This is an optimization exercise on Yosys and OpenROAD, whose aim is small area, a short achievable clock period and few clock cycles per item, not a production implementation. The RTL was checked by simulation tests, not by an equivalence proof against the original design. Some runs may be left out. An edit can pass the tests and still lose a function that they never use. Power is estimated from default activity; no workload was simulated.

$ cat flow/run.sh
#!/bin/bash
# synth_recipe.tcl (not shown) runs the flow's synth.tcl, then flattens the netlist and writes it again
# the make line also repeats each setting of config.mk as NAME=value (left out here)
make -C /OpenROAD-flow-scripts/flow DESIGN_CONFIG=/design/flow/config.mk WORK_HOME=/design/flow/orfs CLKGATE_MAP_FILE= SYNTH_SCRIPT=/design/flow/synth_recipe.tcl finish
$ cat flow/config.mk
export PLATFORM = sky130hd
export DESIGN_NAME = mlp_top
export DESIGN_NICKNAME = mlp_top
export VERILOG_FILES = /design/flow/design.v
export SDC_FILE = /design/flow/constraint.sdc
export NUM_CORES = 4
export LEC_CHECK = 0
export CAP_MARGIN = 20
export CORE_MARGIN = 2
export CORE_UTILIZATION = 40
export SLEW_MARGIN = 20
$ cat flow/constraint.sdc
create_clock -name core_clock -period 7.0 [get_ports {clk}]
set_input_delay 1.4000 -clock core_clock [delete_from_list [all_inputs] [get_ports {clk}]]
set_output_delay 1.4000 -clock core_clock [all_outputs]
set_load 0.01 [all_outputs]
$ cat flow/design.v
module deserializer (
    input wire clk,              
    input wire reset_n,          
    input wire ser_in,           
    input wire data_ready,       
    output wire [7:0] data_out,   
    output reg valid             
);
    reg [7:0] shift_reg;         
    reg [2:0] bit_cnt;           
    assign data_out = (valid)? shift_reg : 8'b00;
    always @(posedge clk or negedge reset_n) begin
        if (!reset_n) begin
            shift_reg <= 8'b0;
            bit_cnt <= 3'b000;
            valid <= 1'b0;
        end else begin
            valid <= 1'b0;
            if (data_ready) begin
                shift_reg <= {shift_reg[6:0], ser_in};   
                bit_cnt <= bit_cnt + 1;
                if (bit_cnt == 3'b111) begin
                    valid <= 1'b1;           
                    bit_cnt <= 3'b000;
                end 
            end
        end
    end
endmodule
module controller(
    input wire clk,
    input wire reset_n,
    input wire [1:0] mode,
    input wire [7:0] incoming_data,
    input wire incoming_data_valid,
    output reg [7:0] data_in_w,
    output reg [7:0] data_in_n,
    output reg [7:0] data_in_b,
    output reg [7:0] data_in_p1,
    output reg [7:0] data_in_p2,
    output reg we_w,
    output reg we_n,
    output reg we_b,
    output reg we_p1,
    output reg we_p2,
    output wire [18:0] addr_w,
    output wire [9:0] addr_n,
    output wire [9:0] addr_b,
    output wire [9:0] addr_p1,
    output wire [9:0] addr_p2,
    input  wire [7:0] data_out_w,
    input  wire [7:0] data_out_n,
    input  wire [7:0] data_out_b,
    input  wire [7:0] data_out_p1,
    input  wire [7:0] data_out_p2,
    output reg [3:0] result_data,
    output reg       result_valid,
    output reg [7:0] result_score
    );
    integer i;
    reg [4:0]   state, next_state;
    reg [18:0]  w_counter, w_counter_next;
    reg [9:0]   b_counter, b_counter_next;
    reg [9:0]   n_counter, n_counter_next;  
    reg [9:0]   p1_counter, p1_counter_next;
    reg [9:0]   p2_counter, p2_counter_next;
    reg [9:0]   r_counter, r_counter_next;
    reg [15:0]  acc, acc_next;
    reg [9:0]   mac_counter, mac_counter_next;
    reg [7:0]   node, node_next;
    reg [7:0]   weight, weight_next;
    reg [7:0] result_reg, result_reg_next;
    reg [7:0] MAX_VALUE, MAX_VALUE_NEXT;
    reg [9:0] MAX_INDEX, MAX_INDEX_NEXT;
    reg [3:0] result_data_next;
    reg       result_valid_next;
    reg [7:0] result_score_next;
    wire signed [15:0] sacc     = acc;
    wire signed [15:0] sacc_m6  = sacc + 16'sd6144;
    wire signed [15:0] sacc_sh9 = sacc >>> 9;
    wire signed [15:0] sacc_p3  = sacc - 16'sd3072;
    reg  [7:0] sig_out;
    always @(*) begin
        if (sacc < -16'sd6144)
            sig_out = 8'd0;
        else if (sacc < -16'sd3072)
            sig_out = 8'd10 + sacc_m6[15:8];
        else if (sacc < 16'sd3072)
            sig_out = 8'd128 + sacc_sh9[7:0];
        else if (sacc < 16'sd6144)
            sig_out = 8'd245 + sacc_p3[15:8];
        else
            sig_out = 8'd255;
    end
    parameter IDLE          = 5'b00000;
    parameter LOAD          = 5'b00001;
    parameter READ_L1       = 5'b00010;
    parameter BIAS_L1       = 5'b00011;
    parameter NODE_L1       = 5'b00100;
    parameter WEIGHT_L1     = 5'b00101;
    parameter MAC_L1        = 5'b00110;
    parameter WRITE_L1      = 5'b00111;
    parameter READ_L2       = 5'b01000;
    parameter BIAS_L2       = 5'b01001;
    parameter NODE_L2       = 5'b01010;
    parameter WEIGHT_L2     = 5'b01011;
    parameter MAC_L2	    = 5'b01100;
    parameter WRITE_L2      = 5'b01101;
    parameter READ_L3       = 5'b01110;
    parameter BIAS_L3       = 5'b01111;
    parameter NODE_L3       = 5'b10000;
    parameter WEIGHT_L3     = 5'b10001;
    parameter MAC_L3	    = 5'b10010;
    parameter WRITE_L3      = 5'b10011;
    parameter CHECK         = 5'b10100;
    parameter RESULT	    = 5'b10101;
    parameter WAIT1         = 5'b10110;
    parameter WAIT2         = 5'b10111;
    parameter WAIT3         = 5'b11000;
    parameter WAIT4         = 5'b11001;
    parameter WAIT5         = 5'b11010;
    parameter WAIT6         = 5'b11011;
    assign addr_n = n_counter;
    assign addr_w = w_counter;
    assign addr_b = b_counter;
    assign addr_p1 = p1_counter;
    assign addr_p2 = p2_counter;
    always @(posedge clk or negedge reset_n)begin
        if (!reset_n)begin
            state               <= IDLE;
            w_counter           <= 19'b0;
            b_counter           <= 10'b0;
            n_counter           <= 10'b0;
            p1_counter          <= 10'b0;
            p2_counter          <= 10'b0;
            r_counter           <= 10'b0;
            acc                 <= 16'b0;
            mac_counter         <= 10'b0;
            node                <= 8'b0;
            weight              <= 8'b0;
            MAX_VALUE           <= 8'b0;
            MAX_INDEX           <= 10'b0;
            result_reg          <= 8'b0;
            result_data         <= 4'b0;
            result_valid        <= 1'b0;
            result_score        <= 8'b0;
        end else begin
            state               <= next_state;
            w_counter           <= w_counter_next;
            b_counter           <= b_counter_next;
            n_counter           <= n_counter_next;
            p1_counter          <= p1_counter_next;
            p2_counter          <= p2_counter_next;
            r_counter           <= r_counter_next;
            acc                 <= acc_next;
            mac_counter         <= mac_counter_next;
            node                <= node_next;
            weight              <= weight_next;
            MAX_VALUE           <= MAX_VALUE_NEXT;
            MAX_INDEX           <= MAX_INDEX_NEXT;
            result_reg          <= result_reg_next;
            result_data         <= result_data_next;
            result_valid        <= result_valid_next;
            result_score        <= result_score_next;
        end
    end
    always @(*)begin
        next_state              = state;
        w_counter_next          = w_counter;
        b_counter_next          = b_counter;
        n_counter_next          = n_counter;
        p1_counter_next          = p1_counter;
        p2_counter_next         = p2_counter;
        r_counter_next          = r_counter;
        acc_next                = acc;
        mac_counter_next        = mac_counter;
        node_next               = node;
        weight_next             = weight;
        MAX_VALUE_NEXT          = MAX_VALUE;
        MAX_INDEX_NEXT          = MAX_INDEX;
        result_reg_next         = result_reg;
        result_data_next        = result_data;
        result_valid_next       = 1'b0;
        result_score_next       = result_score;
        we_w                    = 1'b0;
        we_n                    = 1'b0;
        we_b                    = 1'b0;
        we_p1                   = 1'b0;
        we_p2                   = 1'b0;
        data_in_w               = 8'b0;
        data_in_n               = 8'b0;
        data_in_b               = 8'b0;
        data_in_p1              = 8'b0;
        data_in_p2              = 8'b0;
        case(state)
	    IDLE:	begin
	    			if (mode == 2'b01)begin			         
	    				w_counter_next = 0;
	    				next_state = LOAD;
	    			end else if (mode == 2'b10)begin		 
	    				b_counter_next = 0;
	    				next_state = LOAD;
	    			end else if (mode == 2'b11)begin         
	    			    n_counter_next = 0;
	    			    b_counter_next = 0;
	    			    w_counter_next = 0;
	    			    p1_counter_next = 0;
	    			    p2_counter_next = 0;
	    				next_state = READ_L1;
	    			end 
	    		end
	    LOAD:	begin
	    			if(w_counter < 281700 && mode == 2'b01)begin
                        	if(incoming_data_valid)begin
                        		data_in_w = incoming_data;
                        		we_w = 1'b1;
                        		w_counter_next = w_counter + 1;
                    		end 
                    end else if (b_counter < 460 && mode == 2'b10)begin
                            if(incoming_data_valid)begin
                        		data_in_b = incoming_data;
                        		we_b = 1'b1;
                        		b_counter_next = b_counter + 1;
                    		end 
                    end else begin
                        next_state = IDLE;
                    end
	    		end
            READ_L1:   begin
                    if(n_counter < 784)begin
                        if(incoming_data_valid)begin
                            data_in_n = incoming_data;
                            we_n = 1'b1;
                            n_counter_next = n_counter + 1;
                        end
                    end else begin
                        n_counter_next = 0;
                        next_state = BIAS_L1;
                    end
                    end
            WAIT1:  begin
                    next_state = BIAS_L1;
                    end 
            BIAS_L1 : begin
                    acc_next = {8'b0, data_out_b};
                    next_state = WAIT2;
                    end
            WAIT2:  begin
                    next_state = NODE_L1;
                    end        
            NODE_L1: begin
                   weight_next = data_out_w;
                   node_next = data_out_n;
                   next_state = MAC_L1;
                   w_counter_next = w_counter + 1;
                   end            
            MAC_L1:     begin
                    if (n_counter < 784)begin
                            acc_next = acc + (node*weight);
                            n_counter_next = n_counter + 1;
                            next_state = WEIGHT_L1;
                    end else begin
                        next_state = WRITE_L1;
                        mac_counter_next = mac_counter + 1;
                        n_counter_next = 0;
			            b_counter_next = b_counter + 1;
			            w_counter_next = w_counter - 1;
                    end
                    end
            WEIGHT_L1: begin
                        next_state = WAIT2;
                        end
             WRITE_L1: begin
                    data_in_p1 = sig_out;
                    we_p1 = 1'b1;
                    if (mac_counter < 300)begin
			             next_state = WAIT1;
			             p1_counter_next = p1_counter + 1;
                    end else begin
                        mac_counter_next = 10'b0;
                        b_counter_next = 300;
                        p1_counter_next = 0;
                        w_counter_next = 235200;
                        next_state = WAIT3;   
                        end
                    end
             WAIT3 : begin             
                        next_state = BIAS_L2;
                        end
             BIAS_L2:   begin
                        acc_next = {8'b0, data_out_b};                         
                        next_state = WAIT4;
                        end
            WAIT4 : begin
                    next_state = NODE_L2;
                    end
            NODE_L2:    begin
                        node_next = data_out_p1;                                     
                        weight_next = data_out_w;                                  
                        w_counter_next = w_counter + 1;
                        next_state = MAC_L2;                       
                        end
	        MAC_L2:     begin
                        if (p1_counter < 300)begin
                            acc_next = acc + (node*weight);
                            p1_counter_next = p1_counter + 1;
                            next_state = WEIGHT_L2;
                        end else begin
                            next_state = WRITE_L2;
                            mac_counter_next = mac_counter + 1;
                            p1_counter_next = 0;
			                b_counter_next = b_counter + 1;
			                w_counter_next = w_counter - 1;
                        end
                        end
            WEIGHT_L2: begin            
                        next_state = WAIT4;
                       end 
	        WRITE_L2: begin
                    data_in_p2 = sig_out;
                    we_p2 = 1'b1;
                    if (mac_counter < 150)begin
			            next_state = WAIT3;
			            p2_counter_next = p2_counter + 1;
                    end else begin
                        mac_counter_next = 10'b0;
                        b_counter_next = 450;
                        p2_counter_next = 0;
                        w_counter_next = 280200;
                        next_state = WAIT5;   
                        end
                    end
             WAIT5 : begin
                        next_state = BIAS_L3;
                    end
             BIAS_L3:   begin
                        acc_next = {8'b0, data_out_b};                         
                        next_state = WAIT6;
                        end
            WAIT6:    begin
                        next_state = NODE_L3;                       
                        end
            NODE_L3:  begin
                        node_next = data_out_p2;                                     
                        weight_next = data_out_w;                                   
                        next_state = MAC_L3;
                        w_counter_next = w_counter + 1;
                        end
	        MAC_L3:     begin
                        if (p2_counter < 150)begin
                            acc_next = acc + (node*weight);
                            p2_counter_next = p2_counter + 1;
                            next_state = WEIGHT_L3;
                        end else begin
                            next_state = WRITE_L3;
                            mac_counter_next = mac_counter + 1;
                            b_counter_next = b_counter + 1;
                            p2_counter_next = 0;
                            w_counter_next = w_counter - 1;
                        end
                        end
              WEIGHT_L3: begin
                         next_state = WAIT6;
                         end
              WRITE_L3: begin
                    result_reg_next = sig_out;
                    next_state = RESULT;
                    r_counter_next = r_counter + 1;
                    end
        	RESULT: begin
            		if (result_reg > MAX_VALUE) begin
                			MAX_VALUE_NEXT = result_reg;
                			MAX_INDEX_NEXT = r_counter - 10'd1;
        			end
        		if (r_counter < 10)begin
        			next_state = WAIT5;
        		end else begin 
        		r_counter_next = 0;
        		if (MAX_INDEX_NEXT == 0)
        			result_data_next = 4'b1111;			 
        		else
        			result_data_next = MAX_INDEX_NEXT[3:0];	 
        		result_score_next = MAX_VALUE_NEXT;
        		result_valid_next = 1'b1;
        		MAX_VALUE_NEXT = 8'b0;
        		MAX_INDEX_NEXT = 10'b0;
        		mac_counter_next = 10'b0;
        		w_counter_next = 19'b0;
        		b_counter_next = 10'b0;
        		n_counter_next = 10'b0;
        		p1_counter_next = 10'b0;
        		p2_counter_next = 10'b0;
        		next_state = READ_L1;
        		end
            end
        	default:
			next_state = IDLE;
        endcase 
        end
endmodule
module mlp_top (
    input  wire        clk,
    input  wire        reset_n,
    input  wire        ser_data,
    input  wire        data_ready,
    input  wire [1:0]  mode,
    output wire [18:0] w_addr,
    output wire        w_we,
    output wire [7:0]  w_wdata,
    input  wire [7:0]  w_rdata,
    output wire [9:0]  n_addr,
    output wire        n_we,
    output wire [7:0]  n_wdata,
    input  wire [7:0]  n_rdata,
    output wire [9:0]  b_addr,
    output wire        b_we,
    output wire [7:0]  b_wdata,
    input  wire [7:0]  b_rdata,
    output wire [9:0]  p1_addr,
    output wire        p1_we,
    output wire [7:0]  p1_wdata,
    input  wire [7:0]  p1_rdata,
    output wire [9:0]  p2_addr,
    output wire        p2_we,
    output wire [7:0]  p2_wdata,
    input  wire [7:0]  p2_rdata,
    output wire [3:0]  result_data,
    output wire        result_valid,
    output wire [7:0]  result_score
);
    wire [7:0] incoming_data;
    wire       incoming_data_valid;
    reg  [7:0] w_rdata_q;
    always @(posedge clk) begin
        w_rdata_q <= w_rdata;
    end
    deserializer u_des (
        .clk(clk),
        .reset_n(reset_n),
        .ser_in(ser_data),
        .data_ready(data_ready),
        .data_out(incoming_data),
        .valid(incoming_data_valid)
    );
    controller mlp (
        .clk(clk),
        .reset_n(reset_n),
        .mode(mode),
        .incoming_data(incoming_data),
        .incoming_data_valid(incoming_data_valid),
        .data_in_w(w_wdata),
        .data_in_n(n_wdata),
        .data_in_p1(p1_wdata),
        .data_in_p2(p2_wdata),
        .data_in_b(b_wdata),
        .we_w(w_we),
        .we_n(n_we),
        .we_b(b_we),
        .we_p1(p1_we),
        .we_p2(p2_we),
        .addr_w(w_addr),
        .addr_n(n_addr),
        .addr_b(b_addr),
        .addr_p1(p1_addr),
        .addr_p2(p2_addr),
        .data_out_w(w_rdata_q),
        .data_out_n(n_rdata),
        .data_out_b(b_rdata),
        .data_out_p1(p1_rdata),
        .data_out_p2(p2_rdata),
        .result_data(result_data),
        .result_valid(result_valid),
        .result_score(result_score)
    );
endmodule
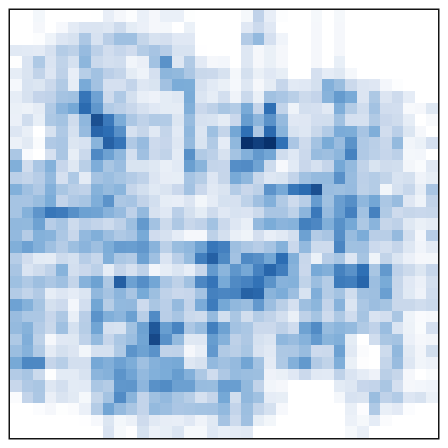
Fig. 1. Routed metal per tile (run 1).
The die is cut into 37 by 37 equal tiles; white is low, dark blue is high, scaled to the fullest tile. Values are wire area over tile area, all layers added.
The emptiest ninth of the die: north-east. The fullest tile reaches 0.59. 13% of the tiles are nearly empty.

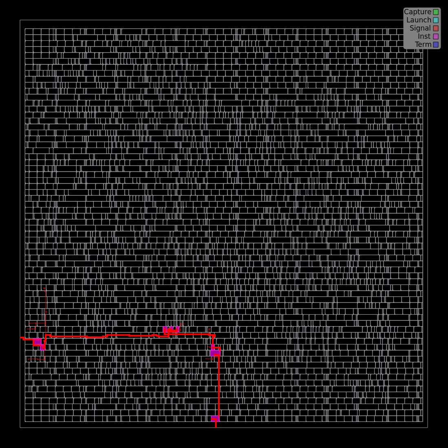
Fig. 2. Worst path highlighted (run 1).
PnR worst setup slack: 1.821 ns
fin cells: 2112
fin crit period: 5.179 ns
final core occ: 48.80%
setup TNS: 0 ns

==> notes.md, run 1 <==
Clock power frac roughly 25%; worst-case vdd ir drop roughly 0.21 mV; H-tree depth 4; Layout Area Growth over Synthesis 19.86%; critical path, cell by cell clkdlybuf4s50_1 > ha_1 > inv_1 > nor3_1 > nand2_1 > nor2_1 > and2_1 > clkdlybuf4s50_1; Min-Delay Path Class register to register; max capacitance violation total 0; FP Rows 66; r2r setup slk ~1.9 ns; Final Cell Area 0.01592 mm²; Met3 Wirelength 1875 µm; Post-DP HPWL roughly 25000 µm; most frequent cells in the layout 167 x dfrtp_1, 161 x nand2_1, 161 x clkdlybuf4s50_1; die extent in y 186.2 µm; final hold slack ~0.46 ns; Ports ~160; Slowest cell on crit path clkdlybuf4s50_1; synth cell count leaders 167 x dfrtp_1, 161 x nand2_1, 146 x o21ai_0; Hold Path Stages 1; placed instance area 0.01529 mm²; CTS clk-pin slew, worst paths 0.07 ns; main combinational cell family by area after synthesis simple AND/OR/NAND/NOR gates; Signal buffers around 170; most flop-heavy register mlp.w_counter; commonest non-fill, non-tap cell in the layout dfrtp_1; antenna viol nets, final 0; post-synth cell types 85; area of the multi-input gates slightly above 0.008 mm²; critical path endpoint category output pin; core area roughly 0.033 mm²; root buffer cell clkbuf_16; first-pass GRT wire length ~57000 µm; simple-gate portion of the synthesized area between 20 and 25%; Post-Route WL between 30000 and 40000 µm; Psw 1.660 mW; R2R cell count 17; Power, Total 4.178 mW; reg-to-reg critical path endpoint mlp.acc[15]; most frequent cell after synthesis dfrtp_1; Top Consumer combinational cells; YS warnings 3; 1st-pass router iterations 5; register bit count reported by yosys ~180; number of global-route vias before repair 10960; placer's final routability congestion estimate 0.8658; via/cell ratio ~5.4; Worst slew margin 34.51%; Lkg Pwr ~7.1 nW; biggest regs mlp.w_counter: 19 flops, mlp.acc: 16 flops; initial antenna violation count 0; met3 Track Usage GR under 10%; Data buffer area share between 10% and 20%; Setup crit end b_wdata[2]; Worst Hold End mlp.weight[0]; Post-Synthesis Cell Area between 0.01 and 0.015 mm²; worst-skew pair later-pin latency around 0.44 ns; Worst R2R Start mlp.node[1]; layout cell share with drive strength beyond 1 5.808%; complex-gate fraction of the synthesized area between 10% and 20%; pre-CTS setup slack between 1.5 and 2 ns; number of well taps 442; min-delay src w_rdata_q[0]; combinational share of power 46.6%; Sw Ratio around two fifths; CP dominant cell by count clkdlybuf4s50_1; critical path class input pin to output pin; Pint between 2 and 3 mW; sequential share of cell area between 20% and 30%; CTS Buffer Depth 2; RSZ-0062 raised after global routing no; maximum fanout along the worst path 9; setup violators final 0; Crit. Startpoint mode[1]; Slew Limit Fails 0; grt met2 use around a third; cells after synthesis ~1500; num sequential about 180; Die Wd about 190 µm; busiest grt layer met2; Setup Fix Bufs, Post-CTS 0; n_diodes 0; post-CTS sizing 0; Final clock-cell share 3.907%; Largest register FFs 19; Seq/Total Area, Yosys 32.67%; multi-input gates ~1200; cell count after placement between 2000 and 2500; Worst Skew 0.01328 ns; CTS tree done; CP Launch Type input pin; post-DR wirelength/cell around 16 µm; P_seq 1.20 mW; Clock net power slightly above 1 mW; fraction of area in multi-input gates between 50% and 60%; xor/xnor cell area share of the yosys netlist about 3.4%; remaining global-route overflow 0; Port Buf Inserts ~160; PD cells roughly 260 mW/mm²; CP arrival between 3 and 4 ns; Clock Buffer Count 20; top area cells in the synthesized netlist dfrtp_1 31%, ha_1 7.7%, fa_1 7.7%; period utilization about 74%; WP depth 8; FF/Latch Area around 0.0043 mm²; die area approximately 0.035 mm²; endpoints failing hold 0; inverters between 100 and 150; top layer in use met4; Initial Utilization 40.71%; Worst Tran Pin Value between 0.9 and 1 ns; routed wl met2 between 10000 and 15000 µm; status complete, no violations; M1 GR Usage between 20 and 30%; top cell type's share of synthesized area between 30% and 40%; fill count 3126; largest class multi-input gates; CTS buffer count 17; largest net degree at the start of global routing 74; comb pwr ~2.0 mW; clk sinks ~180; mux share of post-synthesis cell area 2.798%; Vias roughly 11000; syn avg cell area slightly below 9 µm²; drt first-iter violations between 900 and 1000; fmax about 0.19 GHz; Synth Area in Adders between 15 and 20%; WP data required 5.60 ns; M1 WL about 17000 µm; global-route total usage across every layer 20.61%; FFs w/ async S/R, synth between 90% and 100%; dominant cell type by area after synthesis dfrtp_1; CP bufs+invs 3; Post-CTS Hold Buffers 0; Post-layout nets ~1800
Testbench counts for the RTL of run 1, summed over its fixed seeds: cycles 9,086,744, images 8.
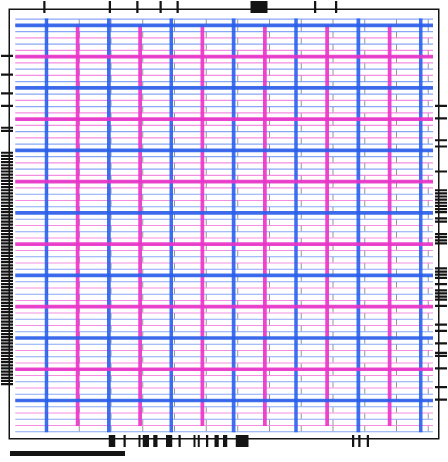
Fig. 3. Power grid (run 1).
Scale bar: 50 µm. Pins as bars on the die edge. Tap cells in grey.
Key: blue = VSS; magenta = VDD
163 signal pins sit on the boundary. 13 straps on met4. The core has 66 rows. 442 tap cells.

Fig. 4: run 1, the metal 1 layer
Scale bar: 50 µm. Supply wires on this layer in grey.
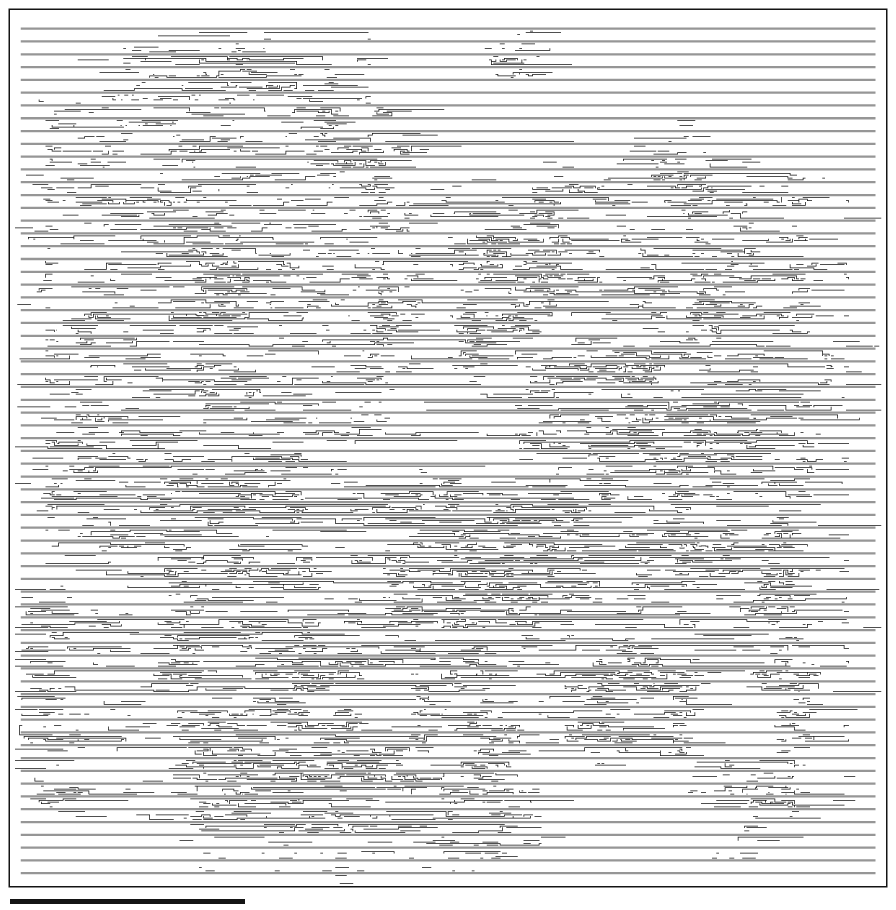

## Run 2: files that changed since run 1, shown whole
==> flow/design.v <==
module deserializer (
    input  wire       clk,
    input  wire       reset_n,
    input  wire       ser_in,
    input  wire       data_ready,
    input  wire       ld,
    input  wire [7:0] ld_data,
    output reg  [7:0] data_out,
    output reg        valid
);
    reg [2:0] bit_cnt;
    always @(posedge clk or negedge reset_n) begin
        if (!reset_n) begin
            bit_cnt <= 3'd0;
            valid   <= 1'b0;
        end else begin
            valid <= data_ready & (&bit_cnt);
            if (data_ready)
                bit_cnt <= bit_cnt + 3'd1;
        end
    end
    always @(posedge clk) begin
        if (ld)
            data_out <= ld_data;
        else if (data_ready)
            data_out <= {data_out[6:0], ser_in};
    end
endmodule
module controller (
    input  wire        clk,
    input  wire        reset_n,
    input  wire [1:0]  mode,
    input  wire [7:0]  sr,
    input  wire        sr_valid,
    output wire        sr_ld,
    output wire [7:0]  sr_ld_data,
    output wire [18:0] w_addr,
    output wire        w_we,
    output wire [7:0]  w_wdata,
    input  wire [7:0]  w_rdata,
    output wire [9:0]  n_addr,
    output wire        n_we,
    output wire [7:0]  n_wdata,
    input  wire [7:0]  n_rdata,
    output wire [9:0]  b_addr,
    output wire        b_we,
    output wire [7:0]  b_wdata,
    input  wire [7:0]  b_rdata,
    output wire [9:0]  p1_addr,
    output wire        p1_we,
    output wire [7:0]  p1_wdata,
    input  wire [7:0]  p1_rdata,
    output wire [9:0]  p2_addr,
    output wire        p2_we,
    output wire [7:0]  p2_wdata,
    input  wire [7:0]  p2_rdata,
    output reg  [3:0]  result_data,
    output reg         result_valid,
    output reg  [7:0]  result_score
);
    reg [1:0]  mq;
    reg [8:0]  X;
    reg [9:0]  Y;
    reg        L2, L3;
    reg        run, busy;
    reg        f1, f2, f3;
    reg        lp1, lp2, lp3, lp4, lp5;
    reg [7:0]  wq, xq, bq;
    reg [15:0] pq, acc;
    wire L1  = ~L2 & ~L3;
    wire ldw = (mq == 2'b01);
    wire ldb = (mq == 2'b10);
    wire inf = (mq == 2'b11);
    wire stepW = sr_valid & ldw;
    wire stepB = sr_valid & ldb;
    wire stepR = sr_valid & inf & ~busy;
    wire step  = stepW | stepB | run;
    wire y_end    = L2 ? (Y == 10'd933) : L1 ? (Y == 10'd783) : (Y == 10'd934);
    wire x_end    = L2 ? (X == 9'd300)  : L1 ? (X == 9'd299)  : (X == 9'd312);
    wire in_last  = L2 ? x_end : y_end;
    wire out_last = L2 ? y_end : x_end;
    wire in_first = L2 ? (X == 9'd1) : L1 ? (Y == 10'd0) : (Y == 10'd785);
    wire il       = stepB | in_last;
    wire drain_done = busy & ~run & lp5;
    wire newlayer = (step & il & out_last & ~run) | drain_done;
    assign w_addr   = {X, Y};
    assign n_addr   = Y;
    assign p1_addr  = {1'b0, X};
    assign b_addr   = {1'b0, X} ^ Y;
    assign p2_addr  = Y;
    assign w_wdata  = sr;
    assign n_wdata  = sr;
    assign b_wdata  = sr;
    assign p1_wdata = sr;
    assign p2_wdata = sr;
    assign w_we     = stepW;
    assign b_we     = stepB;
    assign n_we     = stepR | (lp5 & L2);
    assign p1_we    = lp5 & L1;
    assign p2_we    = 1'b0;
    always @(posedge clk or negedge reset_n) begin
        if (!reset_n) begin
            mq   <= 2'b00;
            X    <= 9'd0;
            Y    <= 10'd0;
            L2   <= 1'b0;
            L3   <= 1'b0;
            run  <= 1'b0;
            busy <= 1'b0;
        end else begin
            mq <= mode;
            if (newlayer) begin
                if (L1) begin
                    L2 <= 1'b1; X <= 9'd1; Y <= 10'd784;
                end else if (L2) begin
                    L2 <= 1'b0; L3 <= 1'b1; X <= 9'd303; Y <= 10'd785;
                end else begin
                    L3 <= 1'b0; X <= 9'd0; Y <= 10'd0; busy <= 1'b0;
                end
                run <= busy & ~L3;
            end else if (step) begin
                if (!il) begin
                    if (L2) X <= X + 9'd1;
                    else    Y <= Y + 10'd1;
                end else begin
                    if (L2) begin
                        X <= 9'd1;
                        Y <= Y + 10'd1;
                    end else begin
                        Y <= L1 ? 10'd0 : 10'd785;
                        X <= X + 9'd1;
                    end
                    if (out_last) run <= 1'b0;
                end
            end else if (stepR) begin
                if (y_end) begin
                    Y <= 10'd0; run <= 1'b1; busy <= 1'b1;
                end else begin
                    Y <= Y + 10'd1;
                end
            end
        end
    end
    always @(posedge clk or negedge reset_n) begin
        if (!reset_n) begin
            lp1 <= 1'b0; lp2 <= 1'b0; lp3 <= 1'b0; lp4 <= 1'b0; lp5 <= 1'b0;
            result_valid <= 1'b0;
        end else begin
            lp1 <= run & in_last;
            lp2 <= lp1; lp3 <= lp2; lp4 <= lp3; lp5 <= lp4;
            result_valid <= drain_done & L3;
        end
    end
    always @(posedge clk) begin
        f1 <= run & in_first;
        f2 <= f1;
        f3 <= f2;
        wq <= w_rdata;
        xq <= L2 ? p1_rdata : n_rdata;
        if (f1) bq <= b_rdata;
        pq  <= wq * xq;
        acc <= (f3 ? {8'd0, bq} : acc) + pq;
    end
    wire signed [7:0] h = acc[15:8];
    reg  [7:0] sig;
    always @(*) begin
        if (h < -8'sd24)
            sig = 8'd0;
        else if (h < -8'sd12)
            sig = h + 8'd34;
        else if (h < 8'sd12)
            sig = 8'd128 + {h[7], h[7:1]};
        else if (h < 8'sd24)
            sig = h + 8'd233;
        else
            sig = 8'd255;
    end
    assign sr_ld      = lp4;
    assign sr_ld_data = sig;
    wire first_out = (X[3:0] == 4'd0);
    always @(posedge clk) begin
        if (lp5 & L3 & (first_out | (sr > result_score))) begin
            result_score <= sr;
            result_data  <= first_out ? 4'hF : X[3:0];
        end
    end
endmodule
module mlp_top (
    input  wire        clk,
    input  wire        reset_n,
    input  wire        ser_data,
    input  wire        data_ready,
    input  wire [1:0]  mode,
    output wire [18:0] w_addr,
    output wire        w_we,
    output wire [7:0]  w_wdata,
    input  wire [7:0]  w_rdata,
    output wire [9:0]  n_addr,
    output wire        n_we,
    output wire [7:0]  n_wdata,
    input  wire [7:0]  n_rdata,
    output wire [9:0]  b_addr,
    output wire        b_we,
    output wire [7:0]  b_wdata,
    input  wire [7:0]  b_rdata,
    output wire [9:0]  p1_addr,
    output wire        p1_we,
    output wire [7:0]  p1_wdata,
    input  wire [7:0]  p1_rdata,
    output wire [9:0]  p2_addr,
    output wire        p2_we,
    output wire [7:0]  p2_wdata,
    input  wire [7:0]  p2_rdata,
    output wire [3:0]  result_data,
    output wire        result_valid,
    output wire [7:0]  result_score
);
    wire [7:0] sr;
    wire       sr_valid;
    wire       sr_ld;
    wire [7:0] sr_ld_data;
    deserializer u_des (
        .clk(clk),
        .reset_n(reset_n),
        .ser_in(ser_data),
        .data_ready(data_ready),
        .ld(sr_ld),
        .ld_data(sr_ld_data),
        .data_out(sr),
        .valid(sr_valid)
    );
    controller mlp (
        .clk(clk),
        .reset_n(reset_n),
        .mode(mode),
        .sr(sr),
        .sr_valid(sr_valid),
        .sr_ld(sr_ld),
        .sr_ld_data(sr_ld_data),
        .w_addr(w_addr), .w_we(w_we), .w_wdata(w_wdata), .w_rdata(w_rdata),
        .n_addr(n_addr), .n_we(n_we), .n_wdata(n_wdata), .n_rdata(n_rdata),
        .b_addr(b_addr), .b_we(b_we), .b_wdata(b_wdata), .b_rdata(b_rdata),
        .p1_addr(p1_addr), .p1_we(p1_we), .p1_wdata(p1_wdata), .p1_rdata(p1_rdata),
        .p2_addr(p2_addr), .p2_we(p2_we), .p2_wdata(p2_wdata), .p2_rdata(p2_rdata),
        .result_data(result_data),
        .result_valid(result_valid),
        .result_score(result_score)
    );
endmodule
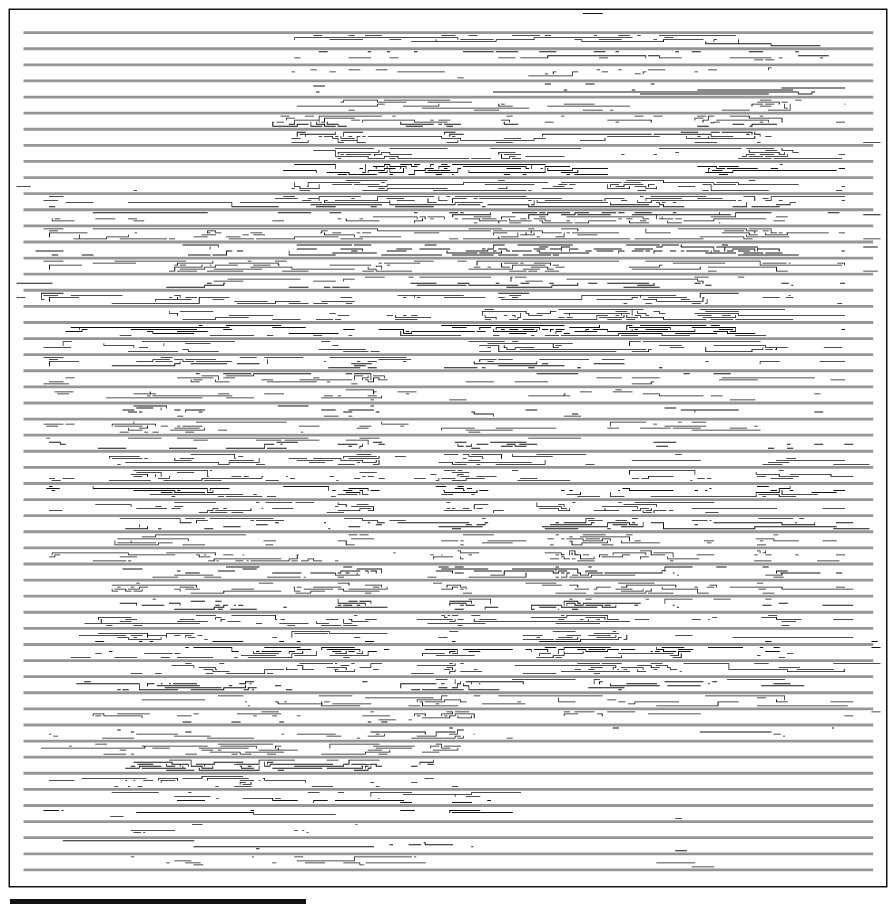
Fig. 5. The metal 1 layer (run 2).
Scale bar: 50 µm. Supply wires on this layer in grey.
The longest straight run is 51.5 µm. The layer holds 47% of the routed length. 962 nets have wire on it. The layer carries 7990 µm of wire. The wires run mostly horizontal.

==> run 2 against run 1 <==
Effect of this change: non-clock buffer count down 19; global-route usage down 4.6 points; synthesized cell count down 43%; die area down 37%; setup slack better by 0.60 ns; via count down 45%; critical path depth up 6; total power down 13%; highest routed layer unchanged; maximum frequency up 13%; sequential power down 11%; clock skew down 0.0076 ns; clock power down 21%.
==> notes.md, run 2 <==
CTS clk-pin slew, worst paths 0.05 ns (-0.02 ns); number of well taps 270 (-39%); Die Wd 148.0 µm (-21%); Final clock-cell share 5.499% (+1.6 points); grt met2 use 25.69% (-6.2 points); busiest grt layer met2; period utilization 65.47% (-8.5 points); antenna viol nets, final 0 (unchanged); main combinational cell family by area after synthesis adder cells; cell count after placement 1202 (-42%); Clock net power 0.813 mW (-21%); Lkg Pwr 4.343 nW (-39%); Worst slew margin 36.05% (+1.5 points); area of the multi-input gates 0.004703 mm² (-43%); routed wl met2 8035 µm (-46%); Data buffer area share 15.18% (+4.4 points); r2r setup slk 2.42 ns (+0.54 ns); max capacitance violation total 0 (unchanged); Post-Route WL 17090 µm (-50%); placer's final routability congestion estimate 0.8752 (+1.1%); 1st-pass router iterations 5 (unchanged); CP dominant cell by count fa_1; status complete, no violations; Synth Area in Adders 19.34% (+3.9 points); fmax 0.2182 GHz (+13%); worst-skew pair later-pin latency 0.41 ns (-0.03 ns); simple-gate portion of the synthesized area 16.75% (-3.4 points); CTS Buffer Depth 2 (unchanged); M1 WL 7990 µm (-53%); most frequent cell after synthesis inv_1; WP data required 7.33 ns (+1.73 ns); setup violators final 0 (unchanged); critical path, cell by cell nand2_1 > fa_1 > fa_1 > inv_1 > fa_1 > inv_1 > fa_1 > inv_1 > ha_1 > a21boi_0 > o41a_1 > a41o_1 > o41ai_1 > xnor2_1; FP Rows 52 (-21%); die area 0.02190 mm² (-37%); remaining global-route overflow 0 (unchanged); Worst Hold End mlp.f3; Clock power frac 22.4% (-2.2 points); Pint 2.253 mW (-11%); Hold Path Stages 0 (-1); Post-Synthesis Cell Area 0.008293 mm² (-38%); CP Launch Type register; Top Consumer combinational cells; largest class multi-input gates; Psw 1.375 mW (-17%); post-CTS sizing 0 (unchanged); Met3 Wirelength 846 µm (-55%); CP arrival 4.92 ns (+1.14 ns); top cell type's share of synthesized area 12.31% (-19 points); Post-DP HPWL 12940 µm (-49%); CP bufs+invs 3 (unchanged); Seq/Total Area, Yosys 33.01% (+0.34 points); mux share of post-synthesis cell area 3.048% (+0.25 points); die extent in y 148.0 µm (-21%); CTS tree done; fin cells 1234 (-42%); RSZ-0062 raised after global routing no; maximum fanout along the worst path 8 (-1); Crit. Startpoint mlp.xq[7]; FFs w/ async S/R, synth 30.70% (-65 points); n_diodes 0 (unchanged); R2R cell count 14 (-3); Port Buf Inserts 152 (-6.2%); Slew Limit Fails 0 (unchanged); Setup crit end mlp.pq[15]
Testbench counts for the RTL of run 2, summed over its fixed seeds: cycles 2,303,904, images 8.
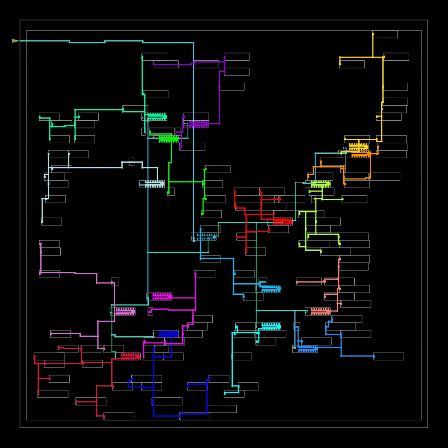
Fig. 6. CTS result over the die (run 2).
root buffer cell: clkbuf_16
num sequential: 114
CTS buffer count: 17
H-tree depth: 4
clk sinks: 114

Fig. 7: run 2, clock network drawn from the DEF
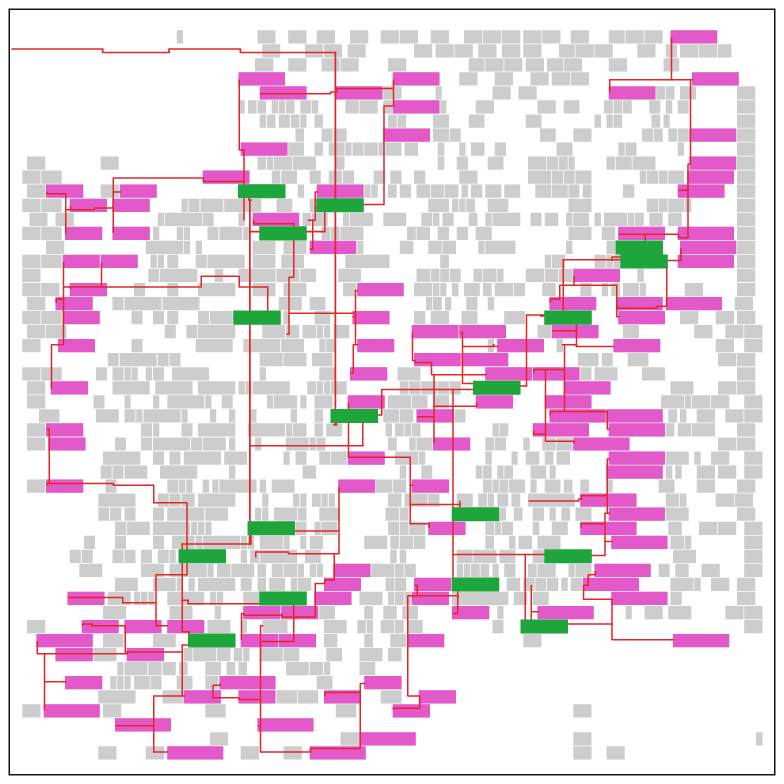

==> run 3: changes to the inputs <==
--- a/flow/design.v
+++ b/flow/design.v
@@ -68,3 +68,5 @@
     reg [7:0]  wq, xq, bq;
-    reg [15:0] pq, acc;
+    reg [15:0] ps, pc, acc;
+    wire [15:0] ms, mc;
+    mul8_cs u_mul (.a(wq), .b(xq), .d(bq), .s(ms), .c(mc));
     wire L1  = ~L2 & ~L3;
@@ -159,5 +161,6 @@
         xq <= L2 ? p1_rdata : n_rdata;
-        if (f1) bq <= b_rdata;
-        pq  <= wq * xq;
-        acc <= (f3 ? {8'd0, bq} : acc) + pq;
+        bq <= b_rdata & {8{f1}};
+        ps  <= ms;
+        pc  <= mc;
+        acc <= (acc & {16{~f3}}) + ps + pc;
     end
@@ -187,2 +190,176 @@
 endmodule
+module mul8_cs (
+    input  wire [7:0]  a,
+    input  wire [7:0]  b,
+    input  wire [7:0]  d,
+    output wire [15:0] s,
+    output wire [15:0] c
+);
+    wire [63:0] pp;
+    wire t1, t2, t3, t4, t5, t6, t7, t8, t9, t10, t11, t12, t13, t14, t15, t16, t17, t18, t19, t20, t21, t22, t23, t24, t25, t26, t27, t28, t29, t30, t31, t32, t33, t34, t35, t36, t37, t38, t39, t40, t41, t42, t43, t44, t45, t46, t47, t48, t49, t50, t51, t52, t53, t54, t55, t56, t57, t58, t59, t60, t61, t62, t63, t64, t65, t66, t67, t68, t69, t70, t71, t72, t73, t74, t75, t76, t77, t78, t79, t80, t81, t82, t83, t84, t85, t86, t87, t88, t89, t90, t91, t92, t93, t94, t95, t96, t97, t98;
+    assign pp[0] = a[0] & b[0];
+    assign pp[1] = a[1] & b[0];
+    assign pp[2] = a[2] & b[0];
+    assign pp[3] = a[3] & b[0];
+    assign pp[4] = a[4] & b[0];
+    assign pp[5] = a[5] & b[0];
+    assign pp[6] = a[6] & b[0];
+    assign pp[7] = a[7] & b[0];
+    assign pp[8] = a[0] & b[1];
+    assign pp[9] = a[1] & b[1];
+    assign pp[10] = a[2] & b[1];
+    assign pp[11] = a[3] & b[1];
+    assign pp[12] = a[4] & b[1];
+    assign pp[13] = a[5] & b[1];
+    assign pp[14] = a[6] & b[1];
+    assign pp[15] = a[7] & b[1];
+    assign pp[16] = a[0] & b[2];
+    assign pp[17] = a[1] & b[2];
+    assign pp[18] = a[2] & b[2];
+    assign pp[19] = a[3] & b[2];
+    assign pp[20] = a[4] & b[2];
+    assign pp[21] = a[5] & b[2];
+    assign pp[22] = a[6] & b[2];
+    assign pp[23] = a[7] & b[2];
+    assign pp[24] = a[0] & b[3];
+    assign pp[25] = a[1] & b[3];
+    assign pp[26] = a[2] & b[3];
+    assign pp[27] = a[3] & b[3];
+    assign pp[28] = a[4] & b[3];
+    assign pp[29] = a[5] & b[3];
+    assign pp[30] = a[6] & b[3];
+    assign pp[31] = a[7] & b[3];
+    assign pp[32] = a[0] & b[4];
+    assign pp[33] = a[1] & b[4];
+    assign pp[34] = a[2] & b[4];
+    assign pp[35] = a[3] & b[4];
+    assign pp[36] = a[4] & b[4];
+    assign pp[37] = a[5] & b[4];
+    assign pp[38] = a[6] & b[4];
+    assign pp[39] = a[7] & b[4];
+    assign pp[40] = a[0] & b[5];
+    assign pp[41] = a[1] & b[5];
+    assign pp[42] = a[2] & b[5];
+    assign pp[43] = a[3] & b[5];
+    assign pp[44] = a[4] & b[5];
+    assign pp[45] = a[5] & b[5];
+    assign pp[46] = a[6] & b[5];
+    assign pp[47] = a[7] & b[5];
+    assign pp[48] = a[0] & b[6];
+    assign pp[49] = a[1] & b[6];
+    assign pp[50] = a[2] & b[6];
+    assign pp[51] = a[3] & b[6];
+    assign pp[52] = a[4] & b[6];
+    assign pp[53] = a[5] & b[6];
+    assign pp[54] = a[6] & b[6];
+    assign pp[55] = a[7] & b[6];
+    assign pp[56] = a[0] & b[7];
+    assign pp[57] = a[1] & b[7];
+    assign pp[58] = a[2] & b[7];
+    assign pp[59] = a[3] & b[7];
+    assign pp[60] = a[4] & b[7];
+    assign pp[61] = a[5] & b[7];
+    assign pp[62] = a[6] & b[7];
+    assign pp[63] = a[7] & b[7];
+    assign t1 = pp[5] ^ pp[12];
+    assign t2 = pp[5] & pp[12];
+    assign t3 = pp[6] ^ pp[13] ^ pp[20];
+    assign t4 = (pp[6] & pp[13]) | (pp[20] & (pp[6] ^ pp[13]));
+    assign t5 = pp[27] ^ pp[34];
+    assign t6 = pp[27] & pp[34];
+    assign t7 = pp[7] ^ pp[14] ^ pp[21];
+    assign t8 = (pp[7] & pp[14]) | (pp[21] & (pp[7] ^ pp[14]));
+    assign t9 = pp[28] ^ pp[35] ^ pp[42];
+    assign t10 = (pp[28] & pp[35]) | (pp[42] & (pp[28] ^ pp[35]));
+    assign t11 = pp[49] ^ pp[56];
+    assign t12 = pp[49] & pp[56];
+    assign t13 = pp[15] ^ pp[22] ^ pp[29];
+    assign t14 = (pp[15] & pp[22]) | (pp[29] & (pp[15] ^ pp[22]));
+    assign t15 = pp[36] ^ pp[43] ^ pp[50];
+    assign t16 = (pp[36] & pp[43]) | (pp[50] & (pp[36] ^ pp[43]));
+    assign t17 = pp[23] ^ pp[30] ^ pp[37];
+    assign t18 = (pp[23] & pp[30]) | (pp[37] & (pp[23] ^ pp[30]));
+    assign t19 = pp[3] ^ pp[10];
+    assign t20 = pp[3] & pp[10];
+    assign t21 = pp[4] ^ pp[11] ^ pp[18];
+    assign t22 = (pp[4] & pp[11]) | (pp[18] & (pp[4] ^ pp[11]));
+    assign t23 = pp[25] ^ pp[32];
+    assign t24 = pp[25] & pp[32];
+    assign t25 = t1 ^ pp[19] ^ pp[26];
+    assign t26 = (t1 & pp[19]) | (pp[26] & (t1 ^ pp[19]));
+    assign t27 = pp[33] ^ pp[40] ^ d[5];
+    assign t28 = (pp[33] & pp[40]) | (d[5] & (pp[33] ^ pp[40]));
+    assign t29 = t3 ^ t5 ^ pp[41];
+    assign t30 = (t3 & t5) | (pp[41] & (t3 ^ t5));
+    assign t31 = pp[48] ^ d[6] ^ t2;
+    assign t32 = (pp[48] & d[6]) | (t2 & (pp[48] ^ d[6]));
+    assign t33 = t7 ^ t9 ^ t11;
+    assign t34 = (t7 & t9) | (t11 & (t7 ^ t9));
+    assign t35 = d[7] ^ t4 ^ t6;
+    assign t36 = (d[7] & t4) | (t6 & (d[7] ^ t4));
+    assign t37 = t13 ^ t15 ^ pp[57];
+    assign t38 = (t13 & t15) | (pp[57] & (t13 ^ t15));
+    assign t39 = t8 ^ t10 ^ t12;
+    assign t40 = (t8 & t10) | (t12 & (t8 ^ t10));
+    assign t41 = t17 ^ pp[44] ^ pp[51];
+    assign t42 = (t17 & pp[44]) | (pp[51] & (t17 ^ pp[44]));
+    assign t43 = pp[58] ^ t14 ^ t16;
+    assign t44 = (pp[58] & t14) | (t16 & (pp[58] ^ t14));
+    assign t45 = pp[31] ^ pp[38] ^ pp[45];
+    assign t46 = (pp[31] & pp[38]) | (pp[45] & (pp[31] ^ pp[38]));
+    assign t47 = pp[52] ^ pp[59] ^ t18;
+    assign t48 = (pp[52] & pp[59]) | (t18 & (pp[52] ^ pp[59]));
+    assign t49 = pp[39] ^ pp[46] ^ pp[53];
+    assign t50 = (pp[39] & pp[46]) | (pp[53] & (pp[39] ^ pp[46]));
+    assign t51 = pp[2] ^ pp[9];
+    assign t52 = pp[2] & pp[9];
+    assign t53 = t19 ^ pp[17] ^ pp[24];
+    assign t54 = (t19 & pp[17]) | (pp[24] & (t19 ^ pp[17]));
+    assign t55 = t21 ^ t23 ^ d[4];
+    assign t56 = (t21 & t23) | (d[4] & (t21 ^ t23));
+    assign t57 = t25 ^ t27 ^ t22;
+    assign t58 = (t25 & t27) | (t22 & (t25 ^ t27));
+    assign t59 = t29 ^ t31 ^ t26;
+    assign t60 = (t29 & t31) | (t26 & (t29 ^ t31));
+    assign t61 = t33 ^ t35 ^ t30;
+    assign t62 = (t33 & t35) | (t30 & (t33 ^ t35));
+    assign t63 = t37 ^ t39 ^ t34;
+    assign t64 = (t37 & t39) | (t34 & (t37 ^ t39));
+    assign t65 = t41 ^ t43 ^ t38;
+    assign t66 = (t41 & t43) | (t38 & (t41 ^ t43));
+    assign t67 = t45 ^ t47 ^ t42;
+    assign t68 = (t45 & t47) | (t42 & (t45 ^ t47));
+    assign t69 = t49 ^ pp[60] ^ t46;
+    assign t70 = (t49 & pp[60]) | (t46 & (t49 ^ pp[60]));
+    assign t71 = pp[47] ^ pp[54] ^ pp[61];
+    assign t72 = (pp[47] & pp[54]) | (pp[61] & (pp[47] ^ pp[54]));
+    assign t73 = pp[1] ^ pp[8];
+    assign t74 = pp[1] & pp[8];
+    assign t75 = t51 ^ pp[16] ^ d[2];
+    assign t76 = (t51 & pp[16]) | (d[2] & (t51 ^ pp[16]));
+    assign t77 = t53 ^ d[3] ^ t52;
+    assign t78 = (t53 & d[3]) | (t52 & (t53 ^ d[3]));
+    assign t79 = t55 ^ t20 ^ t54;
+    assign t80 = (t55 & t20) | (t54 & (t55 ^ t20));
+    assign t81 = t57 ^ t24 ^ t56;
+    assign t82 = (t57 & t24) | (t56 & (t57 ^ t24));
+    assign t83 = t59 ^ t28 ^ t58;
+    assign t84 = (t59 & t28) | (t58 & (t59 ^ t28));
+    assign t85 = t61 ^ t32 ^ t60;
+    assign t86 = (t61 & t32) | (t60 & (t61 ^ t32));
+    assign t87 = t63 ^ t36 ^ t62;
+    assign t88 = (t63 & t36) | (t62 & (t63 ^ t36));
+    assign t89 = t65 ^ t40 ^ t64;
+    assign t90 = (t65 & t40) | (t64 & (t65 ^ t40));
+    assign t91 = t67 ^ t44 ^ t66;
+    assign t92 = (t67 & t44) | (t66 & (t67 ^ t44));
+    assign t93 = t69 ^ t48 ^ t68;
+    assign t94 = (t69 & t48) | (t68 & (t69 ^ t48));
+    assign t95 = t71 ^ t50 ^ t70;
+    assign t96 = (t71 & t50) | (t70 & (t71 ^ t50));
+    assign t97 = pp[55] ^ pp[62] ^ t72;
+    assign t98 = (pp[55] & pp[62]) | (t72 & (pp[55] ^ pp[62]));
+    assign s = {1'b0, pp[63], t97, t95, t93, t91, t89, t87, t85, t83, t81, t79, t77, t75, t73, pp[0]};
+    assign c = {1'b0, t98, t96, t94, t92, t90, t88, t86, t84, t82, t80, t78, t76, t74, d[1], d[0]};
+endmodule
 module mlp_top (
--- a/flow/config.mk
+++ b/flow/config.mk
@@ -10,2 +10,3 @@
 export CORE_UTILIZATION = 40
+export SETUP_SLACK_MARGIN = 4.4
 export SLEW_MARGIN = 20
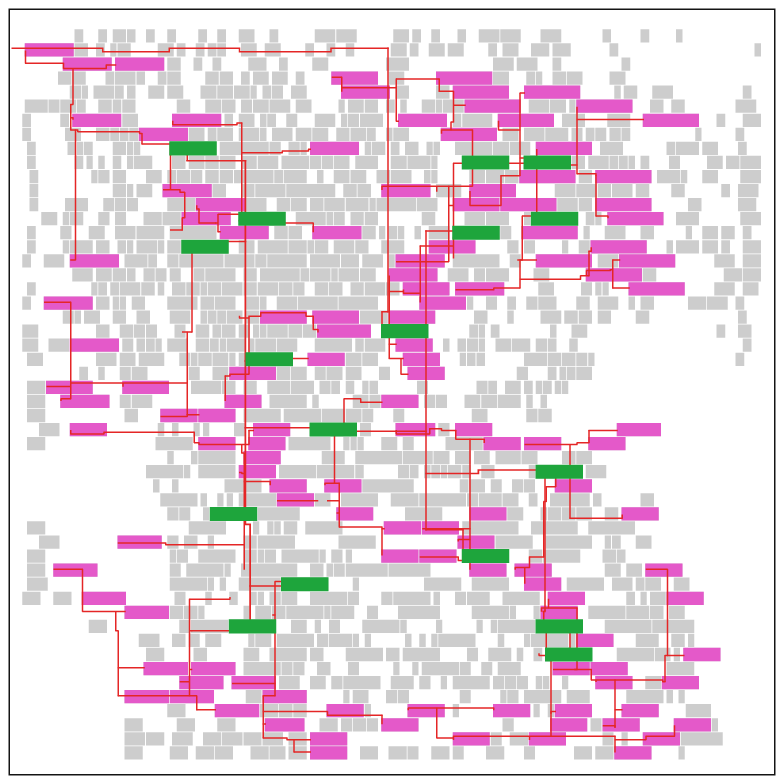
Fig. 8. Clock network drawn from the DEF (run 3).
Key: green = clock-net drivers [count 17]; magenta = flip-flops [count 128]; red = clock wires [length 1880 µm]
Position of the flops: spread over the die.
Clock power frac: 24.3%
worst-skew pair later-pin latency: 0.42 ns
Clock net power: 0.928 mW
Worst Skew: 0.009225 ns

==> run 3 against run 2 <==
Effect of this change: first-iteration DRC count is 88% higher; setup slack better by 1.8 ns; clock skew is 0.0036 ns higher; sequential share of layout area is 1.1 points lower; register-to-register slack better by 1.8 ns; global-route usage is 3.1 points higher; synthesized cell count is 2.7% lower; final area is 15% higher; total power is 5.4% higher; utilization is 7.7 points higher; critical path type is now register to output pin; critical endpoint is now b_addr[4]; largest power group unchanged.
==> notes.md, run 3 <==
most frequent cell after synthesis inv_1; r2r setup slk 4.25 ns (+1.83 ns); CTS Buffer Depth 2 (unchanged); complex-gate fraction of the synthesized area between 10 and 15%; final hold slack ~0.32 ns; top area cells in the synthesized netlist dfxtp_1 18%, fa_1 14%, dfrtp_1 11%; biggest regs mlp.acc: 16 flops, mlp.pc: 15 flops, mlp.ps: 15 flops; Sw Ratio between 30% and 40%; Top Consumer combinational cells; top cell type's share of synthesized area 17.66% (+5.4 points); most frequent cells in the layout 101 x buf_4, 69 x inv_1, 59 x nand2_1; period utilization 39.49% (-26 points); Worst slew margin 35.77% (-0.27 points); FP Rows 52 (unchanged); RSZ-0062 raised after global routing yes; Lkg Pwr 5.374 nW (+24%); Synth Flop Type dfxtp_1; top layer in use met4; Vias ~6800; Post-Route WL 21310 µm (+25%); Synth Area in Adders 19.93% (+0.59 points); Largest register FFs 16; area of the multi-input gates 0.004989 mm² (+6.1%); most flop-heavy register mlp.acc; maximum fanout along the worst path 3 (-5); Worst Hold End mlp.f3; Hold Path Stages 0 (unchanged); critical path class register to output pin; Clock Buffer Count 21; M1 GR Usage between 20% and 30%; max capacitance violation total 0 (unchanged); num sequential 128 (+12%); PD cells 326.9 mW/mm²; Pint 2.438 mW (+8.2%); R2R cell count 7 (-7); Setup crit end b_addr[4]; register bit count reported by yosys 128; drt first-iter violations between 500 and 600; CP Launch Type register; CP bufs+invs 3 (unchanged); main combinational cell family by area after synthesis adder cells; FF/Latch Area roughly 0.0030 mm²; post-DR wirelength/cell between 15 and 20 µm; Crit. Startpoint mlp.X[4]; M1 WL 9602 µm (+20%); Min-Delay Path Class register to register; fill count around 1700; placer's final routability congestion estimate 0.8678 (-0.85%); routed wl met2 10380 µm (+29%); synth cell count leaders 76 x inv_1, 73 x dfxtp_1, 65 x buf_4; crit-path leading delay family flip-flops; FFs w/ async S/R, synth 27.34% (-3.4 points); syn avg cell area approximately 9.8 µm²; xor/xnor cell area share of the yosys netlist 3.600%; global-route total usage across every layer about a fifth; Post-Synthesis Cell Area 0.008273 mm² (-0.24%); commonest non-fill, non-tap cell in the layout buf_4; WP depth 4; final core occ roughly 58%; largest class multi-input gates; grt met2 use 30.67% (+5.0 points); layout cell share with drive strength beyond 1 around two fifths; mux share of post-synthesis cell area 2.132% (-0.92 points); Post-layout nets 1205; endpoints failing hold 0; initial antenna violation count 0; critical path, cell by cell buf_6 > buf_6 > xor2_1 > buf_2; clk sinks 128 (+12%); multi-input gates 544; fraction of area in multi-input gates a little over two fifths; combinational share of power between 40% and 50%; PnR worst setup slack between 4 and 5 ns; YS warnings 2; Setup Fix Bufs, Post-CTS ~110; first-pass GRT wire length approximately 33000 µm; antenna viol nets, final 0 (unchanged); root buffer cell clkbuf_16; setup TNS 0 ns; cell count after placement 1170 (-2.7%); Post-DP HPWL 13100 µm (+1.2%); Post-CTS Hold Buffers 0; Signal buffers 294; largest net degree at the start of global routing 36; CP arrival 1.36 ns (-3.56 ns); max incr delay on CP 0.43 ns; Data buffer area share 20.80% (+5.6 points); placed instance area approximately 0.0096 mm²; CTS tree done; met3 Track Usage GR ~4.1%; critical path endpoint category output pin; CTS buffer count 17 (unchanged); Final Cell Area 0.01170 mm²; count of flip-flops with a built-in enable after synthesis 20; fin crit period 2.764 ns; cells after synthesis 840; Flop pwr share 26.7%; remaining global-route overflow 0 (unchanged); inverters 77; WP data required 5.60 ns (-1.73 ns); number of global-route vias before repair approximately 6600; Ports 163; dominant cell type by area after synthesis dfxtp_1; Met3 Wirelength 965 µm (+14%); status complete, no violations; fmax 0.3617 GHz (+66%); comb pwr 1.88 mW; fin cells 1345 (+9.0%); Final clock-cell share 5.306% (-0.19 points); number of well taps 270 (unchanged); 1st-pass router iterations 6 (+1); via/cell ratio around 5; DRC 0; setup violators final 0 (unchanged); Psw 1.386 mW (+0.81%); Slew Limit Fails 0 (unchanged); min-delay src mlp.f2; Seq/Total Area, Yosys 35.51% (+2.5 points); pre-CTS setup slack roughly 3.7 ns; busiest grt layer met2; die area 0.02185 mm² (-0.23%); CTS clk-pin slew, worst paths 0.06 ns (about the same); Initial Utilization 40.89%; Slowest cell on crit path dfrtp_2; post-synth cell types 66; Layout Area Growth over Synthesis 41.38%; Power, Total 3.824 mW; sequential share of cell area between 20% and 30%; n_diodes 0 (unchanged); P_seq 1.02 mW; CP dominant cell by count buf_6; H-tree depth 4 (unchanged); Worst Tran Pin Value between 0.9 and 1 ns; post-CTS sizing 419 (+419); simple-gate portion of the synthesized area 16.89% (+0.15 points); Worst R2R Start mlp.xq[2]; reg-to-reg critical path endpoint mlp.ps[9]; Port Buf Inserts 152 (unchanged)
Testbench counts for the RTL of run 3, summed over its fixed seeds: cycles 2,303,904, images 8.
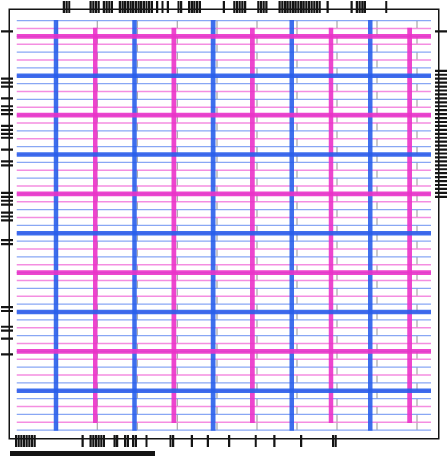
Fig. 9. Power grid (run 3).
Scale bar: 50 µm. Pins as bars on the die edge. Tap cells in grey.
Key: magenta = VDD; blue = VSS
10 straps on met5. 163 signal pins sit on the boundary. 53 met1 rails follow the rows. 10 straps on met4. The core has 52 rows.
die extent in y: 147.8 µm
core area: 0.02023 mm²
Die Wd: 147.8 µm
worst-case vdd ir drop: 0.2322 mV

==> run 4: changes to the inputs <==
--- a/flow/config.mk
+++ b/flow/config.mk
@@ -7,2 +7,3 @@
 export LEC_CHECK = 0
+export ABC_CLOCK_PERIOD_IN_PS = 2600
 export CAP_MARGIN = 20
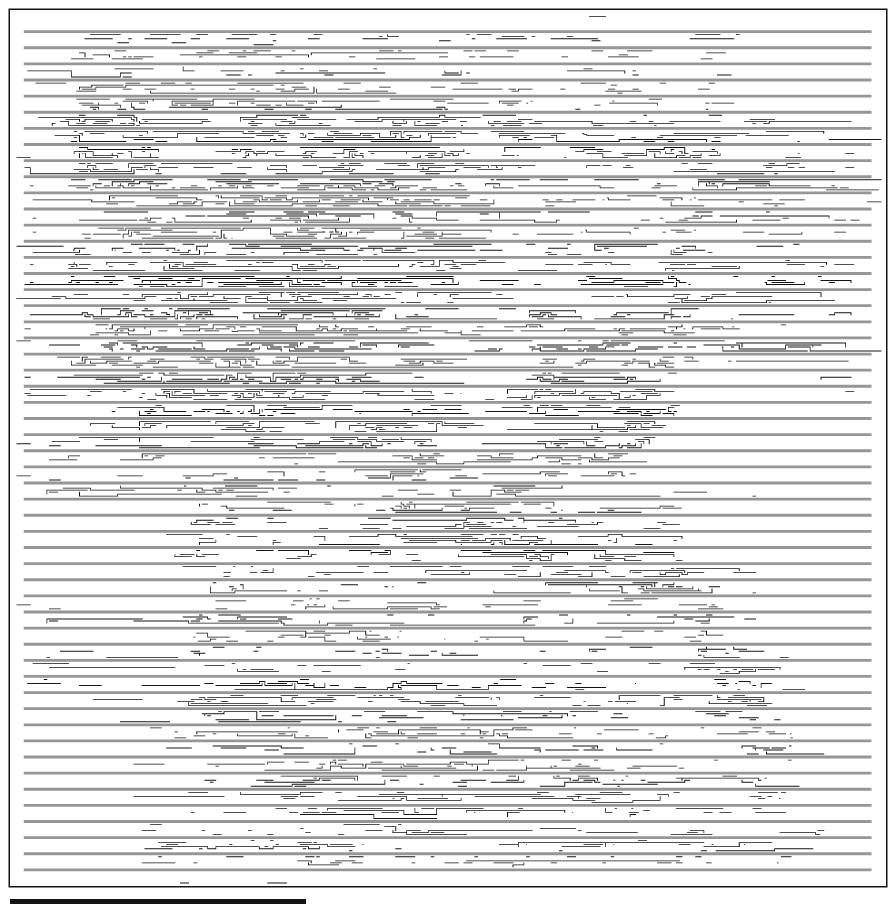
Fig. 10. The metal 1 layer (run 4).
Scale bar: 50 µm. Supply wires on this layer in grey.
The layer carries 9600 µm of wire. The longest straight run is 47.4 µm. 1078 nets have wire on it. The wires run mostly horizontal. The layer holds 45% of the routed length.

==> run 4 against run 3 <==
Effect of this change: highest routed layer unchanged; clock skew is the same; first-iteration DRC count is the same; still clean; non-clock buffer count is the same; global-route usage is the same; total power is the same; largest power group unchanged; utilization is the same; clock power is essentially flat.
==> notes.md, run 4 <==
status complete, no violations; Synth Flop Type dfxtp_1; setup TNS 0 ns (unchanged); root buffer cell clkbuf_16; busiest grt layer met2; biggest regs mlp.acc: 16 flops, mlp.pc: 15 flops, mlp.ps: 15 flops; M1 GR Usage 25.96% (unchanged); Flop pwr share 26.7% (about the same); remaining global-route overflow 0 (unchanged); core area 0.02023 mm² (unchanged); fin cells 1345 (unchanged); routed wl met2 10380 µm (unchanged); Slew Limit Fails 0 (unchanged); syn avg cell area 9.849 µm² (unchanged); count of flip-flops with a built-in enable after synthesis 20 (unchanged); initial antenna violation count 0 (unchanged); CTS Buffer Depth 2 (unchanged); setup violators final 0 (unchanged); critical path, cell by cell buf_6 > buf_6 > xor2_1 > buf_2; xor/xnor cell area share of the yosys netlist 3.600% (unchanged); 1st-pass router iterations 6 (unchanged); Post-CTS Hold Buffers 0 (unchanged); Ports 163 (unchanged); Post-Synthesis Cell Area 0.008273 mm² (unchanged); number of global-route vias before repair 6633 (unchanged); period utilization 39.49% (unchanged); Clock net power 0.928 mW (about the same); PnR worst setup slack 4.236 ns (unchanged); area of the multi-input gates 0.004989 mm² (unchanged); inverters 77 (unchanged); Psw 1.386 mW (unchanged); Worst slew margin 35.77% (unchanged); simple-gate portion of the synthesized area 16.89% (unchanged); dominant cell type by area after synthesis dfxtp_1; Post-DP HPWL 13100 µm (unchanged); Largest register FFs 16 (unchanged); grt met2 use 30.67% (unchanged); final hold slack 0.3228 ns (unchanged); drt first-iter violations 505 (unchanged); Synth Area in Adders 19.93% (unchanged); layout cell share with drive strength beyond 1 38.60% (unchanged); worst-skew pair later-pin latency 0.42 ns (about the same); multi-input gates 544 (unchanged); CTS clk-pin slew, worst paths 0.06 ns (about the same); Final clock-cell share 5.306% (unchanged); fmax 0.3617 GHz (unchanged); Worst Tran Pin Value 0.9634 ns (unchanged); placer's final routability congestion estimate 0.8678 (unchanged); commonest non-fill, non-tap cell in the layout buf_4; PD cells 326.9 mW/mm² (unchanged); endpoints failing hold 0 (unchanged); cells after synthesis 840 (unchanged); Slowest cell on crit path dfrtp_2; max incr delay on CP 0.43 ns (about the same); Worst Hold End mlp.f3; FFs w/ async S/R, synth 27.34% (unchanged); Layout Area Growth over Synthesis 41.38% (unchanged); Lkg Pwr 5.374 nW (unchanged); P_seq 1.02 mW (about the same); Post-layout nets 1205 (unchanged); fill count 1714 (unchanged); YS warnings 2 (unchanged); CP Launch Type register; mux share of post-synthesis cell area 2.132% (unchanged); Crit. Startpoint mlp.X[4]; Seq/Total Area, Yosys 35.51% (unchanged); first-pass GRT wire length 33410 µm (unchanged); Min-Delay Path Class register to register; top layer in use met4; pre-CTS setup slack 3.708 ns (unchanged); r2r setup slk 4.25 ns (about the same); Signal buffers 294 (unchanged); FP Rows 52 (unchanged); die area 0.02185 mm² (unchanged); WP depth 4 (unchanged); complex-gate fraction of the synthesized area 10.81% (unchanged); post-synth cell types 66 (unchanged); CTS tree done; min-delay src mlp.f2; comb pwr 1.88 mW (about the same); Die Wd 147.8 µm (unchanged); CTS buffer count 17 (unchanged); Initial Utilization 40.89% (unchanged); reg-to-reg critical path endpoint mlp.ps[9]; crit-path leading delay family flip-flops; via/cell ratio 5.032 (unchanged); max capacitance violation total 0 (unchanged); largest class multi-input gates; largest net degree at the start of global routing 36 (unchanged); n_diodes 0 (unchanged); final core occ 57.80% (unchanged); fraction of area in multi-input gates 42.65% (unchanged); fin crit period 2.764 ns (unchanged); FF/Latch Area 0.003020 mm² (unchanged); most frequent cells in the layout 101 x buf_4, 69 x inv_1, 59 x nand2_1; Worst Skew 0.009225 ns (unchanged); Power, Total 3.824 mW (unchanged); clk sinks 128 (unchanged); post-CTS sizing 419 (unchanged); CP bufs+invs 3 (unchanged); WP data required 5.60 ns (about the same); top cell type's share of synthesized area 17.66% (unchanged); Setup Fix Bufs, Post-CTS 107 (unchanged); met3 Track Usage GR 4.074% (unchanged); Setup crit end b_addr[4]; top area cells in the synthesized netlist dfxtp_1 18%, fa_1 14%, dfrtp_1 11%; antenna viol nets, final 0 (unchanged); Clock Buffer Count 21 (unchanged); synth cell count leaders 76 x inv_1, 73 x dfxtp_1, 65 x buf_4; register bit count reported by yosys 128 (unchanged); CP dominant cell by count buf_6; maximum fanout along the worst path 3 (unchanged); Top Consumer combinational cells; num sequential 128 (unchanged); Port Buf Inserts 152 (unchanged); worst-case vdd ir drop 0.2322 mV (unchanged); number of well taps 270 (unchanged); Data buffer area share 20.80% (unchanged); sequential share of cell area 25.82% (unchanged); Hold Path Stages 0 (unchanged); Met3 Wirelength 965 µm (unchanged); Sw Ratio 36.25% (unchanged)
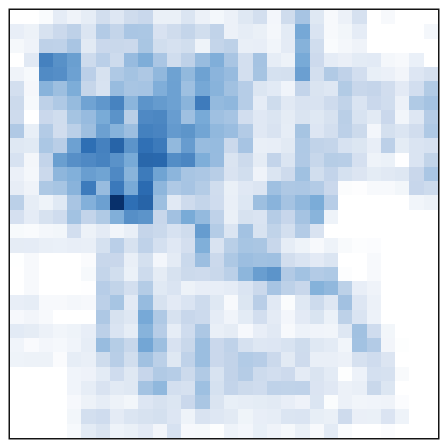
Fig. 11. Routed metal per tile (run 4).
The die is cut into 30 by 30 equal tiles; white is low, dark blue is high, scaled to the fullest tile. Values are wire area over tile area, all layers added.
The emptiest ninth of the die: south-east. The fullest tile reaches 0.75. 15% of the tiles are nearly empty. The densest ninth of the die: north-west. The mean over all tiles is 0.15.
Vias: 6768
global-route total usage across every layer: 19.12%
Post-Route WL: 21310 µm
post-DR wirelength/cell: 15.84 µm

Fig. 12: run 4, worst path highlighted
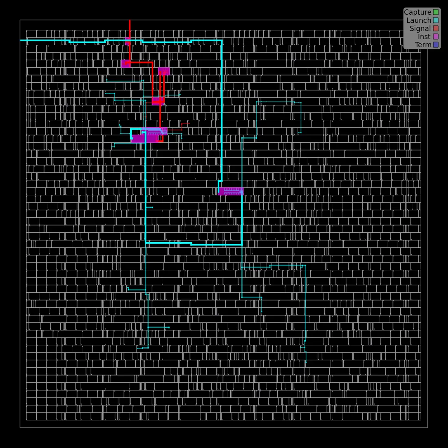

==> run 5: a larger rewrite; changed files in full <==
==> flow/design.v <==
module deserializer (
    input  wire       clk,
    input  wire       reset_n,
    input  wire       ser_in,
    input  wire       data_ready,
    input  wire       ld,
    input  wire [7:0] ld_data,
    output reg  [7:0] data_out,
    output reg        valid
);
    reg [2:0] bit_cnt;
    always @(posedge clk or negedge reset_n) begin
        if (!reset_n) begin
            bit_cnt <= 3'd0;
            valid   <= 1'b0;
        end else begin
            valid <= data_ready & (&bit_cnt);
            if (data_ready)
                bit_cnt <= bit_cnt + 3'd1;
        end
    end
    always @(posedge clk) begin
        if (ld)
            data_out <= ld_data;
        else if (data_ready)
            data_out <= {data_out[6:0], ser_in};
    end
endmodule
module controller (
    input  wire        clk,
    input  wire        reset_n,
    input  wire [1:0]  mode,
    input  wire [7:0]  sr,
    input  wire        sr_valid,
    output wire        sr_ld,
    output wire [7:0]  sr_ld_data,
    output wire [18:0] w_addr,
    output wire        w_we,
    output wire [7:0]  w_wdata,
    input  wire [7:0]  w_rdata,
    output wire [9:0]  n_addr,
    output wire        n_we,
    output wire [7:0]  n_wdata,
    input  wire [7:0]  n_rdata,
    output wire [9:0]  b_addr,
    output wire        b_we,
    output wire [7:0]  b_wdata,
    input  wire [7:0]  b_rdata,
    output wire [9:0]  p1_addr,
    output wire        p1_we,
    output wire [7:0]  p1_wdata,
    input  wire [7:0]  p1_rdata,
    output wire [9:0]  p2_addr,
    output wire        p2_we,
    output wire [7:0]  p2_wdata,
    input  wire [7:0]  p2_rdata,
    output reg  [3:0]  result_data,
    output reg         result_valid,
    output reg  [7:0]  result_score
);
    reg [1:0]  mq;
    reg [8:0]  X;
    reg [9:0]  Y;
    reg        L2, L3;
    reg        run, busy;
    reg        f1, f2, f3;
    reg        lp1, lp2, lp3, lp4, lp5;
    reg [7:0]  wq, xq;
    reg [15:0] ps, pc, acc;
    wire [15:0] ms, mc;
    mul8_cs u_mul (.a(wq), .b(xq), .s(ms), .c(mc));
    wire L1  = ~L2 & ~L3;
    wire ldw = (mq == 2'b01);
    wire ldb = (mq == 2'b10);
    wire inf = (mq == 2'b11);
    wire stepW = sr_valid & ldw;
    wire stepB = sr_valid & ldb;
    wire stepR = sr_valid & inf & ~busy;
    wire step  = stepW | stepB | run;
    wire y_end    = L2 ? (Y == 10'd934) : L1 ? (Y == 10'd784) : (Y == 10'd935);
    wire x_end    = L2 ? (X == 9'd300)  : L1 ? (X == 9'd299)  : (X == 9'd312);
    wire in_last  = L2 ? x_end : y_end;
    wire out_last = L2 ? y_end : x_end;
    wire in_slot  = L2 ? (X == 9'd0) : L1 ? (Y == 10'd0) : (Y == 10'd785);
    wire il       = stepB | in_last;
    wire drain_done = busy & ~run & lp5;
    wire newlayer = (step & il & out_last & ~run) | drain_done;
    assign w_addr   = {X, Y};
    assign n_addr   = Y;
    assign p1_addr  = {1'b0, X};
    assign w_wdata  = sr;
    assign n_wdata  = sr;
    assign p1_wdata = sr;
    assign w_we     = stepW | stepB;
    assign n_we     = stepR | (lp5 & L2);
    assign p1_we    = lp5 & L1;
    assign b_addr   = 10'd0;
    assign b_we     = 1'b0;
    assign b_wdata  = 8'd0;
    assign p2_addr  = 10'd0;
    assign p2_we    = 1'b0;
    assign p2_wdata = 8'd0;
    always @(posedge clk or negedge reset_n) begin
        if (!reset_n) begin
            mq   <= 2'b00;
            X    <= 9'd0;
            Y    <= 10'd1;
            L2   <= 1'b0;
            L3   <= 1'b0;
            run  <= 1'b0;
            busy <= 1'b0;
        end else begin
            mq <= mode;
            if (newlayer) begin
                if (L1) begin
                    L2 <= 1'b1; X <= {8'd0, ldw}; Y <= 10'd785;
                end else if (L2) begin
                    L2 <= 1'b0; L3 <= 1'b1; X <= 9'd303; Y <= ldw ? 10'd786 : 10'd785;
                end else begin
                    L3 <= 1'b0; X <= 9'd0; Y <= {9'd0, ~ldw}; busy <= 1'b0;
                end
                run <= busy & ~L3;
            end else if (step) begin
                if (!il) begin
                    if (L2) X <= X + 9'd1;
                    else    Y <= Y + 10'd1;
                end else begin
                    if (L2) begin
                        X <= {8'd0, ldw};
                        Y <= Y + 10'd1;
                    end else begin
                        Y <= L1 ? {9'd0, ldw} : (ldw ? 10'd786 : 10'd785);
                        X <= X + 9'd1;
                    end
                    if (out_last) run <= 1'b0;
                end
            end else if (stepR) begin
                if (y_end) begin
                    Y <= 10'd0; run <= 1'b1; busy <= 1'b1;
                end else begin
                    Y <= Y + 10'd1;
                end
            end
        end
    end
    always @(posedge clk or negedge reset_n) begin
        if (!reset_n) begin
            lp1 <= 1'b0; lp2 <= 1'b0; lp3 <= 1'b0; lp4 <= 1'b0; lp5 <= 1'b0;
            result_valid <= 1'b0;
        end else begin
            lp1 <= run & in_last;
            lp2 <= lp1; lp3 <= lp2; lp4 <= lp3; lp5 <= lp4;
            result_valid <= drain_done & L3;
        end
    end
    always @(posedge clk) begin
        f1 <= run & in_slot;
        f2 <= f1;
        f3 <= f2;
        wq <= w_rdata;
        xq <= f1 ? 8'd1 : L2 ? p1_rdata : n_rdata;
        ps <= ms;
        pc <= mc;
        acc <= (acc & {16{~f3}}) + ps + pc;
    end
    wire signed [7:0] h = acc[15:8];
    reg  [7:0] sig;
    always @(*) begin
        if (h < -8'sd24)
            sig = 8'd0;
        else if (h < -8'sd12)
            sig = h + 8'd34;
        else if (h < 8'sd12)
            sig = 8'd128 + {h[7], h[7:1]};
        else if (h < 8'sd24)
            sig = h + 8'd233;
        else
            sig = 8'd255;
    end
    assign sr_ld      = lp4;
    assign sr_ld_data = sig;
    wire first_out = (X[3:0] == 4'd0);
    always @(posedge clk) begin
        if (lp5 & L3 & (first_out | (sr > result_score))) begin
            result_score <= sr;
            result_data  <= first_out ? 4'hF : X[3:0];
        end
    end
endmodule
module mul8_cs (
    input  wire [7:0]  a,
    input  wire [7:0]  b,
    output wire [15:0] s,
    output wire [15:0] c
);
    wire [63:0] pp;
    wire t1, t2, t3, t4, t5, t6, t7, t8, t9, t10, t11, t12, t13, t14, t15, t16, t17, t18, t19, t20, t21, t22, t23, t24, t25, t26, t27, t28, t29, t30, t31, t32, t33, t34, t35, t36, t37, t38, t39, t40, t41, t42, t43, t44, t45, t46, t47, t48, t49, t50, t51, t52, t53, t54, t55, t56, t57, t58, t59, t60, t61, t62, t63, t64, t65, t66, t67, t68, t69, t70, t71, t72, t73, t74, t75, t76, t77, t78, t79, t80, t81, t82, t83, t84;
    assign pp[0] = a[0] & b[0];
    assign pp[1] = a[1] & b[0];
    assign pp[2] = a[2] & b[0];
    assign pp[3] = a[3] & b[0];
    assign pp[4] = a[4] & b[0];
    assign pp[5] = a[5] & b[0];
    assign pp[6] = a[6] & b[0];
    assign pp[7] = a[7] & b[0];
    assign pp[8] = a[0] & b[1];
    assign pp[9] = a[1] & b[1];
    assign pp[10] = a[2] & b[1];
    assign pp[11] = a[3] & b[1];
    assign pp[12] = a[4] & b[1];
    assign pp[13] = a[5] & b[1];
    assign pp[14] = a[6] & b[1];
    assign pp[15] = a[7] & b[1];
    assign pp[16] = a[0] & b[2];
    assign pp[17] = a[1] & b[2];
    assign pp[18] = a[2] & b[2];
    assign pp[19] = a[3] & b[2];
    assign pp[20] = a[4] & b[2];
    assign pp[21] = a[5] & b[2];
    assign pp[22] = a[6] & b[2];
    assign pp[23] = a[7] & b[2];
    assign pp[24] = a[0] & b[3];
    assign pp[25] = a[1] & b[3];
    assign pp[26] = a[2] & b[3];
    assign pp[27] = a[3] & b[3];
    assign pp[28] = a[4] & b[3];
    assign pp[29] = a[5] & b[3];
    assign pp[30] = a[6] & b[3];
    assign pp[31] = a[7] & b[3];
    assign pp[32] = a[0] & b[4];
    assign pp[33] = a[1] & b[4];
    assign pp[34] = a[2] & b[4];
    assign pp[35] = a[3] & b[4];
    assign pp[36] = a[4] & b[4];
    assign pp[37] = a[5] & b[4];
    assign pp[38] = a[6] & b[4];
    assign pp[39] = a[7] & b[4];
    assign pp[40] = a[0] & b[5];
    assign pp[41] = a[1] & b[5];
    assign pp[42] = a[2] & b[5];
    assign pp[43] = a[3] & b[5];
    assign pp[44] = a[4] & b[5];
    assign pp[45] = a[5] & b[5];
    assign pp[46] = a[6] & b[5];
    assign pp[47] = a[7] & b[5];
    assign pp[48] = a[0] & b[6];
    assign pp[49] = a[1] & b[6];
    assign pp[50] = a[2] & b[6];
    assign pp[51] = a[3] & b[6];
    assign pp[52] = a[4] & b[6];
    assign pp[53] = a[5] & b[6];
    assign pp[54] = a[6] & b[6];
    assign pp[55] = a[7] & b[6];
    assign pp[56] = a[0] & b[7];
    assign pp[57] = a[1] & b[7];
    assign pp[58] = a[2] & b[7];
    assign pp[59] = a[3] & b[7];
    assign pp[60] = a[4] & b[7];
    assign pp[61] = a[5] & b[7];
    assign pp[62] = a[6] & b[7];
    assign pp[63] = a[7] & b[7];
    assign t1 = pp[6] ^ pp[13];
    assign t2 = pp[6] & pp[13];
    assign t3 = pp[7] ^ pp[14] ^ pp[21];
    assign t4 = (pp[7] & pp[14]) | (pp[21] & (pp[7] ^ pp[14]));
    assign t5 = pp[28] ^ pp[35];
    assign t6 = pp[28] & pp[35];
    assign t7 = pp[15] ^ pp[22] ^ pp[29];
    assign t8 = (pp[15] & pp[22]) | (pp[29] & (pp[15] ^ pp[22]));
    assign t9 = pp[36] ^ pp[43];
    assign t10 = pp[36] & pp[43];
    assign t11 = pp[23] ^ pp[30] ^ pp[37];
    assign t12 = (pp[23] & pp[30]) | (pp[37] & (pp[23] ^ pp[30]));
    assign t13 = pp[4] ^ pp[11];
    assign t14 = pp[4] & pp[11];
    assign t15 = pp[5] ^ pp[12] ^ pp[19];
    assign t16 = (pp[5] & pp[12]) | (pp[19] & (pp[5] ^ pp[12]));
    assign t17 = pp[26] ^ pp[33];
    assign t18 = pp[26] & pp[33];
    assign t19 = t1 ^ pp[20] ^ pp[27];
    assign t20 = (t1 & pp[20]) | (pp[27] & (t1 ^ pp[20]));
    assign t21 = pp[34] ^ pp[41] ^ pp[48];
    assign t22 = (pp[34] & pp[41]) | (pp[48] & (pp[34] ^ pp[41]));
    assign t23 = t3 ^ t5 ^ pp[42];
    assign t24 = (t3 & t5) | (pp[42] & (t3 ^ t5));
    assign t25 = pp[49] ^ pp[56] ^ t2;
    assign t26 = (pp[49] & pp[56]) | (t2 & (pp[49] ^ pp[56]));
    assign t27 = t7 ^ t9 ^ pp[50];
    assign t28 = (t7 & t9) | (pp[50] & (t7 ^ t9));
    assign t29 = pp[57] ^ t4 ^ t6;
    assign t30 = (pp[57] & t4) | (t6 & (pp[57] ^ t4));
    assign t31 = t11 ^ pp[44] ^ pp[51];
    assign t32 = (t11 & pp[44]) | (pp[51] & (t11 ^ pp[44]));
    assign t33 = pp[58] ^ t8 ^ t10;
    assign t34 = (pp[58] & t8) | (t10 & (pp[58] ^ t8));
    assign t35 = pp[31] ^ pp[38] ^ pp[45];
    assign t36 = (pp[31] & pp[38]) | (pp[45] & (pp[31] ^ pp[38]));
    assign t37 = pp[52] ^ pp[59] ^ t12;
    assign t38 = (pp[52] & pp[59]) | (t12 & (pp[52] ^ pp[59]));
    assign t39 = pp[39] ^ pp[46] ^ pp[53];
    assign t40 = (pp[39] & pp[46]) | (pp[53] & (pp[39] ^ pp[46]));
    assign t41 = pp[3] ^ pp[10];
    assign t42 = pp[3] & pp[10];
    assign t43 = t13 ^ pp[18] ^ pp[25];
    assign t44 = (t13 & pp[18]) | (pp[25] & (t13 ^ pp[18]));
    assign t45 = t15 ^ t17 ^ pp[40];
    assign t46 = (t15 & t17) | (pp[40] & (t15 ^ t17));
    assign t47 = t19 ^ t21 ^ t16;
    assign t48 = (t19 & t21) | (t16 & (t19 ^ t21));
    assign t49 = t23 ^ t25 ^ t20;
    assign t50 = (t23 & t25) | (t20 & (t23 ^ t25));
    assign t51 = t27 ^ t29 ^ t24;
    assign t52 = (t27 & t29) | (t24 & (t27 ^ t29));
    assign t53 = t31 ^ t33 ^ t28;
    assign t54 = (t31 & t33) | (t28 & (t31 ^ t33));
    assign t55 = t35 ^ t37 ^ t32;
    assign t56 = (t35 & t37) | (t32 & (t35 ^ t37));
    assign t57 = t39 ^ pp[60] ^ t36;
    assign t58 = (t39 & pp[60]) | (t36 & (t39 ^ pp[60]));
    assign t59 = pp[47] ^ pp[54] ^ pp[61];
    assign t60 = (pp[47] & pp[54]) | (pp[61] & (pp[47] ^ pp[54]));
    assign t61 = pp[2] ^ pp[9];
    assign t62 = pp[2] & pp[9];
    assign t63 = t41 ^ pp[17] ^ pp[24];
    assign t64 = (t41 & pp[17]) | (pp[24] & (t41 ^ pp[17]));
    assign t65 = t43 ^ pp[32] ^ t42;
    assign t66 = (t43 & pp[32]) | (t42 & (t43 ^ pp[32]));
    assign t67 = t45 ^ t14 ^ t44;
    assign t68 = (t45 & t14) | (t44 & (t45 ^ t14));
    assign t69 = t47 ^ t18 ^ t46;
    assign t70 = (t47 & t18) | (t46 & (t47 ^ t18));
    assign t71 = t49 ^ t22 ^ t48;
    assign t72 = (t49 & t22) | (t48 & (t49 ^ t22));
    assign t73 = t51 ^ t26 ^ t50;
    assign t74 = (t51 & t26) | (t50 & (t51 ^ t26));
    assign t75 = t53 ^ t30 ^ t52;
    assign t76 = (t53 & t30) | (t52 & (t53 ^ t30));
    assign t77 = t55 ^ t34 ^ t54;
    assign t78 = (t55 & t34) | (t54 & (t55 ^ t34));
    assign t79 = t57 ^ t38 ^ t56;
    assign t80 = (t57 & t38) | (t56 & (t57 ^ t38));
    assign t81 = t59 ^ t40 ^ t58;
    assign t82 = (t59 & t40) | (t58 & (t59 ^ t40));
    assign t83 = pp[55] ^ pp[62] ^ t60;
    assign t84 = (pp[55] & pp[62]) | (t60 & (pp[55] ^ pp[62]));
    assign s = {1'b0, pp[63], t83, t81, t79, t77, t75, t73, t71, t69, t67, t65, t63, t61, pp[1], pp[0]};
    assign c = {1'b0, t84, t82, t80, t78, t76, t74, t72, t70, t68, t66, t64, t62, pp[16], pp[8], 1'b0};
endmodule
module mlp_top (
    input  wire        clk,
    input  wire        reset_n,
    input  wire        ser_data,
    input  wire        data_ready,
    input  wire [1:0]  mode,
    output wire [18:0] w_addr,
    output wire        w_we,
    output wire [7:0]  w_wdata,
    input  wire [7:0]  w_rdata,
    output wire [9:0]  n_addr,
    output wire        n_we,
    output wire [7:0]  n_wdata,
    input  wire [7:0]  n_rdata,
    output wire [9:0]  b_addr,
    output wire        b_we,
    output wire [7:0]  b_wdata,
    input  wire [7:0]  b_rdata,
    output wire [9:0]  p1_addr,
    output wire        p1_we,
    output wire [7:0]  p1_wdata,
    input  wire [7:0]  p1_rdata,
    output wire [9:0]  p2_addr,
    output wire        p2_we,
    output wire [7:0]  p2_wdata,
    input  wire [7:0]  p2_rdata,
    output wire [3:0]  result_data,
    output wire        result_valid,
    output wire [7:0]  result_score
);
    wire [7:0] sr;
    wire       sr_valid;
    wire       sr_ld;
    wire [7:0] sr_ld_data;
    deserializer u_des (
        .clk(clk),
        .reset_n(reset_n),
        .ser_in(ser_data),
        .data_ready(data_ready),
        .ld(sr_ld),
        .ld_data(sr_ld_data),
        .data_out(sr),
        .valid(sr_valid)
    );
    controller mlp (
        .clk(clk),
        .reset_n(reset_n),
        .mode(mode),
        .sr(sr),
        .sr_valid(sr_valid),
        .sr_ld(sr_ld),
        .sr_ld_data(sr_ld_data),
        .w_addr(w_addr), .w_we(w_we), .w_wdata(w_wdata), .w_rdata(w_rdata),
        .n_addr(n_addr), .n_we(n_we), .n_wdata(n_wdata), .n_rdata(n_rdata),
        .b_addr(b_addr), .b_we(b_we), .b_wdata(b_wdata), .b_rdata(b_rdata),
        .p1_addr(p1_addr), .p1_we(p1_we), .p1_wdata(p1_wdata), .p1_rdata(p1_rdata),
        .p2_addr(p2_addr), .p2_we(p2_we), .p2_wdata(p2_wdata), .p2_rdata(p2_rdata),
        .result_data(result_data),
        .result_valid(result_valid),
        .result_score(result_score)
    );
endmodule
==> flow/config.mk <==
export PLATFORM = sky130hd
export DESIGN_NAME = mlp_top
export DESIGN_NICKNAME = mlp_top
export VERILOG_FILES = /design/flow/design.v
export SDC_FILE = /design/flow/constraint.sdc
export NUM_CORES = 4
export LEC_CHECK = 0
export CAP_MARGIN = 20
export CORE_MARGIN = 2
export CORE_UTILIZATION = 40
export SETUP_SLACK_MARGIN = 4.4
export SLEW_MARGIN = 20
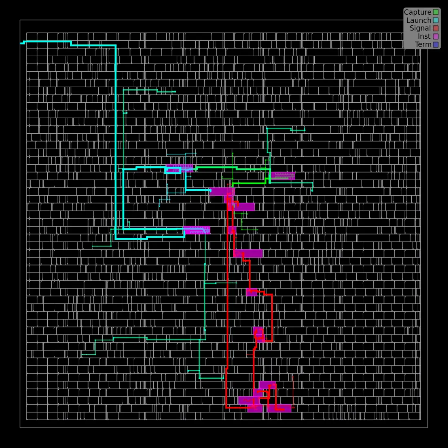
Fig. 13. Worst path highlighted (run 5).
final core occ: 54.03%
fin crit period: 2.943 ns
PnR worst setup slack: 4.057 ns

==> run 5 against run 4 <==
Effect of this change: global-route usage is 2.1 points lower; area after synthesis is 6.3% lower; die area is 6.1% lower; setup slack worse by 0.18 ns.
==> notes.md, run 5 <==
synth cell count leaders 75 x buf_4, 68 x inv_1, 64 x dfxtp_1; Slew Limit Fails 0 (unchanged); Clock net power 0.862 mW (-7.1%); global-route total usage across every layer 17.00% (-2.1 points); WP data required 7.35 ns (+1.75 ns); period utilization 42.04% (+2.5 points); sequential share of cell area 27.62% (+1.8 points); P_seq 0.968 mW (-5%); CTS buffer count 17 (unchanged); fill count 1687 (-1.6%); mux share of post-synthesis cell area 2.017% (-0.12 points); FFs w/ async S/R, synth 29.41% (+2.1 points); placer's final routability congestion estimate 0.8214 (-5.3%); largest net degree at the start of global routing 36 (unchanged); remaining global-route overflow 0 (unchanged); Slowest cell on crit path fa_1; multi-input gates 543 (-0.18%); fraction of area in multi-input gates 44.43% (+1.8 points); number of global-route vias before repair 5538 (-17%); Layout Area Growth over Synthesis 31.23%; syn avg cell area 9.926 µm² (+0.79%); grt met2 use 25.43% (-5.2 points); final hold slack 0.3238 ns (+0.001058 ns); Data buffer area share 16.25% (-4.5 points); met3 Track Usage GR 3.890% (-0.18 points); YS warnings 2 (unchanged); Worst Skew 0.008949 ns (-0.0002757 ns); FP Rows 50 (-3.8%); FF/Latch Area 0.002810 mm² (-7.0%); r2r setup slk 4.06 ns (-0.19 ns); most frequent cells in the layout 73 x buf_4, 65 x inv_1, 55 x dfxtp_1; Post-Synthesis Cell Area 0.007752 mm² (-6.3%); Final clock-cell share 5.830% (+0.52 points); top area cells in the synthesized netlist dfxtp_1 17%, fa_1 13%, dfrtp_1 11%; Worst slew margin 54.67% (+19 points); core area 0.01883 mm² (-6.9%); initial antenna violation count 0 (unchanged); Synth Flop Type dfxtp_1; reg-to-reg critical path endpoint mlp.acc[15]; top layer in use met4; setup TNS 0 ns (unchanged); biggest regs mlp.acc: 16 flops, mlp.ps: 15 flops, mlp.pc: 14 flops; dominant cell type by area after synthesis dfxtp_1; number of well taps 260 (-3.7%); status complete, no violations; worst-skew pair later-pin latency 0.42 ns (about the same); xor/xnor cell area share of the yosys netlist 2.034% (-1.6 points); count of flip-flops with a built-in enable after synthesis 20 (unchanged); Pint around 2.2 mW; Synth Area in Adders 19.53% (-0.40 points); endpoints failing hold 0 (unchanged); die area 0.02051 mm² (-6.1%); maximum fanout along the worst path 5 (+2); Post-Route WL 17010 µm (-20%); cells after synthesis 781 (-7.0%); Post-DP HPWL 11550 µm (-12%); Power, Total 3.474 mW (-9.2%); fmax 0.3398 GHz (-6.1%); CTS Buffer Depth 2 (unchanged); Lkg Pwr 4.678 nW (-13%); n_diodes 0 (unchanged); Seq/Total Area, Yosys 35.59% (+0.076 points); Min-Delay Path Class register to register; busiest grt layer met2; area of the multi-input gates 0.004521 mm² (-9.4%); Setup Fix Bufs, Post-CTS 52 (-51%); Sw Ratio 35.90% (-0.35 points); Vias 5879 (-13%); post-DR wirelength/cell 14.04 µm (-11%); comb pwr 1.64 mW (-13%); crit-path leading delay family compound AO/OA/AOI/OAI gates; simple-gate portion of the synthesized area 15.93% (-0.96 points); worst-case vdd ir drop 0.2318 mV (-0.16%); WP depth 12 (+8); via/cell ratio 4.851 (-3.6%); setup violators final 0 (unchanged); Psw 1.247 mW (-10%); Clock Buffer Count 20 (-4.8%); largest class multi-input gates; complex-gate fraction of the synthesized area 13.54% (+2.7 points); drt first-iter violations 366 (-28%); Worst Hold End mlp.f3; Post-CTS Hold Buffers 0 (unchanged); root buffer cell clkbuf_16; Initial Utilization 41.17% (+0.28 points); antenna viol nets, final 0 (unchanged); min-delay src mlp.f2; Met3 Wirelength 914 µm (-5.3%); pre-CTS setup slack 3.633 ns (-0.07423 ns); Worst Tran Pin Value 0.6754 ns (-0.2880 ns); first-pass GRT wire length 27670 µm (-17%); PD cells 341.4 mW/mm² (+4.4%); CTS clk-pin slew, worst paths 0.05 ns (about the same); routed wl met2 7753 µm (-25%); 1st-pass router iterations 5 (-1); Ports 163 (unchanged); top cell type's share of synthesized area 16.53% (-1.1 points); inverters 69 (-10%); post-CTS sizing 150 (-64%); CP Launch Type register; fin cells 1212 (-9.9%)
Testbench counts for the RTL of run 5, summed over its fixed seeds: cycles 2,307,584, images 8.
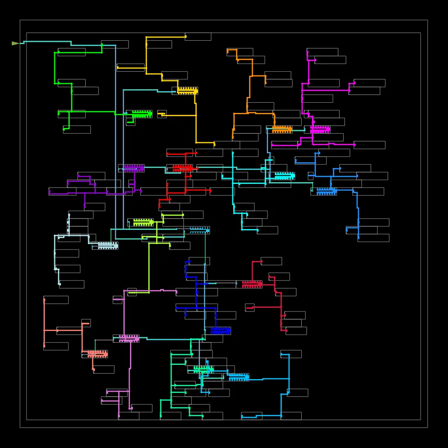
Fig. 14. CTS result over the die (run 5).
num sequential: 119
clk sinks: 119

Fig. 15: run 5, the metal 1 layer
Scale bar: 50 µm. Supply wires on this layer in grey.
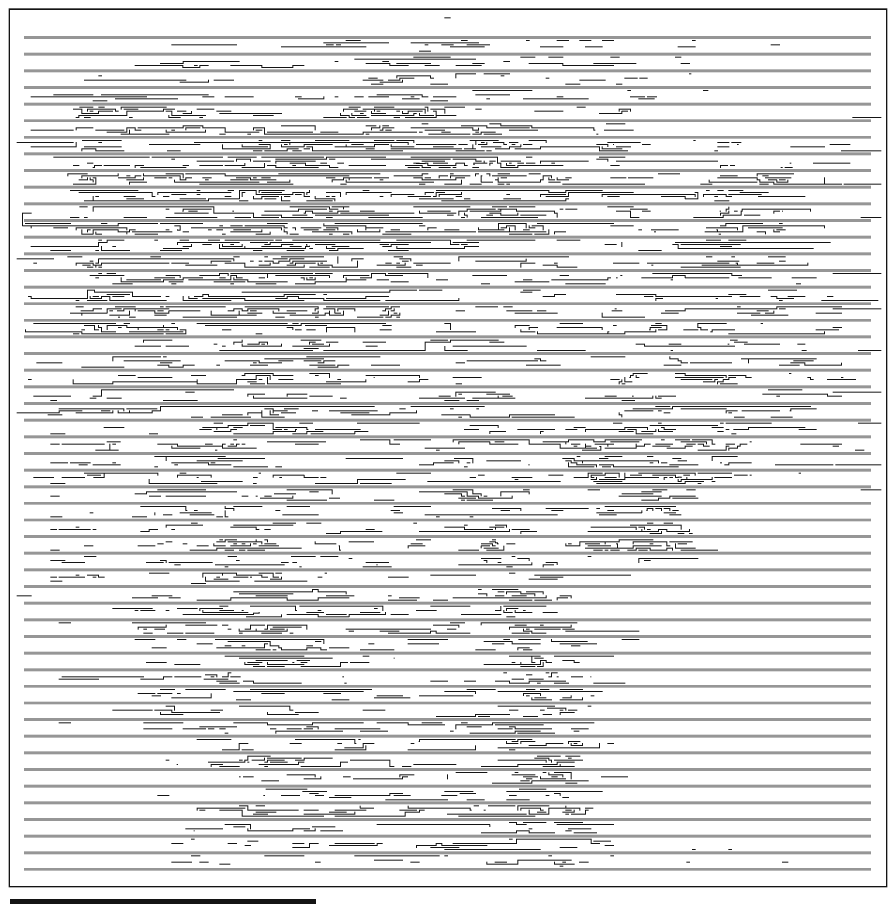

==> run 6: changes to the inputs <==
--- a/flow/design.v
+++ b/flow/design.v
@@ -8,2 +8,3 @@
     output reg  [7:0] data_out,
+    output wire       last_bit,
     output reg        valid
@@ -11,2 +12,3 @@
     reg [2:0] bit_cnt;
+    assign last_bit = data_ready & (&bit_cnt);
     always @(posedge clk or negedge reset_n) begin
@@ -16,3 +18,3 @@
         end else begin
-            valid <= data_ready & (&bit_cnt);
+            valid <= last_bit;
             if (data_ready)
@@ -34,2 +36,3 @@
     input  wire        sr_valid,
+    input  wire        sr_last,
     output wire        sr_ld,
@@ -37,3 +40,3 @@
     output wire [18:0] w_addr,
-    output wire        w_we,
+    output reg         w_we,
     output wire [7:0]  w_wdata,
@@ -41,3 +44,3 @@
     output wire [9:0]  n_addr,
-    output wire        n_we,
+    output reg         n_we,
     output wire [7:0]  n_wdata,
@@ -49,3 +52,3 @@
     output wire [9:0]  p1_addr,
-    output wire        p1_we,
+    output reg         p1_we,
     output wire [7:0]  p1_wdata,
@@ -60,2 +63,7 @@
 );
+    localparam [8:0] X_0   = 9'd1,   X_1   = 9'd2,   X_299 = 9'd116,
+                     X_300 = 9'd233, X_303 = 9'd329, X_312 = 9'd471;
+    localparam [9:0] Y_0   = 10'd1,   Y_1   = 10'd2,   Y_784 = 10'd970,
+                     Y_785 = 10'd916, Y_786 = 10'd809, Y_934 = 10'd142,
+                     Y_935 = 10'd284;
     reg [1:0]  mq;
@@ -69,4 +77,7 @@
     reg [15:0] ps, pc, acc;
+    reg        cy;
     wire [15:0] ms, mc;
     mul8_cs u_mul (.a(wq), .b(xq), .s(ms), .c(mc));
+    wire [8:0] Xn = {X[7:0], X[8] ^ X[4]};
+    wire [9:0] Yn = {Y[8:0], Y[9] ^ Y[6]};
     wire L1  = ~L2 & ~L3;
@@ -79,7 +90,7 @@
     wire step  = stepW | stepB | run;
-    wire y_end    = L2 ? (Y == 10'd934) : L1 ? (Y == 10'd784) : (Y == 10'd935);
-    wire x_end    = L2 ? (X == 9'd300)  : L1 ? (X == 9'd299)  : (X == 9'd312);
+    wire y_end    = L2 ? (Y == Y_934) : L1 ? (Y == Y_784) : (Y == Y_935);
+    wire x_end    = L2 ? (X == X_300) : L1 ? (X == X_299) : (X == X_312);
     wire in_last  = L2 ? x_end : y_end;
     wire out_last = L2 ? y_end : x_end;
-    wire in_slot  = L2 ? (X == 9'd0) : L1 ? (Y == 10'd0) : (Y == 10'd785);
+    wire in_slot  = L2 ? (X == X_0) : L1 ? (Y == Y_0) : (Y == Y_785);
     wire il       = stepB | in_last;
@@ -93,5 +104,2 @@
     assign p1_wdata = sr;
-    assign w_we     = stepW | stepB;
-    assign n_we     = stepR | (lp5 & L2);
-    assign p1_we    = lp5 & L1;
     assign b_addr   = 10'd0;
@@ -105,4 +113,4 @@
             mq   <= 2'b00;
-            X    <= 9'd0;
-            Y    <= 10'd1;
+            X    <= X_0;
+            Y    <= Y_1;
             L2   <= 1'b0;
@@ -115,7 +123,7 @@
                 if (L1) begin
-                    L2 <= 1'b1; X <= {8'd0, ldw}; Y <= 10'd785;
+                    L2 <= 1'b1; X <= ldw ? X_1 : X_0; Y <= Y_785;
                 end else if (L2) begin
-                    L2 <= 1'b0; L3 <= 1'b1; X <= 9'd303; Y <= ldw ? 10'd786 : 10'd785;
+                    L2 <= 1'b0; L3 <= 1'b1; X <= X_303; Y <= ldw ? Y_786 : Y_785;
                 end else begin
-                    L3 <= 1'b0; X <= 9'd0; Y <= {9'd0, ~ldw}; busy <= 1'b0;
+                    L3 <= 1'b0; X <= X_0; Y <= ldw ? Y_0 : Y_1; busy <= 1'b0;
                 end
@@ -124,11 +132,11 @@
                 if (!il) begin
-                    if (L2) X <= X + 9'd1;
-                    else    Y <= Y + 10'd1;
+                    if (L2) X <= Xn;
+                    else    Y <= Yn;
                 end else begin
                     if (L2) begin
-                        X <= {8'd0, ldw};
-                        Y <= Y + 10'd1;
+                        X <= ldw ? X_1 : X_0;
+                        Y <= Yn;
                     end else begin
-                        Y <= L1 ? {9'd0, ldw} : (ldw ? 10'd786 : 10'd785);
-                        X <= X + 9'd1;
+                        Y <= L1 ? (ldw ? Y_1 : Y_0) : (ldw ? Y_786 : Y_785);
+                        X <= Xn;
                     end
@@ -138,5 +146,5 @@
                 if (y_end) begin
-                    Y <= 10'd0; run <= 1'b1; busy <= 1'b1;
+                    Y <= Y_0; run <= 1'b1; busy <= 1'b1;
                 end else begin
-                    Y <= Y + 10'd1;
+                    Y <= Yn;
                 end
@@ -149,2 +157,5 @@
             result_valid <= 1'b0;
+            w_we  <= 1'b0;
+            n_we  <= 1'b0;
+            p1_we <= 1'b0;
         end else begin
@@ -153,4 +164,13 @@
             result_valid <= drain_done & L3;
+            w_we  <= sr_last & (ldw | ldb);
+            n_we  <= (sr_last & inf & ~busy) | (lp4 & L2);
+            p1_we <= lp4 & L1;
         end
     end
+    wire [15:0] a0  = acc & {16{~f3}};
+    wire        cy0 = cy & ~f3;
+    wire [15:0] s3  = a0 ^ ps ^ pc;
+    wire [15:0] c3  = {(a0[14:0] & ps[14:0]) | (a0[14:0] & pc[14:0]) | (ps[14:0] & pc[14:0]), 1'b0};
+    wire [8:0]  lo  = {1'b0, s3[7:0]} + {1'b0, c3[7:0]};
+    wire [8:0]  hi  = {s3[15:8], 1'b1} + {c3[15:8], cy0};
     always @(posedge clk) begin
@@ -163,5 +183,6 @@
         pc <= mc;
-        acc <= (acc & {16{~f3}}) + ps + pc;
+        acc <= {hi[8:1], lo[7:0]};
+        cy  <= lo[8];
     end
-    wire signed [7:0] h = acc[15:8];
+    wire signed [7:0] h = acc[15:8] + {7'd0, cy};
     reg  [7:0] sig;
@@ -181,3 +202,20 @@
     assign sr_ld_data = sig;
-    wire first_out = (X[3:0] == 4'd0);
+    wire [3:0] key = {X[6], X[5], X[3], X[0]};
+    reg  [3:0] idx;
+    always @(*) begin
+        case (key)
+            4'b0001: idx = 4'hF;    
+            4'b0101: idx = 4'd1;
+            4'b1011: idx = 4'd2;
+            4'b0010: idx = 4'd3;
+            4'b0111: idx = 4'd4;
+            4'b1110: idx = 4'd5;
+            4'b1101: idx = 4'd6;
+            4'b1111: idx = 4'd7;
+            4'b1001: idx = 4'd8;
+            4'b0110: idx = 4'd9;
+            default: idx = 4'd0;
+        endcase
+    end
+    wire first_out = (key == 4'b0001);
     always @(posedge clk) begin
@@ -185,3 +223,3 @@
             result_score <= sr;
-            result_data  <= first_out ? 4'hF : X[3:0];
+            result_data  <= idx;
         end
@@ -380,2 +418,3 @@
     wire       sr_valid;
+    wire       sr_last;
     wire       sr_ld;
@@ -390,2 +429,3 @@
         .data_out(sr),
+        .last_bit(sr_last),
         .valid(sr_valid)
@@ -398,2 +438,3 @@
         .sr_valid(sr_valid),
+        .sr_last(sr_last),
         .sr_ld(sr_ld),
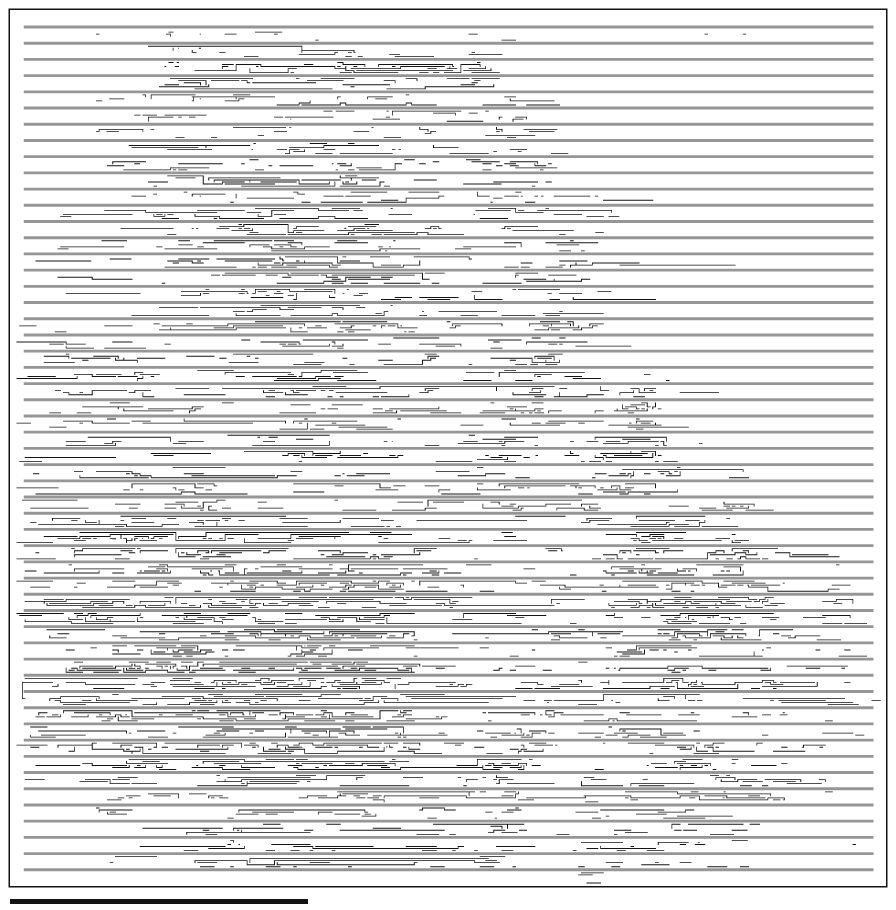
Fig. 16. The metal 1 layer (run 6).
Scale bar: 50 µm. Supply wires on this layer in grey.
986 nets have wire on it. The layer holds 48% of the routed length. The layer carries 8790 µm of wire. The wires run mostly horizontal. The longest straight run is 40.0 µm.

==> run 6 against run 5 <==
Effect of this change: still clean; utilization shrank 1.3 points; combinational power grew 2%; synthesized cell count grew 6.3%; critical path type unchanged; critical endpoint is now mlp.run; largest power group unchanged.
==> notes.md, run 6 <==
final core occ 52.74% (-1.3 points); crit-path leading delay family compound AO/OA/AOI/OAI gates; Post-CTS Hold Buffers 0 (unchanged); Initial Utilization 40.56% (-0.60 points); r2r setup slk 4.28 ns (+0.23 ns); drt first-iter violations 320 (-13%); PD cells 337.0 mW/mm² (-1.3%); num sequential 123 (+3.4%); Vias 6121 (+4.1%); Top Consumer combinational cells; multi-input gates 577 (+6.3%); xor/xnor cell area share of the yosys netlist 3.288% (+1.3 points); fraction of area in multi-input gates 45.58% (+1.1 points); largest net degree at the start of global routing 39 (+8.3%); routed wl met2 8375 µm (+8.0%); grt met2 use 27.09% (+1.7 points); mux share of post-synthesis cell area 2.814% (+0.80 points); most frequent cell after synthesis buf_4; Post-Route WL 18420 µm (+8.3%); top area cells in the synthesized netlist dfxtp_1 16%, fa_1 12%, dfrtp_1 11%; Worst Hold End mlp.f3; CP dominant cell by count a21oi_4; Pint 2.249 mW (+1.0%); core area 0.02017 mm² (+7.1%); cells after synthesis 830 (+6.3%); R2R cell count 9; fin crit period 2.717 ns (-0.2261 ns); comb pwr 1.68 mW (+2%); top layer in use met4; Clock Buffer Count 17 (-15%); setup violators final 0 (unchanged); root buffer cell clkbuf_16; maximum fanout along the worst path 5 (unchanged); Clock power frac about 24%; worst-case vdd ir drop 0.2279 mV (-1.7%); pre-CTS setup slack 3.850 ns (+0.2166 ns); post-CTS sizing 165 (+10%); inverters 73 (+5.8%); FP Rows 52 (+4.0%); Layout Area Growth over Synthesis 30.02%; area of the multi-input gates 0.004848 mm² (+7.3%); Synth Flop Type dfxtp_1; Port Buf Inserts ~110; Worst R2R Start mlp.L2; combinational share of power 46.7%; Data buffer area share 15.70% (-0.54 points); Min-Delay Path Class register to register; Post-DP HPWL 12330 µm (+6.8%); fmax 0.3681 GHz (+8.3%); CP Launch Type register; most frequent cells in the layout 74 x buf_4, 71 x inv_1, 68 x nand2_1; critical path, cell by cell inv_8 > ha_4 > or4bb_4 > a21oi_4 > nand2_4 > o32ai_4 > a21oi_4 > a211oi_2 > mux2_1; via/cell ratio 4.816 (-0.72%); CTS Buffer Depth 2 (unchanged); n_diodes 0 (unchanged); Post-Synthesis Cell Area 0.008182 mm² (+5.5%); Power, Total 3.585 mW (+3.2%); Die Wd between 100 and 150 µm; first-pass GRT wire length 30020 µm (+8.5%); post-synth cell types 83; Lkg Pwr 4.873 nW (+4.2%); setup TNS 0 ns (unchanged); max capacitance violation total 0; register bit count reported by yosys roughly 120; Worst Skew 0.01019 ns (+0.001237 ns); Setup crit end mlp.run; met3 Track Usage GR 3.820% (-0.070 points); Flop pwr share roughly 29%; biggest regs mlp.acc: 16 flops, mlp.ps: 15 flops, mlp.pc: 14 flops; post-DR wirelength/cell 14.50 µm (+3.3%); main combinational cell family by area after synthesis adder cells; Hold Path Stages 0; commonest non-fill, non-tap cell in the layout buf_4; period utilization 38.81% (-3.2 points); Worst slew margin 43.29% (-11 points); fill count 1836 (+8.8%); CTS tree done; M1 WL about 9000 µm; Sw Ratio 37.26% (+1.4 points); top cell type's share of synthesized area 15.90% (-0.62 points); Post-layout nets approximately 1100; complex-gate fraction of the synthesized area 10.83% (-2.7 points); critical path class register to register; layout cell share with drive strength beyond 1 about 24%; fin cells 1271 (+4.9%); final hold slack 0.3247 ns (+0.0008670 ns); P_seq 1.04 mW (+7%); endpoints failing hold 0 (unchanged); CP arrival around 3.0 ns; die extent in y 147.0 µm; reg-to-reg critical path endpoint mlp.run; largest class multi-input gates; syn avg cell area 9.857 µm² (-0.69%); FFs w/ async S/R, synth 30.89% (+1.5 points); number of global-route vias before repair 5971 (+7.8%); global-route total usage across every layer 17.43% (+0.43 points); clk sinks 123 (+3.4%); Synth Area in Adders 20.13% (+0.60 points); initial antenna violation count 0 (unchanged); worst-skew pair later-pin latency 0.42 ns (about the same); max incr delay on CP around 0.54 ns; CTS clk-pin slew, worst paths 0.06 ns (about the same); CTS buffer count 17 (unchanged); M1 GR Usage between 20 and 25%; PnR worst setup slack 4.283 ns (+0.2261 ns); RSZ-0062 raised after global routing yes; 1st-pass router iterations 5 (unchanged); Setup Fix Bufs, Post-CTS 73 (+40%); synth cell count leaders 76 x buf_4, 72 x inv_1, 69 x nand2_1; DRC 0; placed instance area approximately 0.0091 mm²; count of flip-flops with a built-in enable after synthesis 20 (unchanged); antenna viol nets, final 0 (unchanged); min-delay src mlp.f2; YS warnings 2 (unchanged); Largest register FFs 16; Psw 1.336 mW (+7.1%); status complete, no violations; Crit. Startpoint mlp.L2; most flop-heavy register mlp.acc; remaining global-route overflow 0 (unchanged); number of well taps 270 (+3.8%); die area 0.02161 mm² (+5.4%); Slew Limit Fails 0 (unchanged); dominant cell type by area after synthesis dfxtp_1; cell count after placement between 1000 and 1500; busiest grt layer met2; WP data required 7.30 ns (-0.05 ns); Final Cell Area about 0.011 mm²; sequential share of cell area 27.37% (-0.25 points); placer's final routability congestion estimate 0.8438 (+2.7%); Seq/Total Area, Yosys 34.90% (-0.69 points); CP bufs+invs 1; H-tree depth 4; Signal buffers about 200; critical path endpoint category register; Worst Tran Pin Value 0.8506 ns (+0.1752 ns); FF/Latch Area 0.002912 mm² (+3.6%); Final clock-cell share 5.528% (-0.30 points); WP depth 9 (-3); Ports 163 (unchanged); Slowest cell on crit path or4bb_4; Met3 Wirelength 963 µm (+5.4%); Clock net power 0.874 mW (+1%); simple-gate portion of the synthesized area 16.55% (+0.62 points)
Testbench counts for the RTL of run 6, summed over its fixed seeds: cycles 2,307,584, images 8.
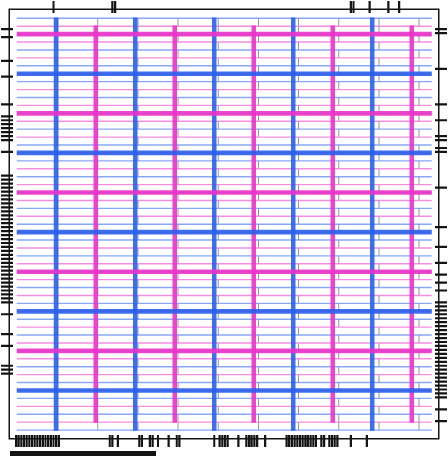
Fig. 17. Power grid (run 6).
Scale bar: 50 µm. Pins as bars on the die edge. Tap cells in grey.
Key: blue = VSS; magenta = VDD
53 met1 rails follow the rows. 10 straps on met4. 163 signal pins sit on the boundary. 10 straps on met5. The core has 52 rows.

Fig. 18: run 6, clock network drawn from the DEF
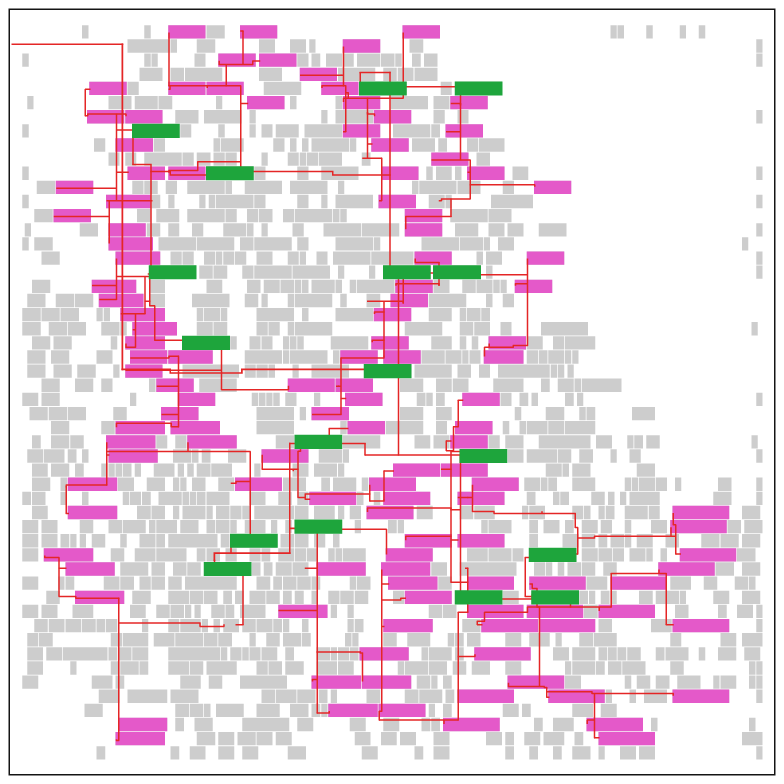

==> run 7: changes to the inputs <==
==> flow/flow/run.sh (new file) <==
#!/bin/bash
# The standard layout (standard.sh), with buf_1 as the buffer that
# buffer_ports puts on every input and output port, in place of the cell it
# would pick by itself; timing repair still resizes it where timing needs.
# The make run's full output goes to standard.log; ORFS keeps each step's
# own log under orfs/logs/.
set -euo pipefail
export BUFFER_PORTS_ARGS="-buffer_cell sky130_fd_sc_hd__buf_1"
bash standard.sh > standard.log 2>&1
==> flow/standard.sh (new file) <==
#!/bin/bash
# synth_recipe.tcl (not shown) runs the flow's synth.tcl, then flattens the netlist and writes it again
# the make line also repeats each setting of config.mk as NAME=value (left out here)
make -C /OpenROAD-flow-scripts/flow DESIGN_CONFIG=/design/flow/config.mk WORK_HOME=/design/flow/orfs CLKGATE_MAP_FILE= SYNTH_SCRIPT=/design/flow/synth_recipe.tcl "${@:-finish}"
removed: flow/run.sh
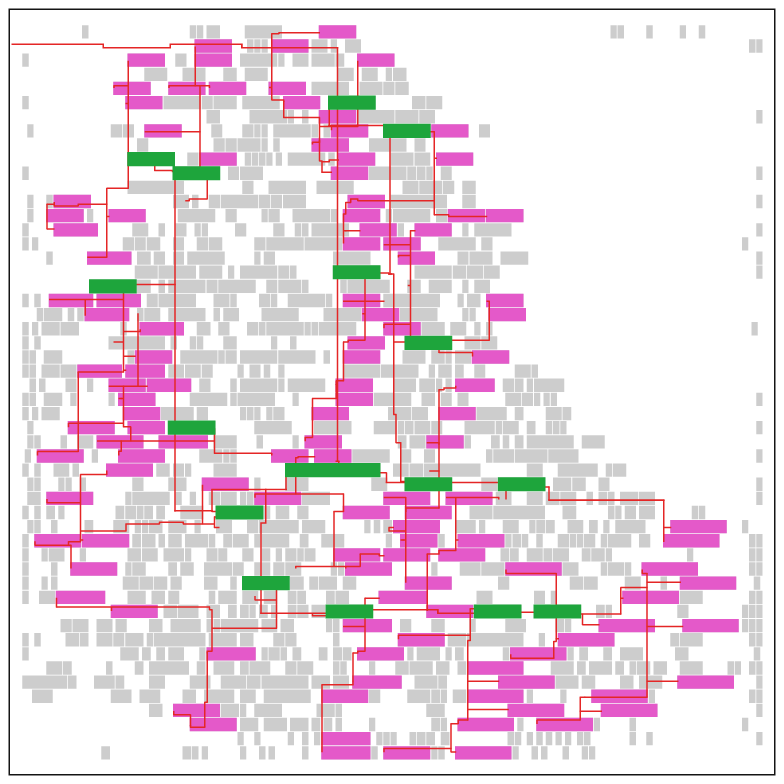
Fig. 19. Clock network drawn from the DEF (run 7).
Key: magenta = flip-flops [count 123]; green = clock-net drivers [count 17]; red = clock wires [length 1700 µm]
There are 18 routed clock nets.
Clock power frac: 28.0%
Clock net power: 0.996 mW

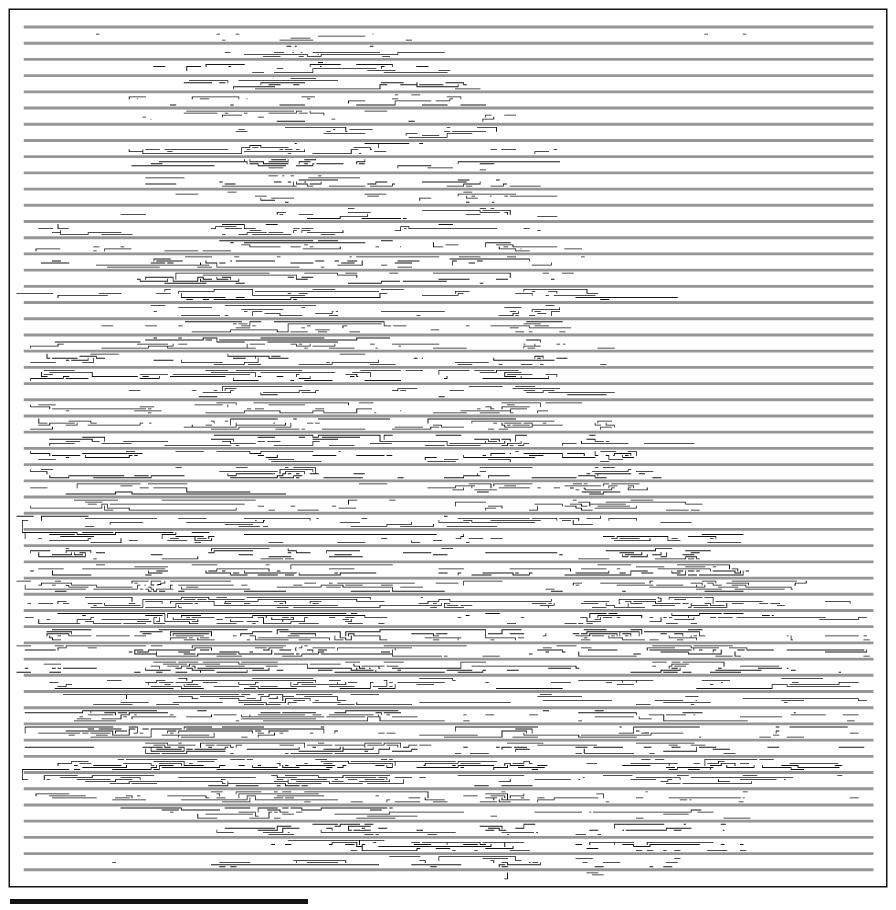
Fig. 20. The metal 1 layer (run 7).
Scale bar: 50 µm. Supply wires on this layer in grey.
905 nets have wire on it. The wires run mostly horizontal. The longest straight run is 32.2 µm. The layer carries 8150 µm of wire.

==> run 7 against run 6 <==
Effect of this change: still clean; register-to-register slack improved by 0.03 ns; clock-buffer cell count stayed put; synthesized cell count unchanged; utilization fell by 5.0 points; die area did not move; area after synthesis stayed put; combinational power shrank 11%; first-iteration DRC count shrank 10%; final area fell by 9.5%; non-clock buffer count down 60; worst hold slack gained 0.00099 ns; setup slack better by 0.034 ns; largest cell class unchanged.
==> notes.md, run 7 <==
status complete, no violations; fin crit period 2.683 ns (-0.03391 ns); fmax 0.3727 GHz (+1.3%); number of well taps 270 (unchanged); CP Launch Type register; initial antenna violation count 0 (unchanged); Seq/Total Area, Yosys 34.90% (unchanged); crit-path leading delay family adder cells; via/cell ratio 4.755 (-1.3%); Post-Synthesis Cell Area 0.008182 mm² (unchanged); Post-DP HPWL 11730 µm (-4.9%); Final Cell Area 0.009627 mm² (-9.5%); CTS clk-pin slew, worst paths 0.06 ns (about the same); reg-to-reg critical path endpoint mlp.ps[9]; PD cells 368.9 mW/mm² (+9.5%); most flop-heavy register mlp.acc; pre-CTS setup slack 3.896 ns (+0.04632 ns); Min-Delay Path Class register to register; placer's final routability congestion estimate 0.8202 (-2.8%); worst-case vdd ir drop 0.2268 mV (-0.46%); critical path endpoint category register; Synth Area in Adders 20.13% (unchanged); largest net degree at the start of global routing 39 (unchanged); die extent in y 147.0 µm (unchanged); Flop pwr share 29.9% (+1.0 points); Met3 Wirelength 807 µm (-16%); Die Wd 147.0 µm (unchanged); cell count after placement 1150 (unchanged); R2R cell count 7 (-2); Crit. Startpoint mlp.wq[5]; num sequential 123 (unchanged); Power, Total 3.551 mW (-0.95%); Setup Fix Bufs, Post-CTS 25 (-66%); placed instance area 0.008458 mm² (-7.3%); syn avg cell area 9.857 µm² (unchanged); Psw 1.295 mW (-3.1%); Post-layout nets 1074 (-5.4%); min-delay src mlp.f2; Post-CTS Hold Buffers 0 (unchanged); main combinational cell family by area after synthesis adder cells; top cell type's share of synthesized area 15.90% (unchanged); number of global-route vias before repair 5506 (-7.8%); CP arrival 2.98 ns (-0.03 ns); cells after synthesis 830 (unchanged); setup violators final 0 (unchanged); FFs w/ async S/R, synth 30.89% (unchanged); Worst slew margin 40.98% (-2.3 points); PnR worst setup slack 4.317 ns (+0.03391 ns); multi-input gates 576 (-0.17%); clk sinks 123 (unchanged); sequential share of cell area 30.08% (+2.7 points); Lkg Pwr 4.207 nW (-14%); YS warnings 2 (unchanged); maximum fanout along the worst path 5 (unchanged); M1 WL 8154 µm (-7.3%); drt first-iter violations 287 (-10%); global-route total usage across every layer 16.25% (-1.2 points); period utilization 38.33% (-0.48 points); worst-skew pair later-pin latency 0.42 ns (about the same); die area 0.02161 mm² (unchanged); mux share of post-synthesis cell area 2.814% (unchanged); final core occ 47.73% (-5.0 points); fill count 1921 (+4.6%); combinational share of power 42.1% (-4.6 points); max incr delay on CP 0.52 ns (-0.02 ns); FF/Latch Area 0.002895 mm² (-0.56%); Ports 163 (unchanged); Top Consumer combinational cells; M1 GR Usage 22.90% (-1.4 points); core area 0.02017 mm² (unchanged); critical path, cell by cell and2_4 > fa_1 > inv_1 > fa_1 > inv_1 > fa_1 > fa_2; complex-gate fraction of the synthesized area 10.83% (unchanged); Slew Limit Fails 0 (unchanged); inverters 73 (unchanged); layout cell share with drive strength beyond 1 16.06% (-8.1 points); post-DR wirelength/cell 14.00 µm (-3.4%); Signal buffers 136 (-31%); Final clock-cell share 6.979% (+1.5 points); routed wl met2 7741 µm (-7.6%); CTS tree done; critical path class register to register; n_diodes 0 (unchanged); Largest register FFs 16 (unchanged); antenna viol nets, final 0 (unchanged); fin cells 1210 (-4.8%); Post-Route WL 16940 µm (-8.0%); max capacitance violation total 0 (unchanged); Initial Utilization 40.56% (unchanged); Pint 2.256 mW (+0.31%); Hold Path Stages 0 (unchanged); H-tree depth 4 (unchanged); busiest grt layer met2; most frequent cell after synthesis buf_4; post-CTS sizing 32 (-81%); r2r setup slk 4.32 ns (+0.03 ns); first-pass GRT wire length 28060 µm (-6.5%); Sw Ratio 36.47% (-0.80 points); endpoints failing hold 0 (unchanged); synth cell count leaders 76 x buf_4, 72 x inv_1, 69 x nand2_1; Vias 5754 (-6.0%); Worst R2R Start mlp.wq[5]; P_seq 1.06 mW (about the same); CTS Buffer Depth 2 (unchanged); most frequent cells in the layout 104 x buf_1, 69 x inv_1, 68 x nand2_1; WP depth 7 (-2); 1st-pass router iterations 5 (unchanged); Port Buf Inserts 107 (unchanged); Data buffer area share 6.811% (-8.9 points); WP data required 7.29 ns (about the same); area of the multi-input gates 0.004785 mm² (-1.3%); register bit count reported by yosys 123 (unchanged); count of flip-flops with a built-in enable after synthesis 20 (unchanged); comb pwr 1.49 mW (-11%); post-synth cell types 83 (unchanged); met3 Track Usage GR 3.354% (-0.47 points); largest class multi-input gates; CTS buffer count 17 (unchanged); Clock Buffer Count 17 (unchanged); top area cells in the synthesized netlist dfxtp_1 16%, fa_1 12%, dfrtp_1 11%; setup TNS 0 ns (unchanged); dominant cell type by area after synthesis dfxtp_1; FP Rows 52 (unchanged); grt met2 use 25.02% (-2.1 points); CP bufs+invs 2 (+1); simple-gate portion of the synthesized area 16.55% (unchanged); commonest non-fill, non-tap cell in the layout buf_1; Setup crit end mlp.ps[9]; Synth Flop Type dfxtp_1; final hold slack 0.3257 ns (+0.0009870 ns); Worst Skew 0.01252 ns (+0.002336 ns); top layer in use met4; RSZ-0062 raised after global routing yes; Worst Tran Pin Value 0.8853 ns (+0.03470 ns); biggest regs mlp.acc: 16 flops, mlp.ps: 15 flops, mlp.pc: 14 flops; root buffer cell clkbuf_16; remaining global-route overflow 0 (unchanged); xor/xnor cell area share of the yosys netlist 3.288% (unchanged); Worst Hold End mlp.f3; Slowest cell on crit path fa_1; DRC 0 (unchanged); fraction of area in multi-input gates 49.70% (+4.1 points); CP dominant cell by count fa_1; Layout Area Growth over Synthesis 17.66%
Fig. 21: run 7, CTS result over the die
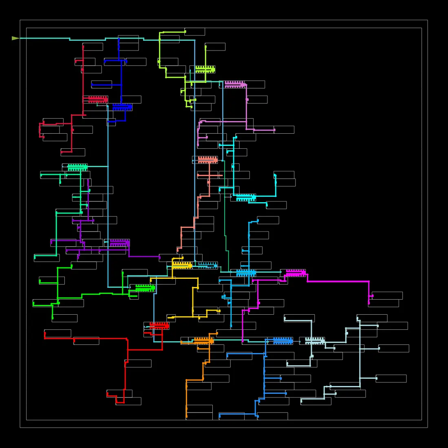

==> run 8: changes to the inputs <==
--- a/flow/design.v
+++ b/flow/design.v
@@ -63,7 +63,7 @@
 );
-    localparam [8:0] X_0   = 9'd1,   X_1   = 9'd2,   X_299 = 9'd116,
-                     X_300 = 9'd233, X_303 = 9'd329, X_312 = 9'd471;
-    localparam [9:0] Y_0   = 10'd1,   Y_1   = 10'd2,   Y_784 = 10'd970,
-                     Y_785 = 10'd916, Y_786 = 10'd809, Y_934 = 10'd142,
-                     Y_935 = 10'd284;
+    localparam [8:0] X_0   = 9'd1,   X_1   = 9'd2,   X_298 = 9'd314,
+                     X_299 = 9'd116, X_303 = 9'd329, X_311 = 9'd491;
+    localparam [9:0] Y_0   = 10'd1,   Y_1   = 10'd2,   Y_783 = 10'd997,
+                     Y_785 = 10'd916, Y_786 = 10'd809, Y_933 = 10'd583,
+                     Y_934 = 10'd142;
     reg [1:0]  mq;
@@ -73,2 +73,3 @@
     reg        run, busy;
+    reg        IL, OL;      
     reg        f1, f2, f3;
@@ -90,10 +91,8 @@
     wire step  = stepW | stepB | run;
-    wire y_end    = L2 ? (Y == Y_934) : L1 ? (Y == Y_784) : (Y == Y_935);
-    wire x_end    = L2 ? (X == X_300) : L1 ? (X == X_299) : (X == X_312);
-    wire in_last  = L2 ? x_end : y_end;
-    wire out_last = L2 ? y_end : x_end;
+    wire il_next  = L2 ? (X == X_299) : L1 ? (Y == Y_783) : (Y == Y_934);
+    wire ol_next  = L2 ? (Y == Y_933) : L1 ? (X == X_298) : (X == X_311);
     wire in_slot  = L2 ? (X == X_0) : L1 ? (Y == Y_0) : (Y == Y_785);
-    wire il       = stepB | in_last;
+    wire il       = stepB | IL;
     wire drain_done = busy & ~run & lp5;
-    wire newlayer = (step & il & out_last & ~run) | drain_done;
+    wire newlayer = (step & il & OL & ~run) | drain_done;
     assign w_addr   = {X, Y};
@@ -119,2 +118,4 @@
             busy <= 1'b0;
+            IL   <= 1'b0;
+            OL   <= 1'b0;
         end else begin
@@ -130,2 +131,4 @@
                 run <= busy & ~L3;
+                IL  <= 1'b0;
+                OL  <= 1'b0;
             end else if (step) begin
@@ -134,3 +137,6 @@
                     else    Y <= Yn;
+                    IL <= il_next;
                 end else begin
+                    IL <= 1'b0;
+                    OL <= ol_next;
                     if (L2) begin
@@ -142,9 +148,9 @@
                     end
-                    if (out_last) run <= 1'b0;
+                    if (OL) run <= 1'b0;
                 end
             end else if (stepR) begin
-                if (y_end) begin
-                    Y <= Y_0; run <= 1'b1; busy <= 1'b1;
+                if (IL) begin
+                    Y <= Y_0; run <= 1'b1; busy <= 1'b1; IL <= 1'b0;
                 end else begin
-                    Y <= Yn;
+                    Y <= Yn; IL <= il_next;
                 end
@@ -161,3 +167,3 @@
         end else begin
-            lp1 <= run & in_last;
+            lp1 <= run & IL;
             lp2 <= lp1; lp3 <= lp2; lp4 <= lp3; lp5 <= lp4;
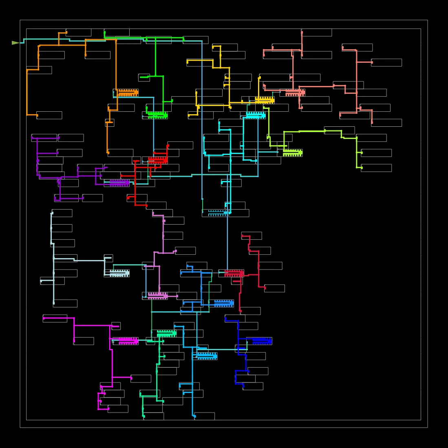
Fig. 22. CTS result over the die (run 8).
num sequential: 125
clk sinks: 125

==> run 8 against run 7 <==
Effect of this change: sequential share of layout area grew 1.6 points; die area grew 0.42%; critical endpoint is now mlp.ps[7]; maximum frequency grew 0.76%; sequential cell count grew 2; area after synthesis grew 0.43%.
==> notes.md, run 8 <==
Crit. Startpoint mlp.wq[7]; dominant cell type by area after synthesis dfxtp_1; r2r setup slk 4.34 ns (+0.02 ns); Worst R2R Start mlp.wq[7]; CTS Buffer Depth 2 (unchanged); CP arrival 2.96 ns (-0.02 ns); Synth Flop Type dfxtp_1; Psw 1.343 mW (+3.7%); Sw Ratio 38.72% (+2.3 points); first-pass GRT wire length 25740 µm (-8.3%); Clock Buffer Count 17 (unchanged); Min-Delay Path Class register to register; xor/xnor cell area share of the yosys netlist 2.452% (-0.84 points); top area cells in the synthesized netlist dfxtp_1 16%, fa_1 12%, dfrtp_1 12%; largest net degree at the start of global routing 41 (+5.1%); fin cells 1234 (+2.0%); Clock power frac 26.4% (-1.6 points); Worst Tran Pin Value 0.9121 ns (+0.02682 ns); post-synth cell types 69 (-17%); Signal buffers 119 (-13%); Data buffer area share 5.306% (-1.5 points); Post-Synthesis Cell Area 0.008217 mm² (+0.43%); most flop-heavy register mlp.acc; inverters 116 (+59%); met3 Track Usage GR 3.012% (-0.34 points); fmax 0.3756 GHz (+0.76%); critical path endpoint category register; worst-case vdd ir drop 0.2531 mV (+12%); RSZ-0062 raised after global routing yes; die area 0.02170 mm² (+0.42%); number of global-route vias before repair 5260 (-4.5%); Vias 5783 (+0.50%); busiest grt layer met2; final hold slack 0.3263 ns (+0.0006410 ns); PnR worst setup slack 4.337 ns (+0.02028 ns); Setup Fix Bufs, Post-CTS 9 (-64%); Slowest cell on crit path fa_1; Seq/Total Area, Yosys 35.36% (+0.46 points); cells after synthesis 872 (+5.1%); Final Cell Area 0.009290 mm² (-3.5%); M1 WL 7606 µm (-6.7%); FP Rows 52 (unchanged); Setup crit end mlp.ps[7]; fin crit period 2.663 ns (-0.02028 ns); synth cell count leaders 114 x inv_1, 79 x nand2_1, 75 x buf_4; grt met2 use 21.43% (-3.6 points); commonest non-fill, non-tap cell in the layout inv_1; WP depth 8 (+1); WP data required 7.30 ns (about the same); simple-gate portion of the synthesized area 16.46% (-0.086 points); area of the multi-input gates 0.004462 mm² (-6.7%); Largest register FFs 16 (unchanged); Post-layout nets 1095 (+2.0%); critical path class register to register; pre-CTS setup slack 4.150 ns (+0.2535 ns); drt first-iter violations 314 (+9.4%); fraction of area in multi-input gates 48.03% (-1.7 points); routed wl met2 6778 µm (-12%); PD cells 373.4 mW/mm² (+1.2%); most frequent cell after synthesis inv_1; Top Consumer combinational cells; YS warnings 2 (unchanged); max capacitance violation total 0 (unchanged); via/cell ratio 4.686 (-1.5%); most frequent cells in the layout 113 x inv_1, 106 x buf_1, 74 x nand2_1; comb pwr 1.48 mW (about the same); 1st-pass router iterations 4 (-1); placed instance area 0.008473 mm² (+0.18%); core area 0.02017 mm² (unchanged); CP bufs+invs 3 (+1); reg-to-reg critical path endpoint mlp.ps[7]; P_seq 1.07 mW (about the same); status complete, no violations; Clock net power 0.917 mW (-7.9%); worst-skew pair later-pin latency 0.43 ns (about the same); endpoints failing hold 0 (unchanged); fill count 1954 (+1.7%); Worst slew margin 39.19% (-1.8 points); die extent in y 147.3 µm (+0.21%); Met3 Wirelength 619 µm (-23%); DRC 0 (unchanged); H-tree depth 4 (unchanged); antenna viol nets, final 0 (unchanged); Post-Route WL 15220 µm (-10%); M1 GR Usage 21.25% (-1.7 points); setup TNS 0 ns (unchanged); multi-input gates 572 (-0.69%); CTS tree done; final core occ 46.06% (-1.7 points); Worst Hold End mlp.f3; max incr delay on CP 0.52 ns (about the same); Hold Path Stages 0 (unchanged); Layout Area Growth over Synthesis 13.07%; number of well taps 270 (unchanged); FF/Latch Area 0.002947 mm² (+1.8%); Initial Utilization 40.74% (+0.17 points); mux share of post-synthesis cell area 1.888% (-0.93 points); root buffer cell clkbuf_16; main combinational cell family by area after synthesis adder cells; complex-gate fraction of the synthesized area 10.93% (+0.11 points); Post-CTS Hold Buffers 0 (unchanged); n_diodes 0 (unchanged); Flop pwr share 30.9% (+1.0 points); combinational share of power 42.7% (+0.6 points); FFs w/ async S/R, synth 32.00% (+1.1 points); remaining global-route overflow 0 (unchanged); layout cell share with drive strength beyond 1 9.855% (-6.2 points); CTS clk-pin slew, worst paths 0.06 ns (about the same); CTS buffer count 17 (unchanged); Pint 2.126 mW (-5.8%); initial antenna violation count 0 (unchanged); period utilization 38.04% (-0.29 points); Synth Area in Adders 19.58% (-0.54 points); post-DR wirelength/cell 12.33 µm (-12%); register bit count reported by yosys 125 (+1.6%); biggest regs mlp.acc: 16 flops, mlp.ps: 15 flops, mlp.pc: 14 flops; setup violators final 0 (unchanged); crit-path leading delay family adder cells; global-route total usage across every layer 14.54% (-1.7 points)
Testbench counts for the RTL of run 8, summed over its fixed seeds: cycles 2,307,584, images 8.
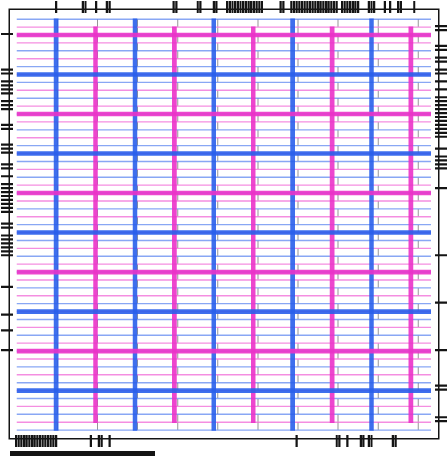
Fig. 23. Power grid (run 8).
Scale bar: 50 µm. Pins as bars on the die edge. Tap cells in grey.
Key: magenta = VDD; blue = VSS
53 met1 rails follow the rows. 10 straps on met5. 270 tap cells. 163 signal pins sit on the boundary.

## separate check: timing with driven ports
How much do the figures lean on ideal ports? The routed layouts below were timed once more, with nothing changed but the port constraints.
Step 1 (the two cells are an assumption about what drives the block):
set clk [get_ports {clk}]
set_driving_cell -lib_cell sky130_fd_sc_hd__clkbuf_16 $clk
set_driving_cell -lib_cell sky130_fd_sc_hd__buf_2 [delete_from_list [all_inputs] $clk]
Step 2, shift: input delay + t, output delay - t, t = (earliest + latest rising clock arrival at the registers) / 2. This alone moves slack from input paths to output paths.
Slacks: ideal ports / drivers / drivers and shift; pairs: ideal ports / drivers.
run | t (ns) | slack for setup (ns) | worst hold slack (ns) | worst setup path at the end | worst slew at a driven data input, ns
run 1 | 0.486 | 1.821 / 1.788 / 1.795 | 0.461 / 0.461 / 0.461 | input to output | 0.04
run 2 | 0.450 | 2.417 / 2.417 / 2.417 | 0.323 / 0.323 / 0.323 | register to register | 0.04
run 3 | 0.467 | 4.236 / 4.189 / 4.251 | 0.323 / 0.323 / 0.323 | register to register | 0.04
run 4 | 0.467 | 4.236 / 4.189 / 4.251 | 0.323 / 0.323 / 0.323 | register to register | 0.04
run 5 | 0.458 | 4.057 / 4.057 / 4.057 | 0.324 / 0.324 / 0.324 | register to register | 0.05
run 6 | 0.457 | 4.283 / 4.283 / 4.283 | 0.325 / 0.325 / 0.325 | register to register | 0.07
run 7 | 0.462 | 4.317 / 4.317 / 4.317 | 0.326 / 0.326 / 0.326 | register to register | 0.04
run 8 | 0.464 | 4.337 / 4.337 / 4.337 | 0.326 / 0.326 / 0.326 | register to register | 0.04
After both steps setup and hold are still met in every run listed. For run 1, which loses most, drivers alone change the setup slack by -0.033 ns; drivers and shift together by -0.026 ns.
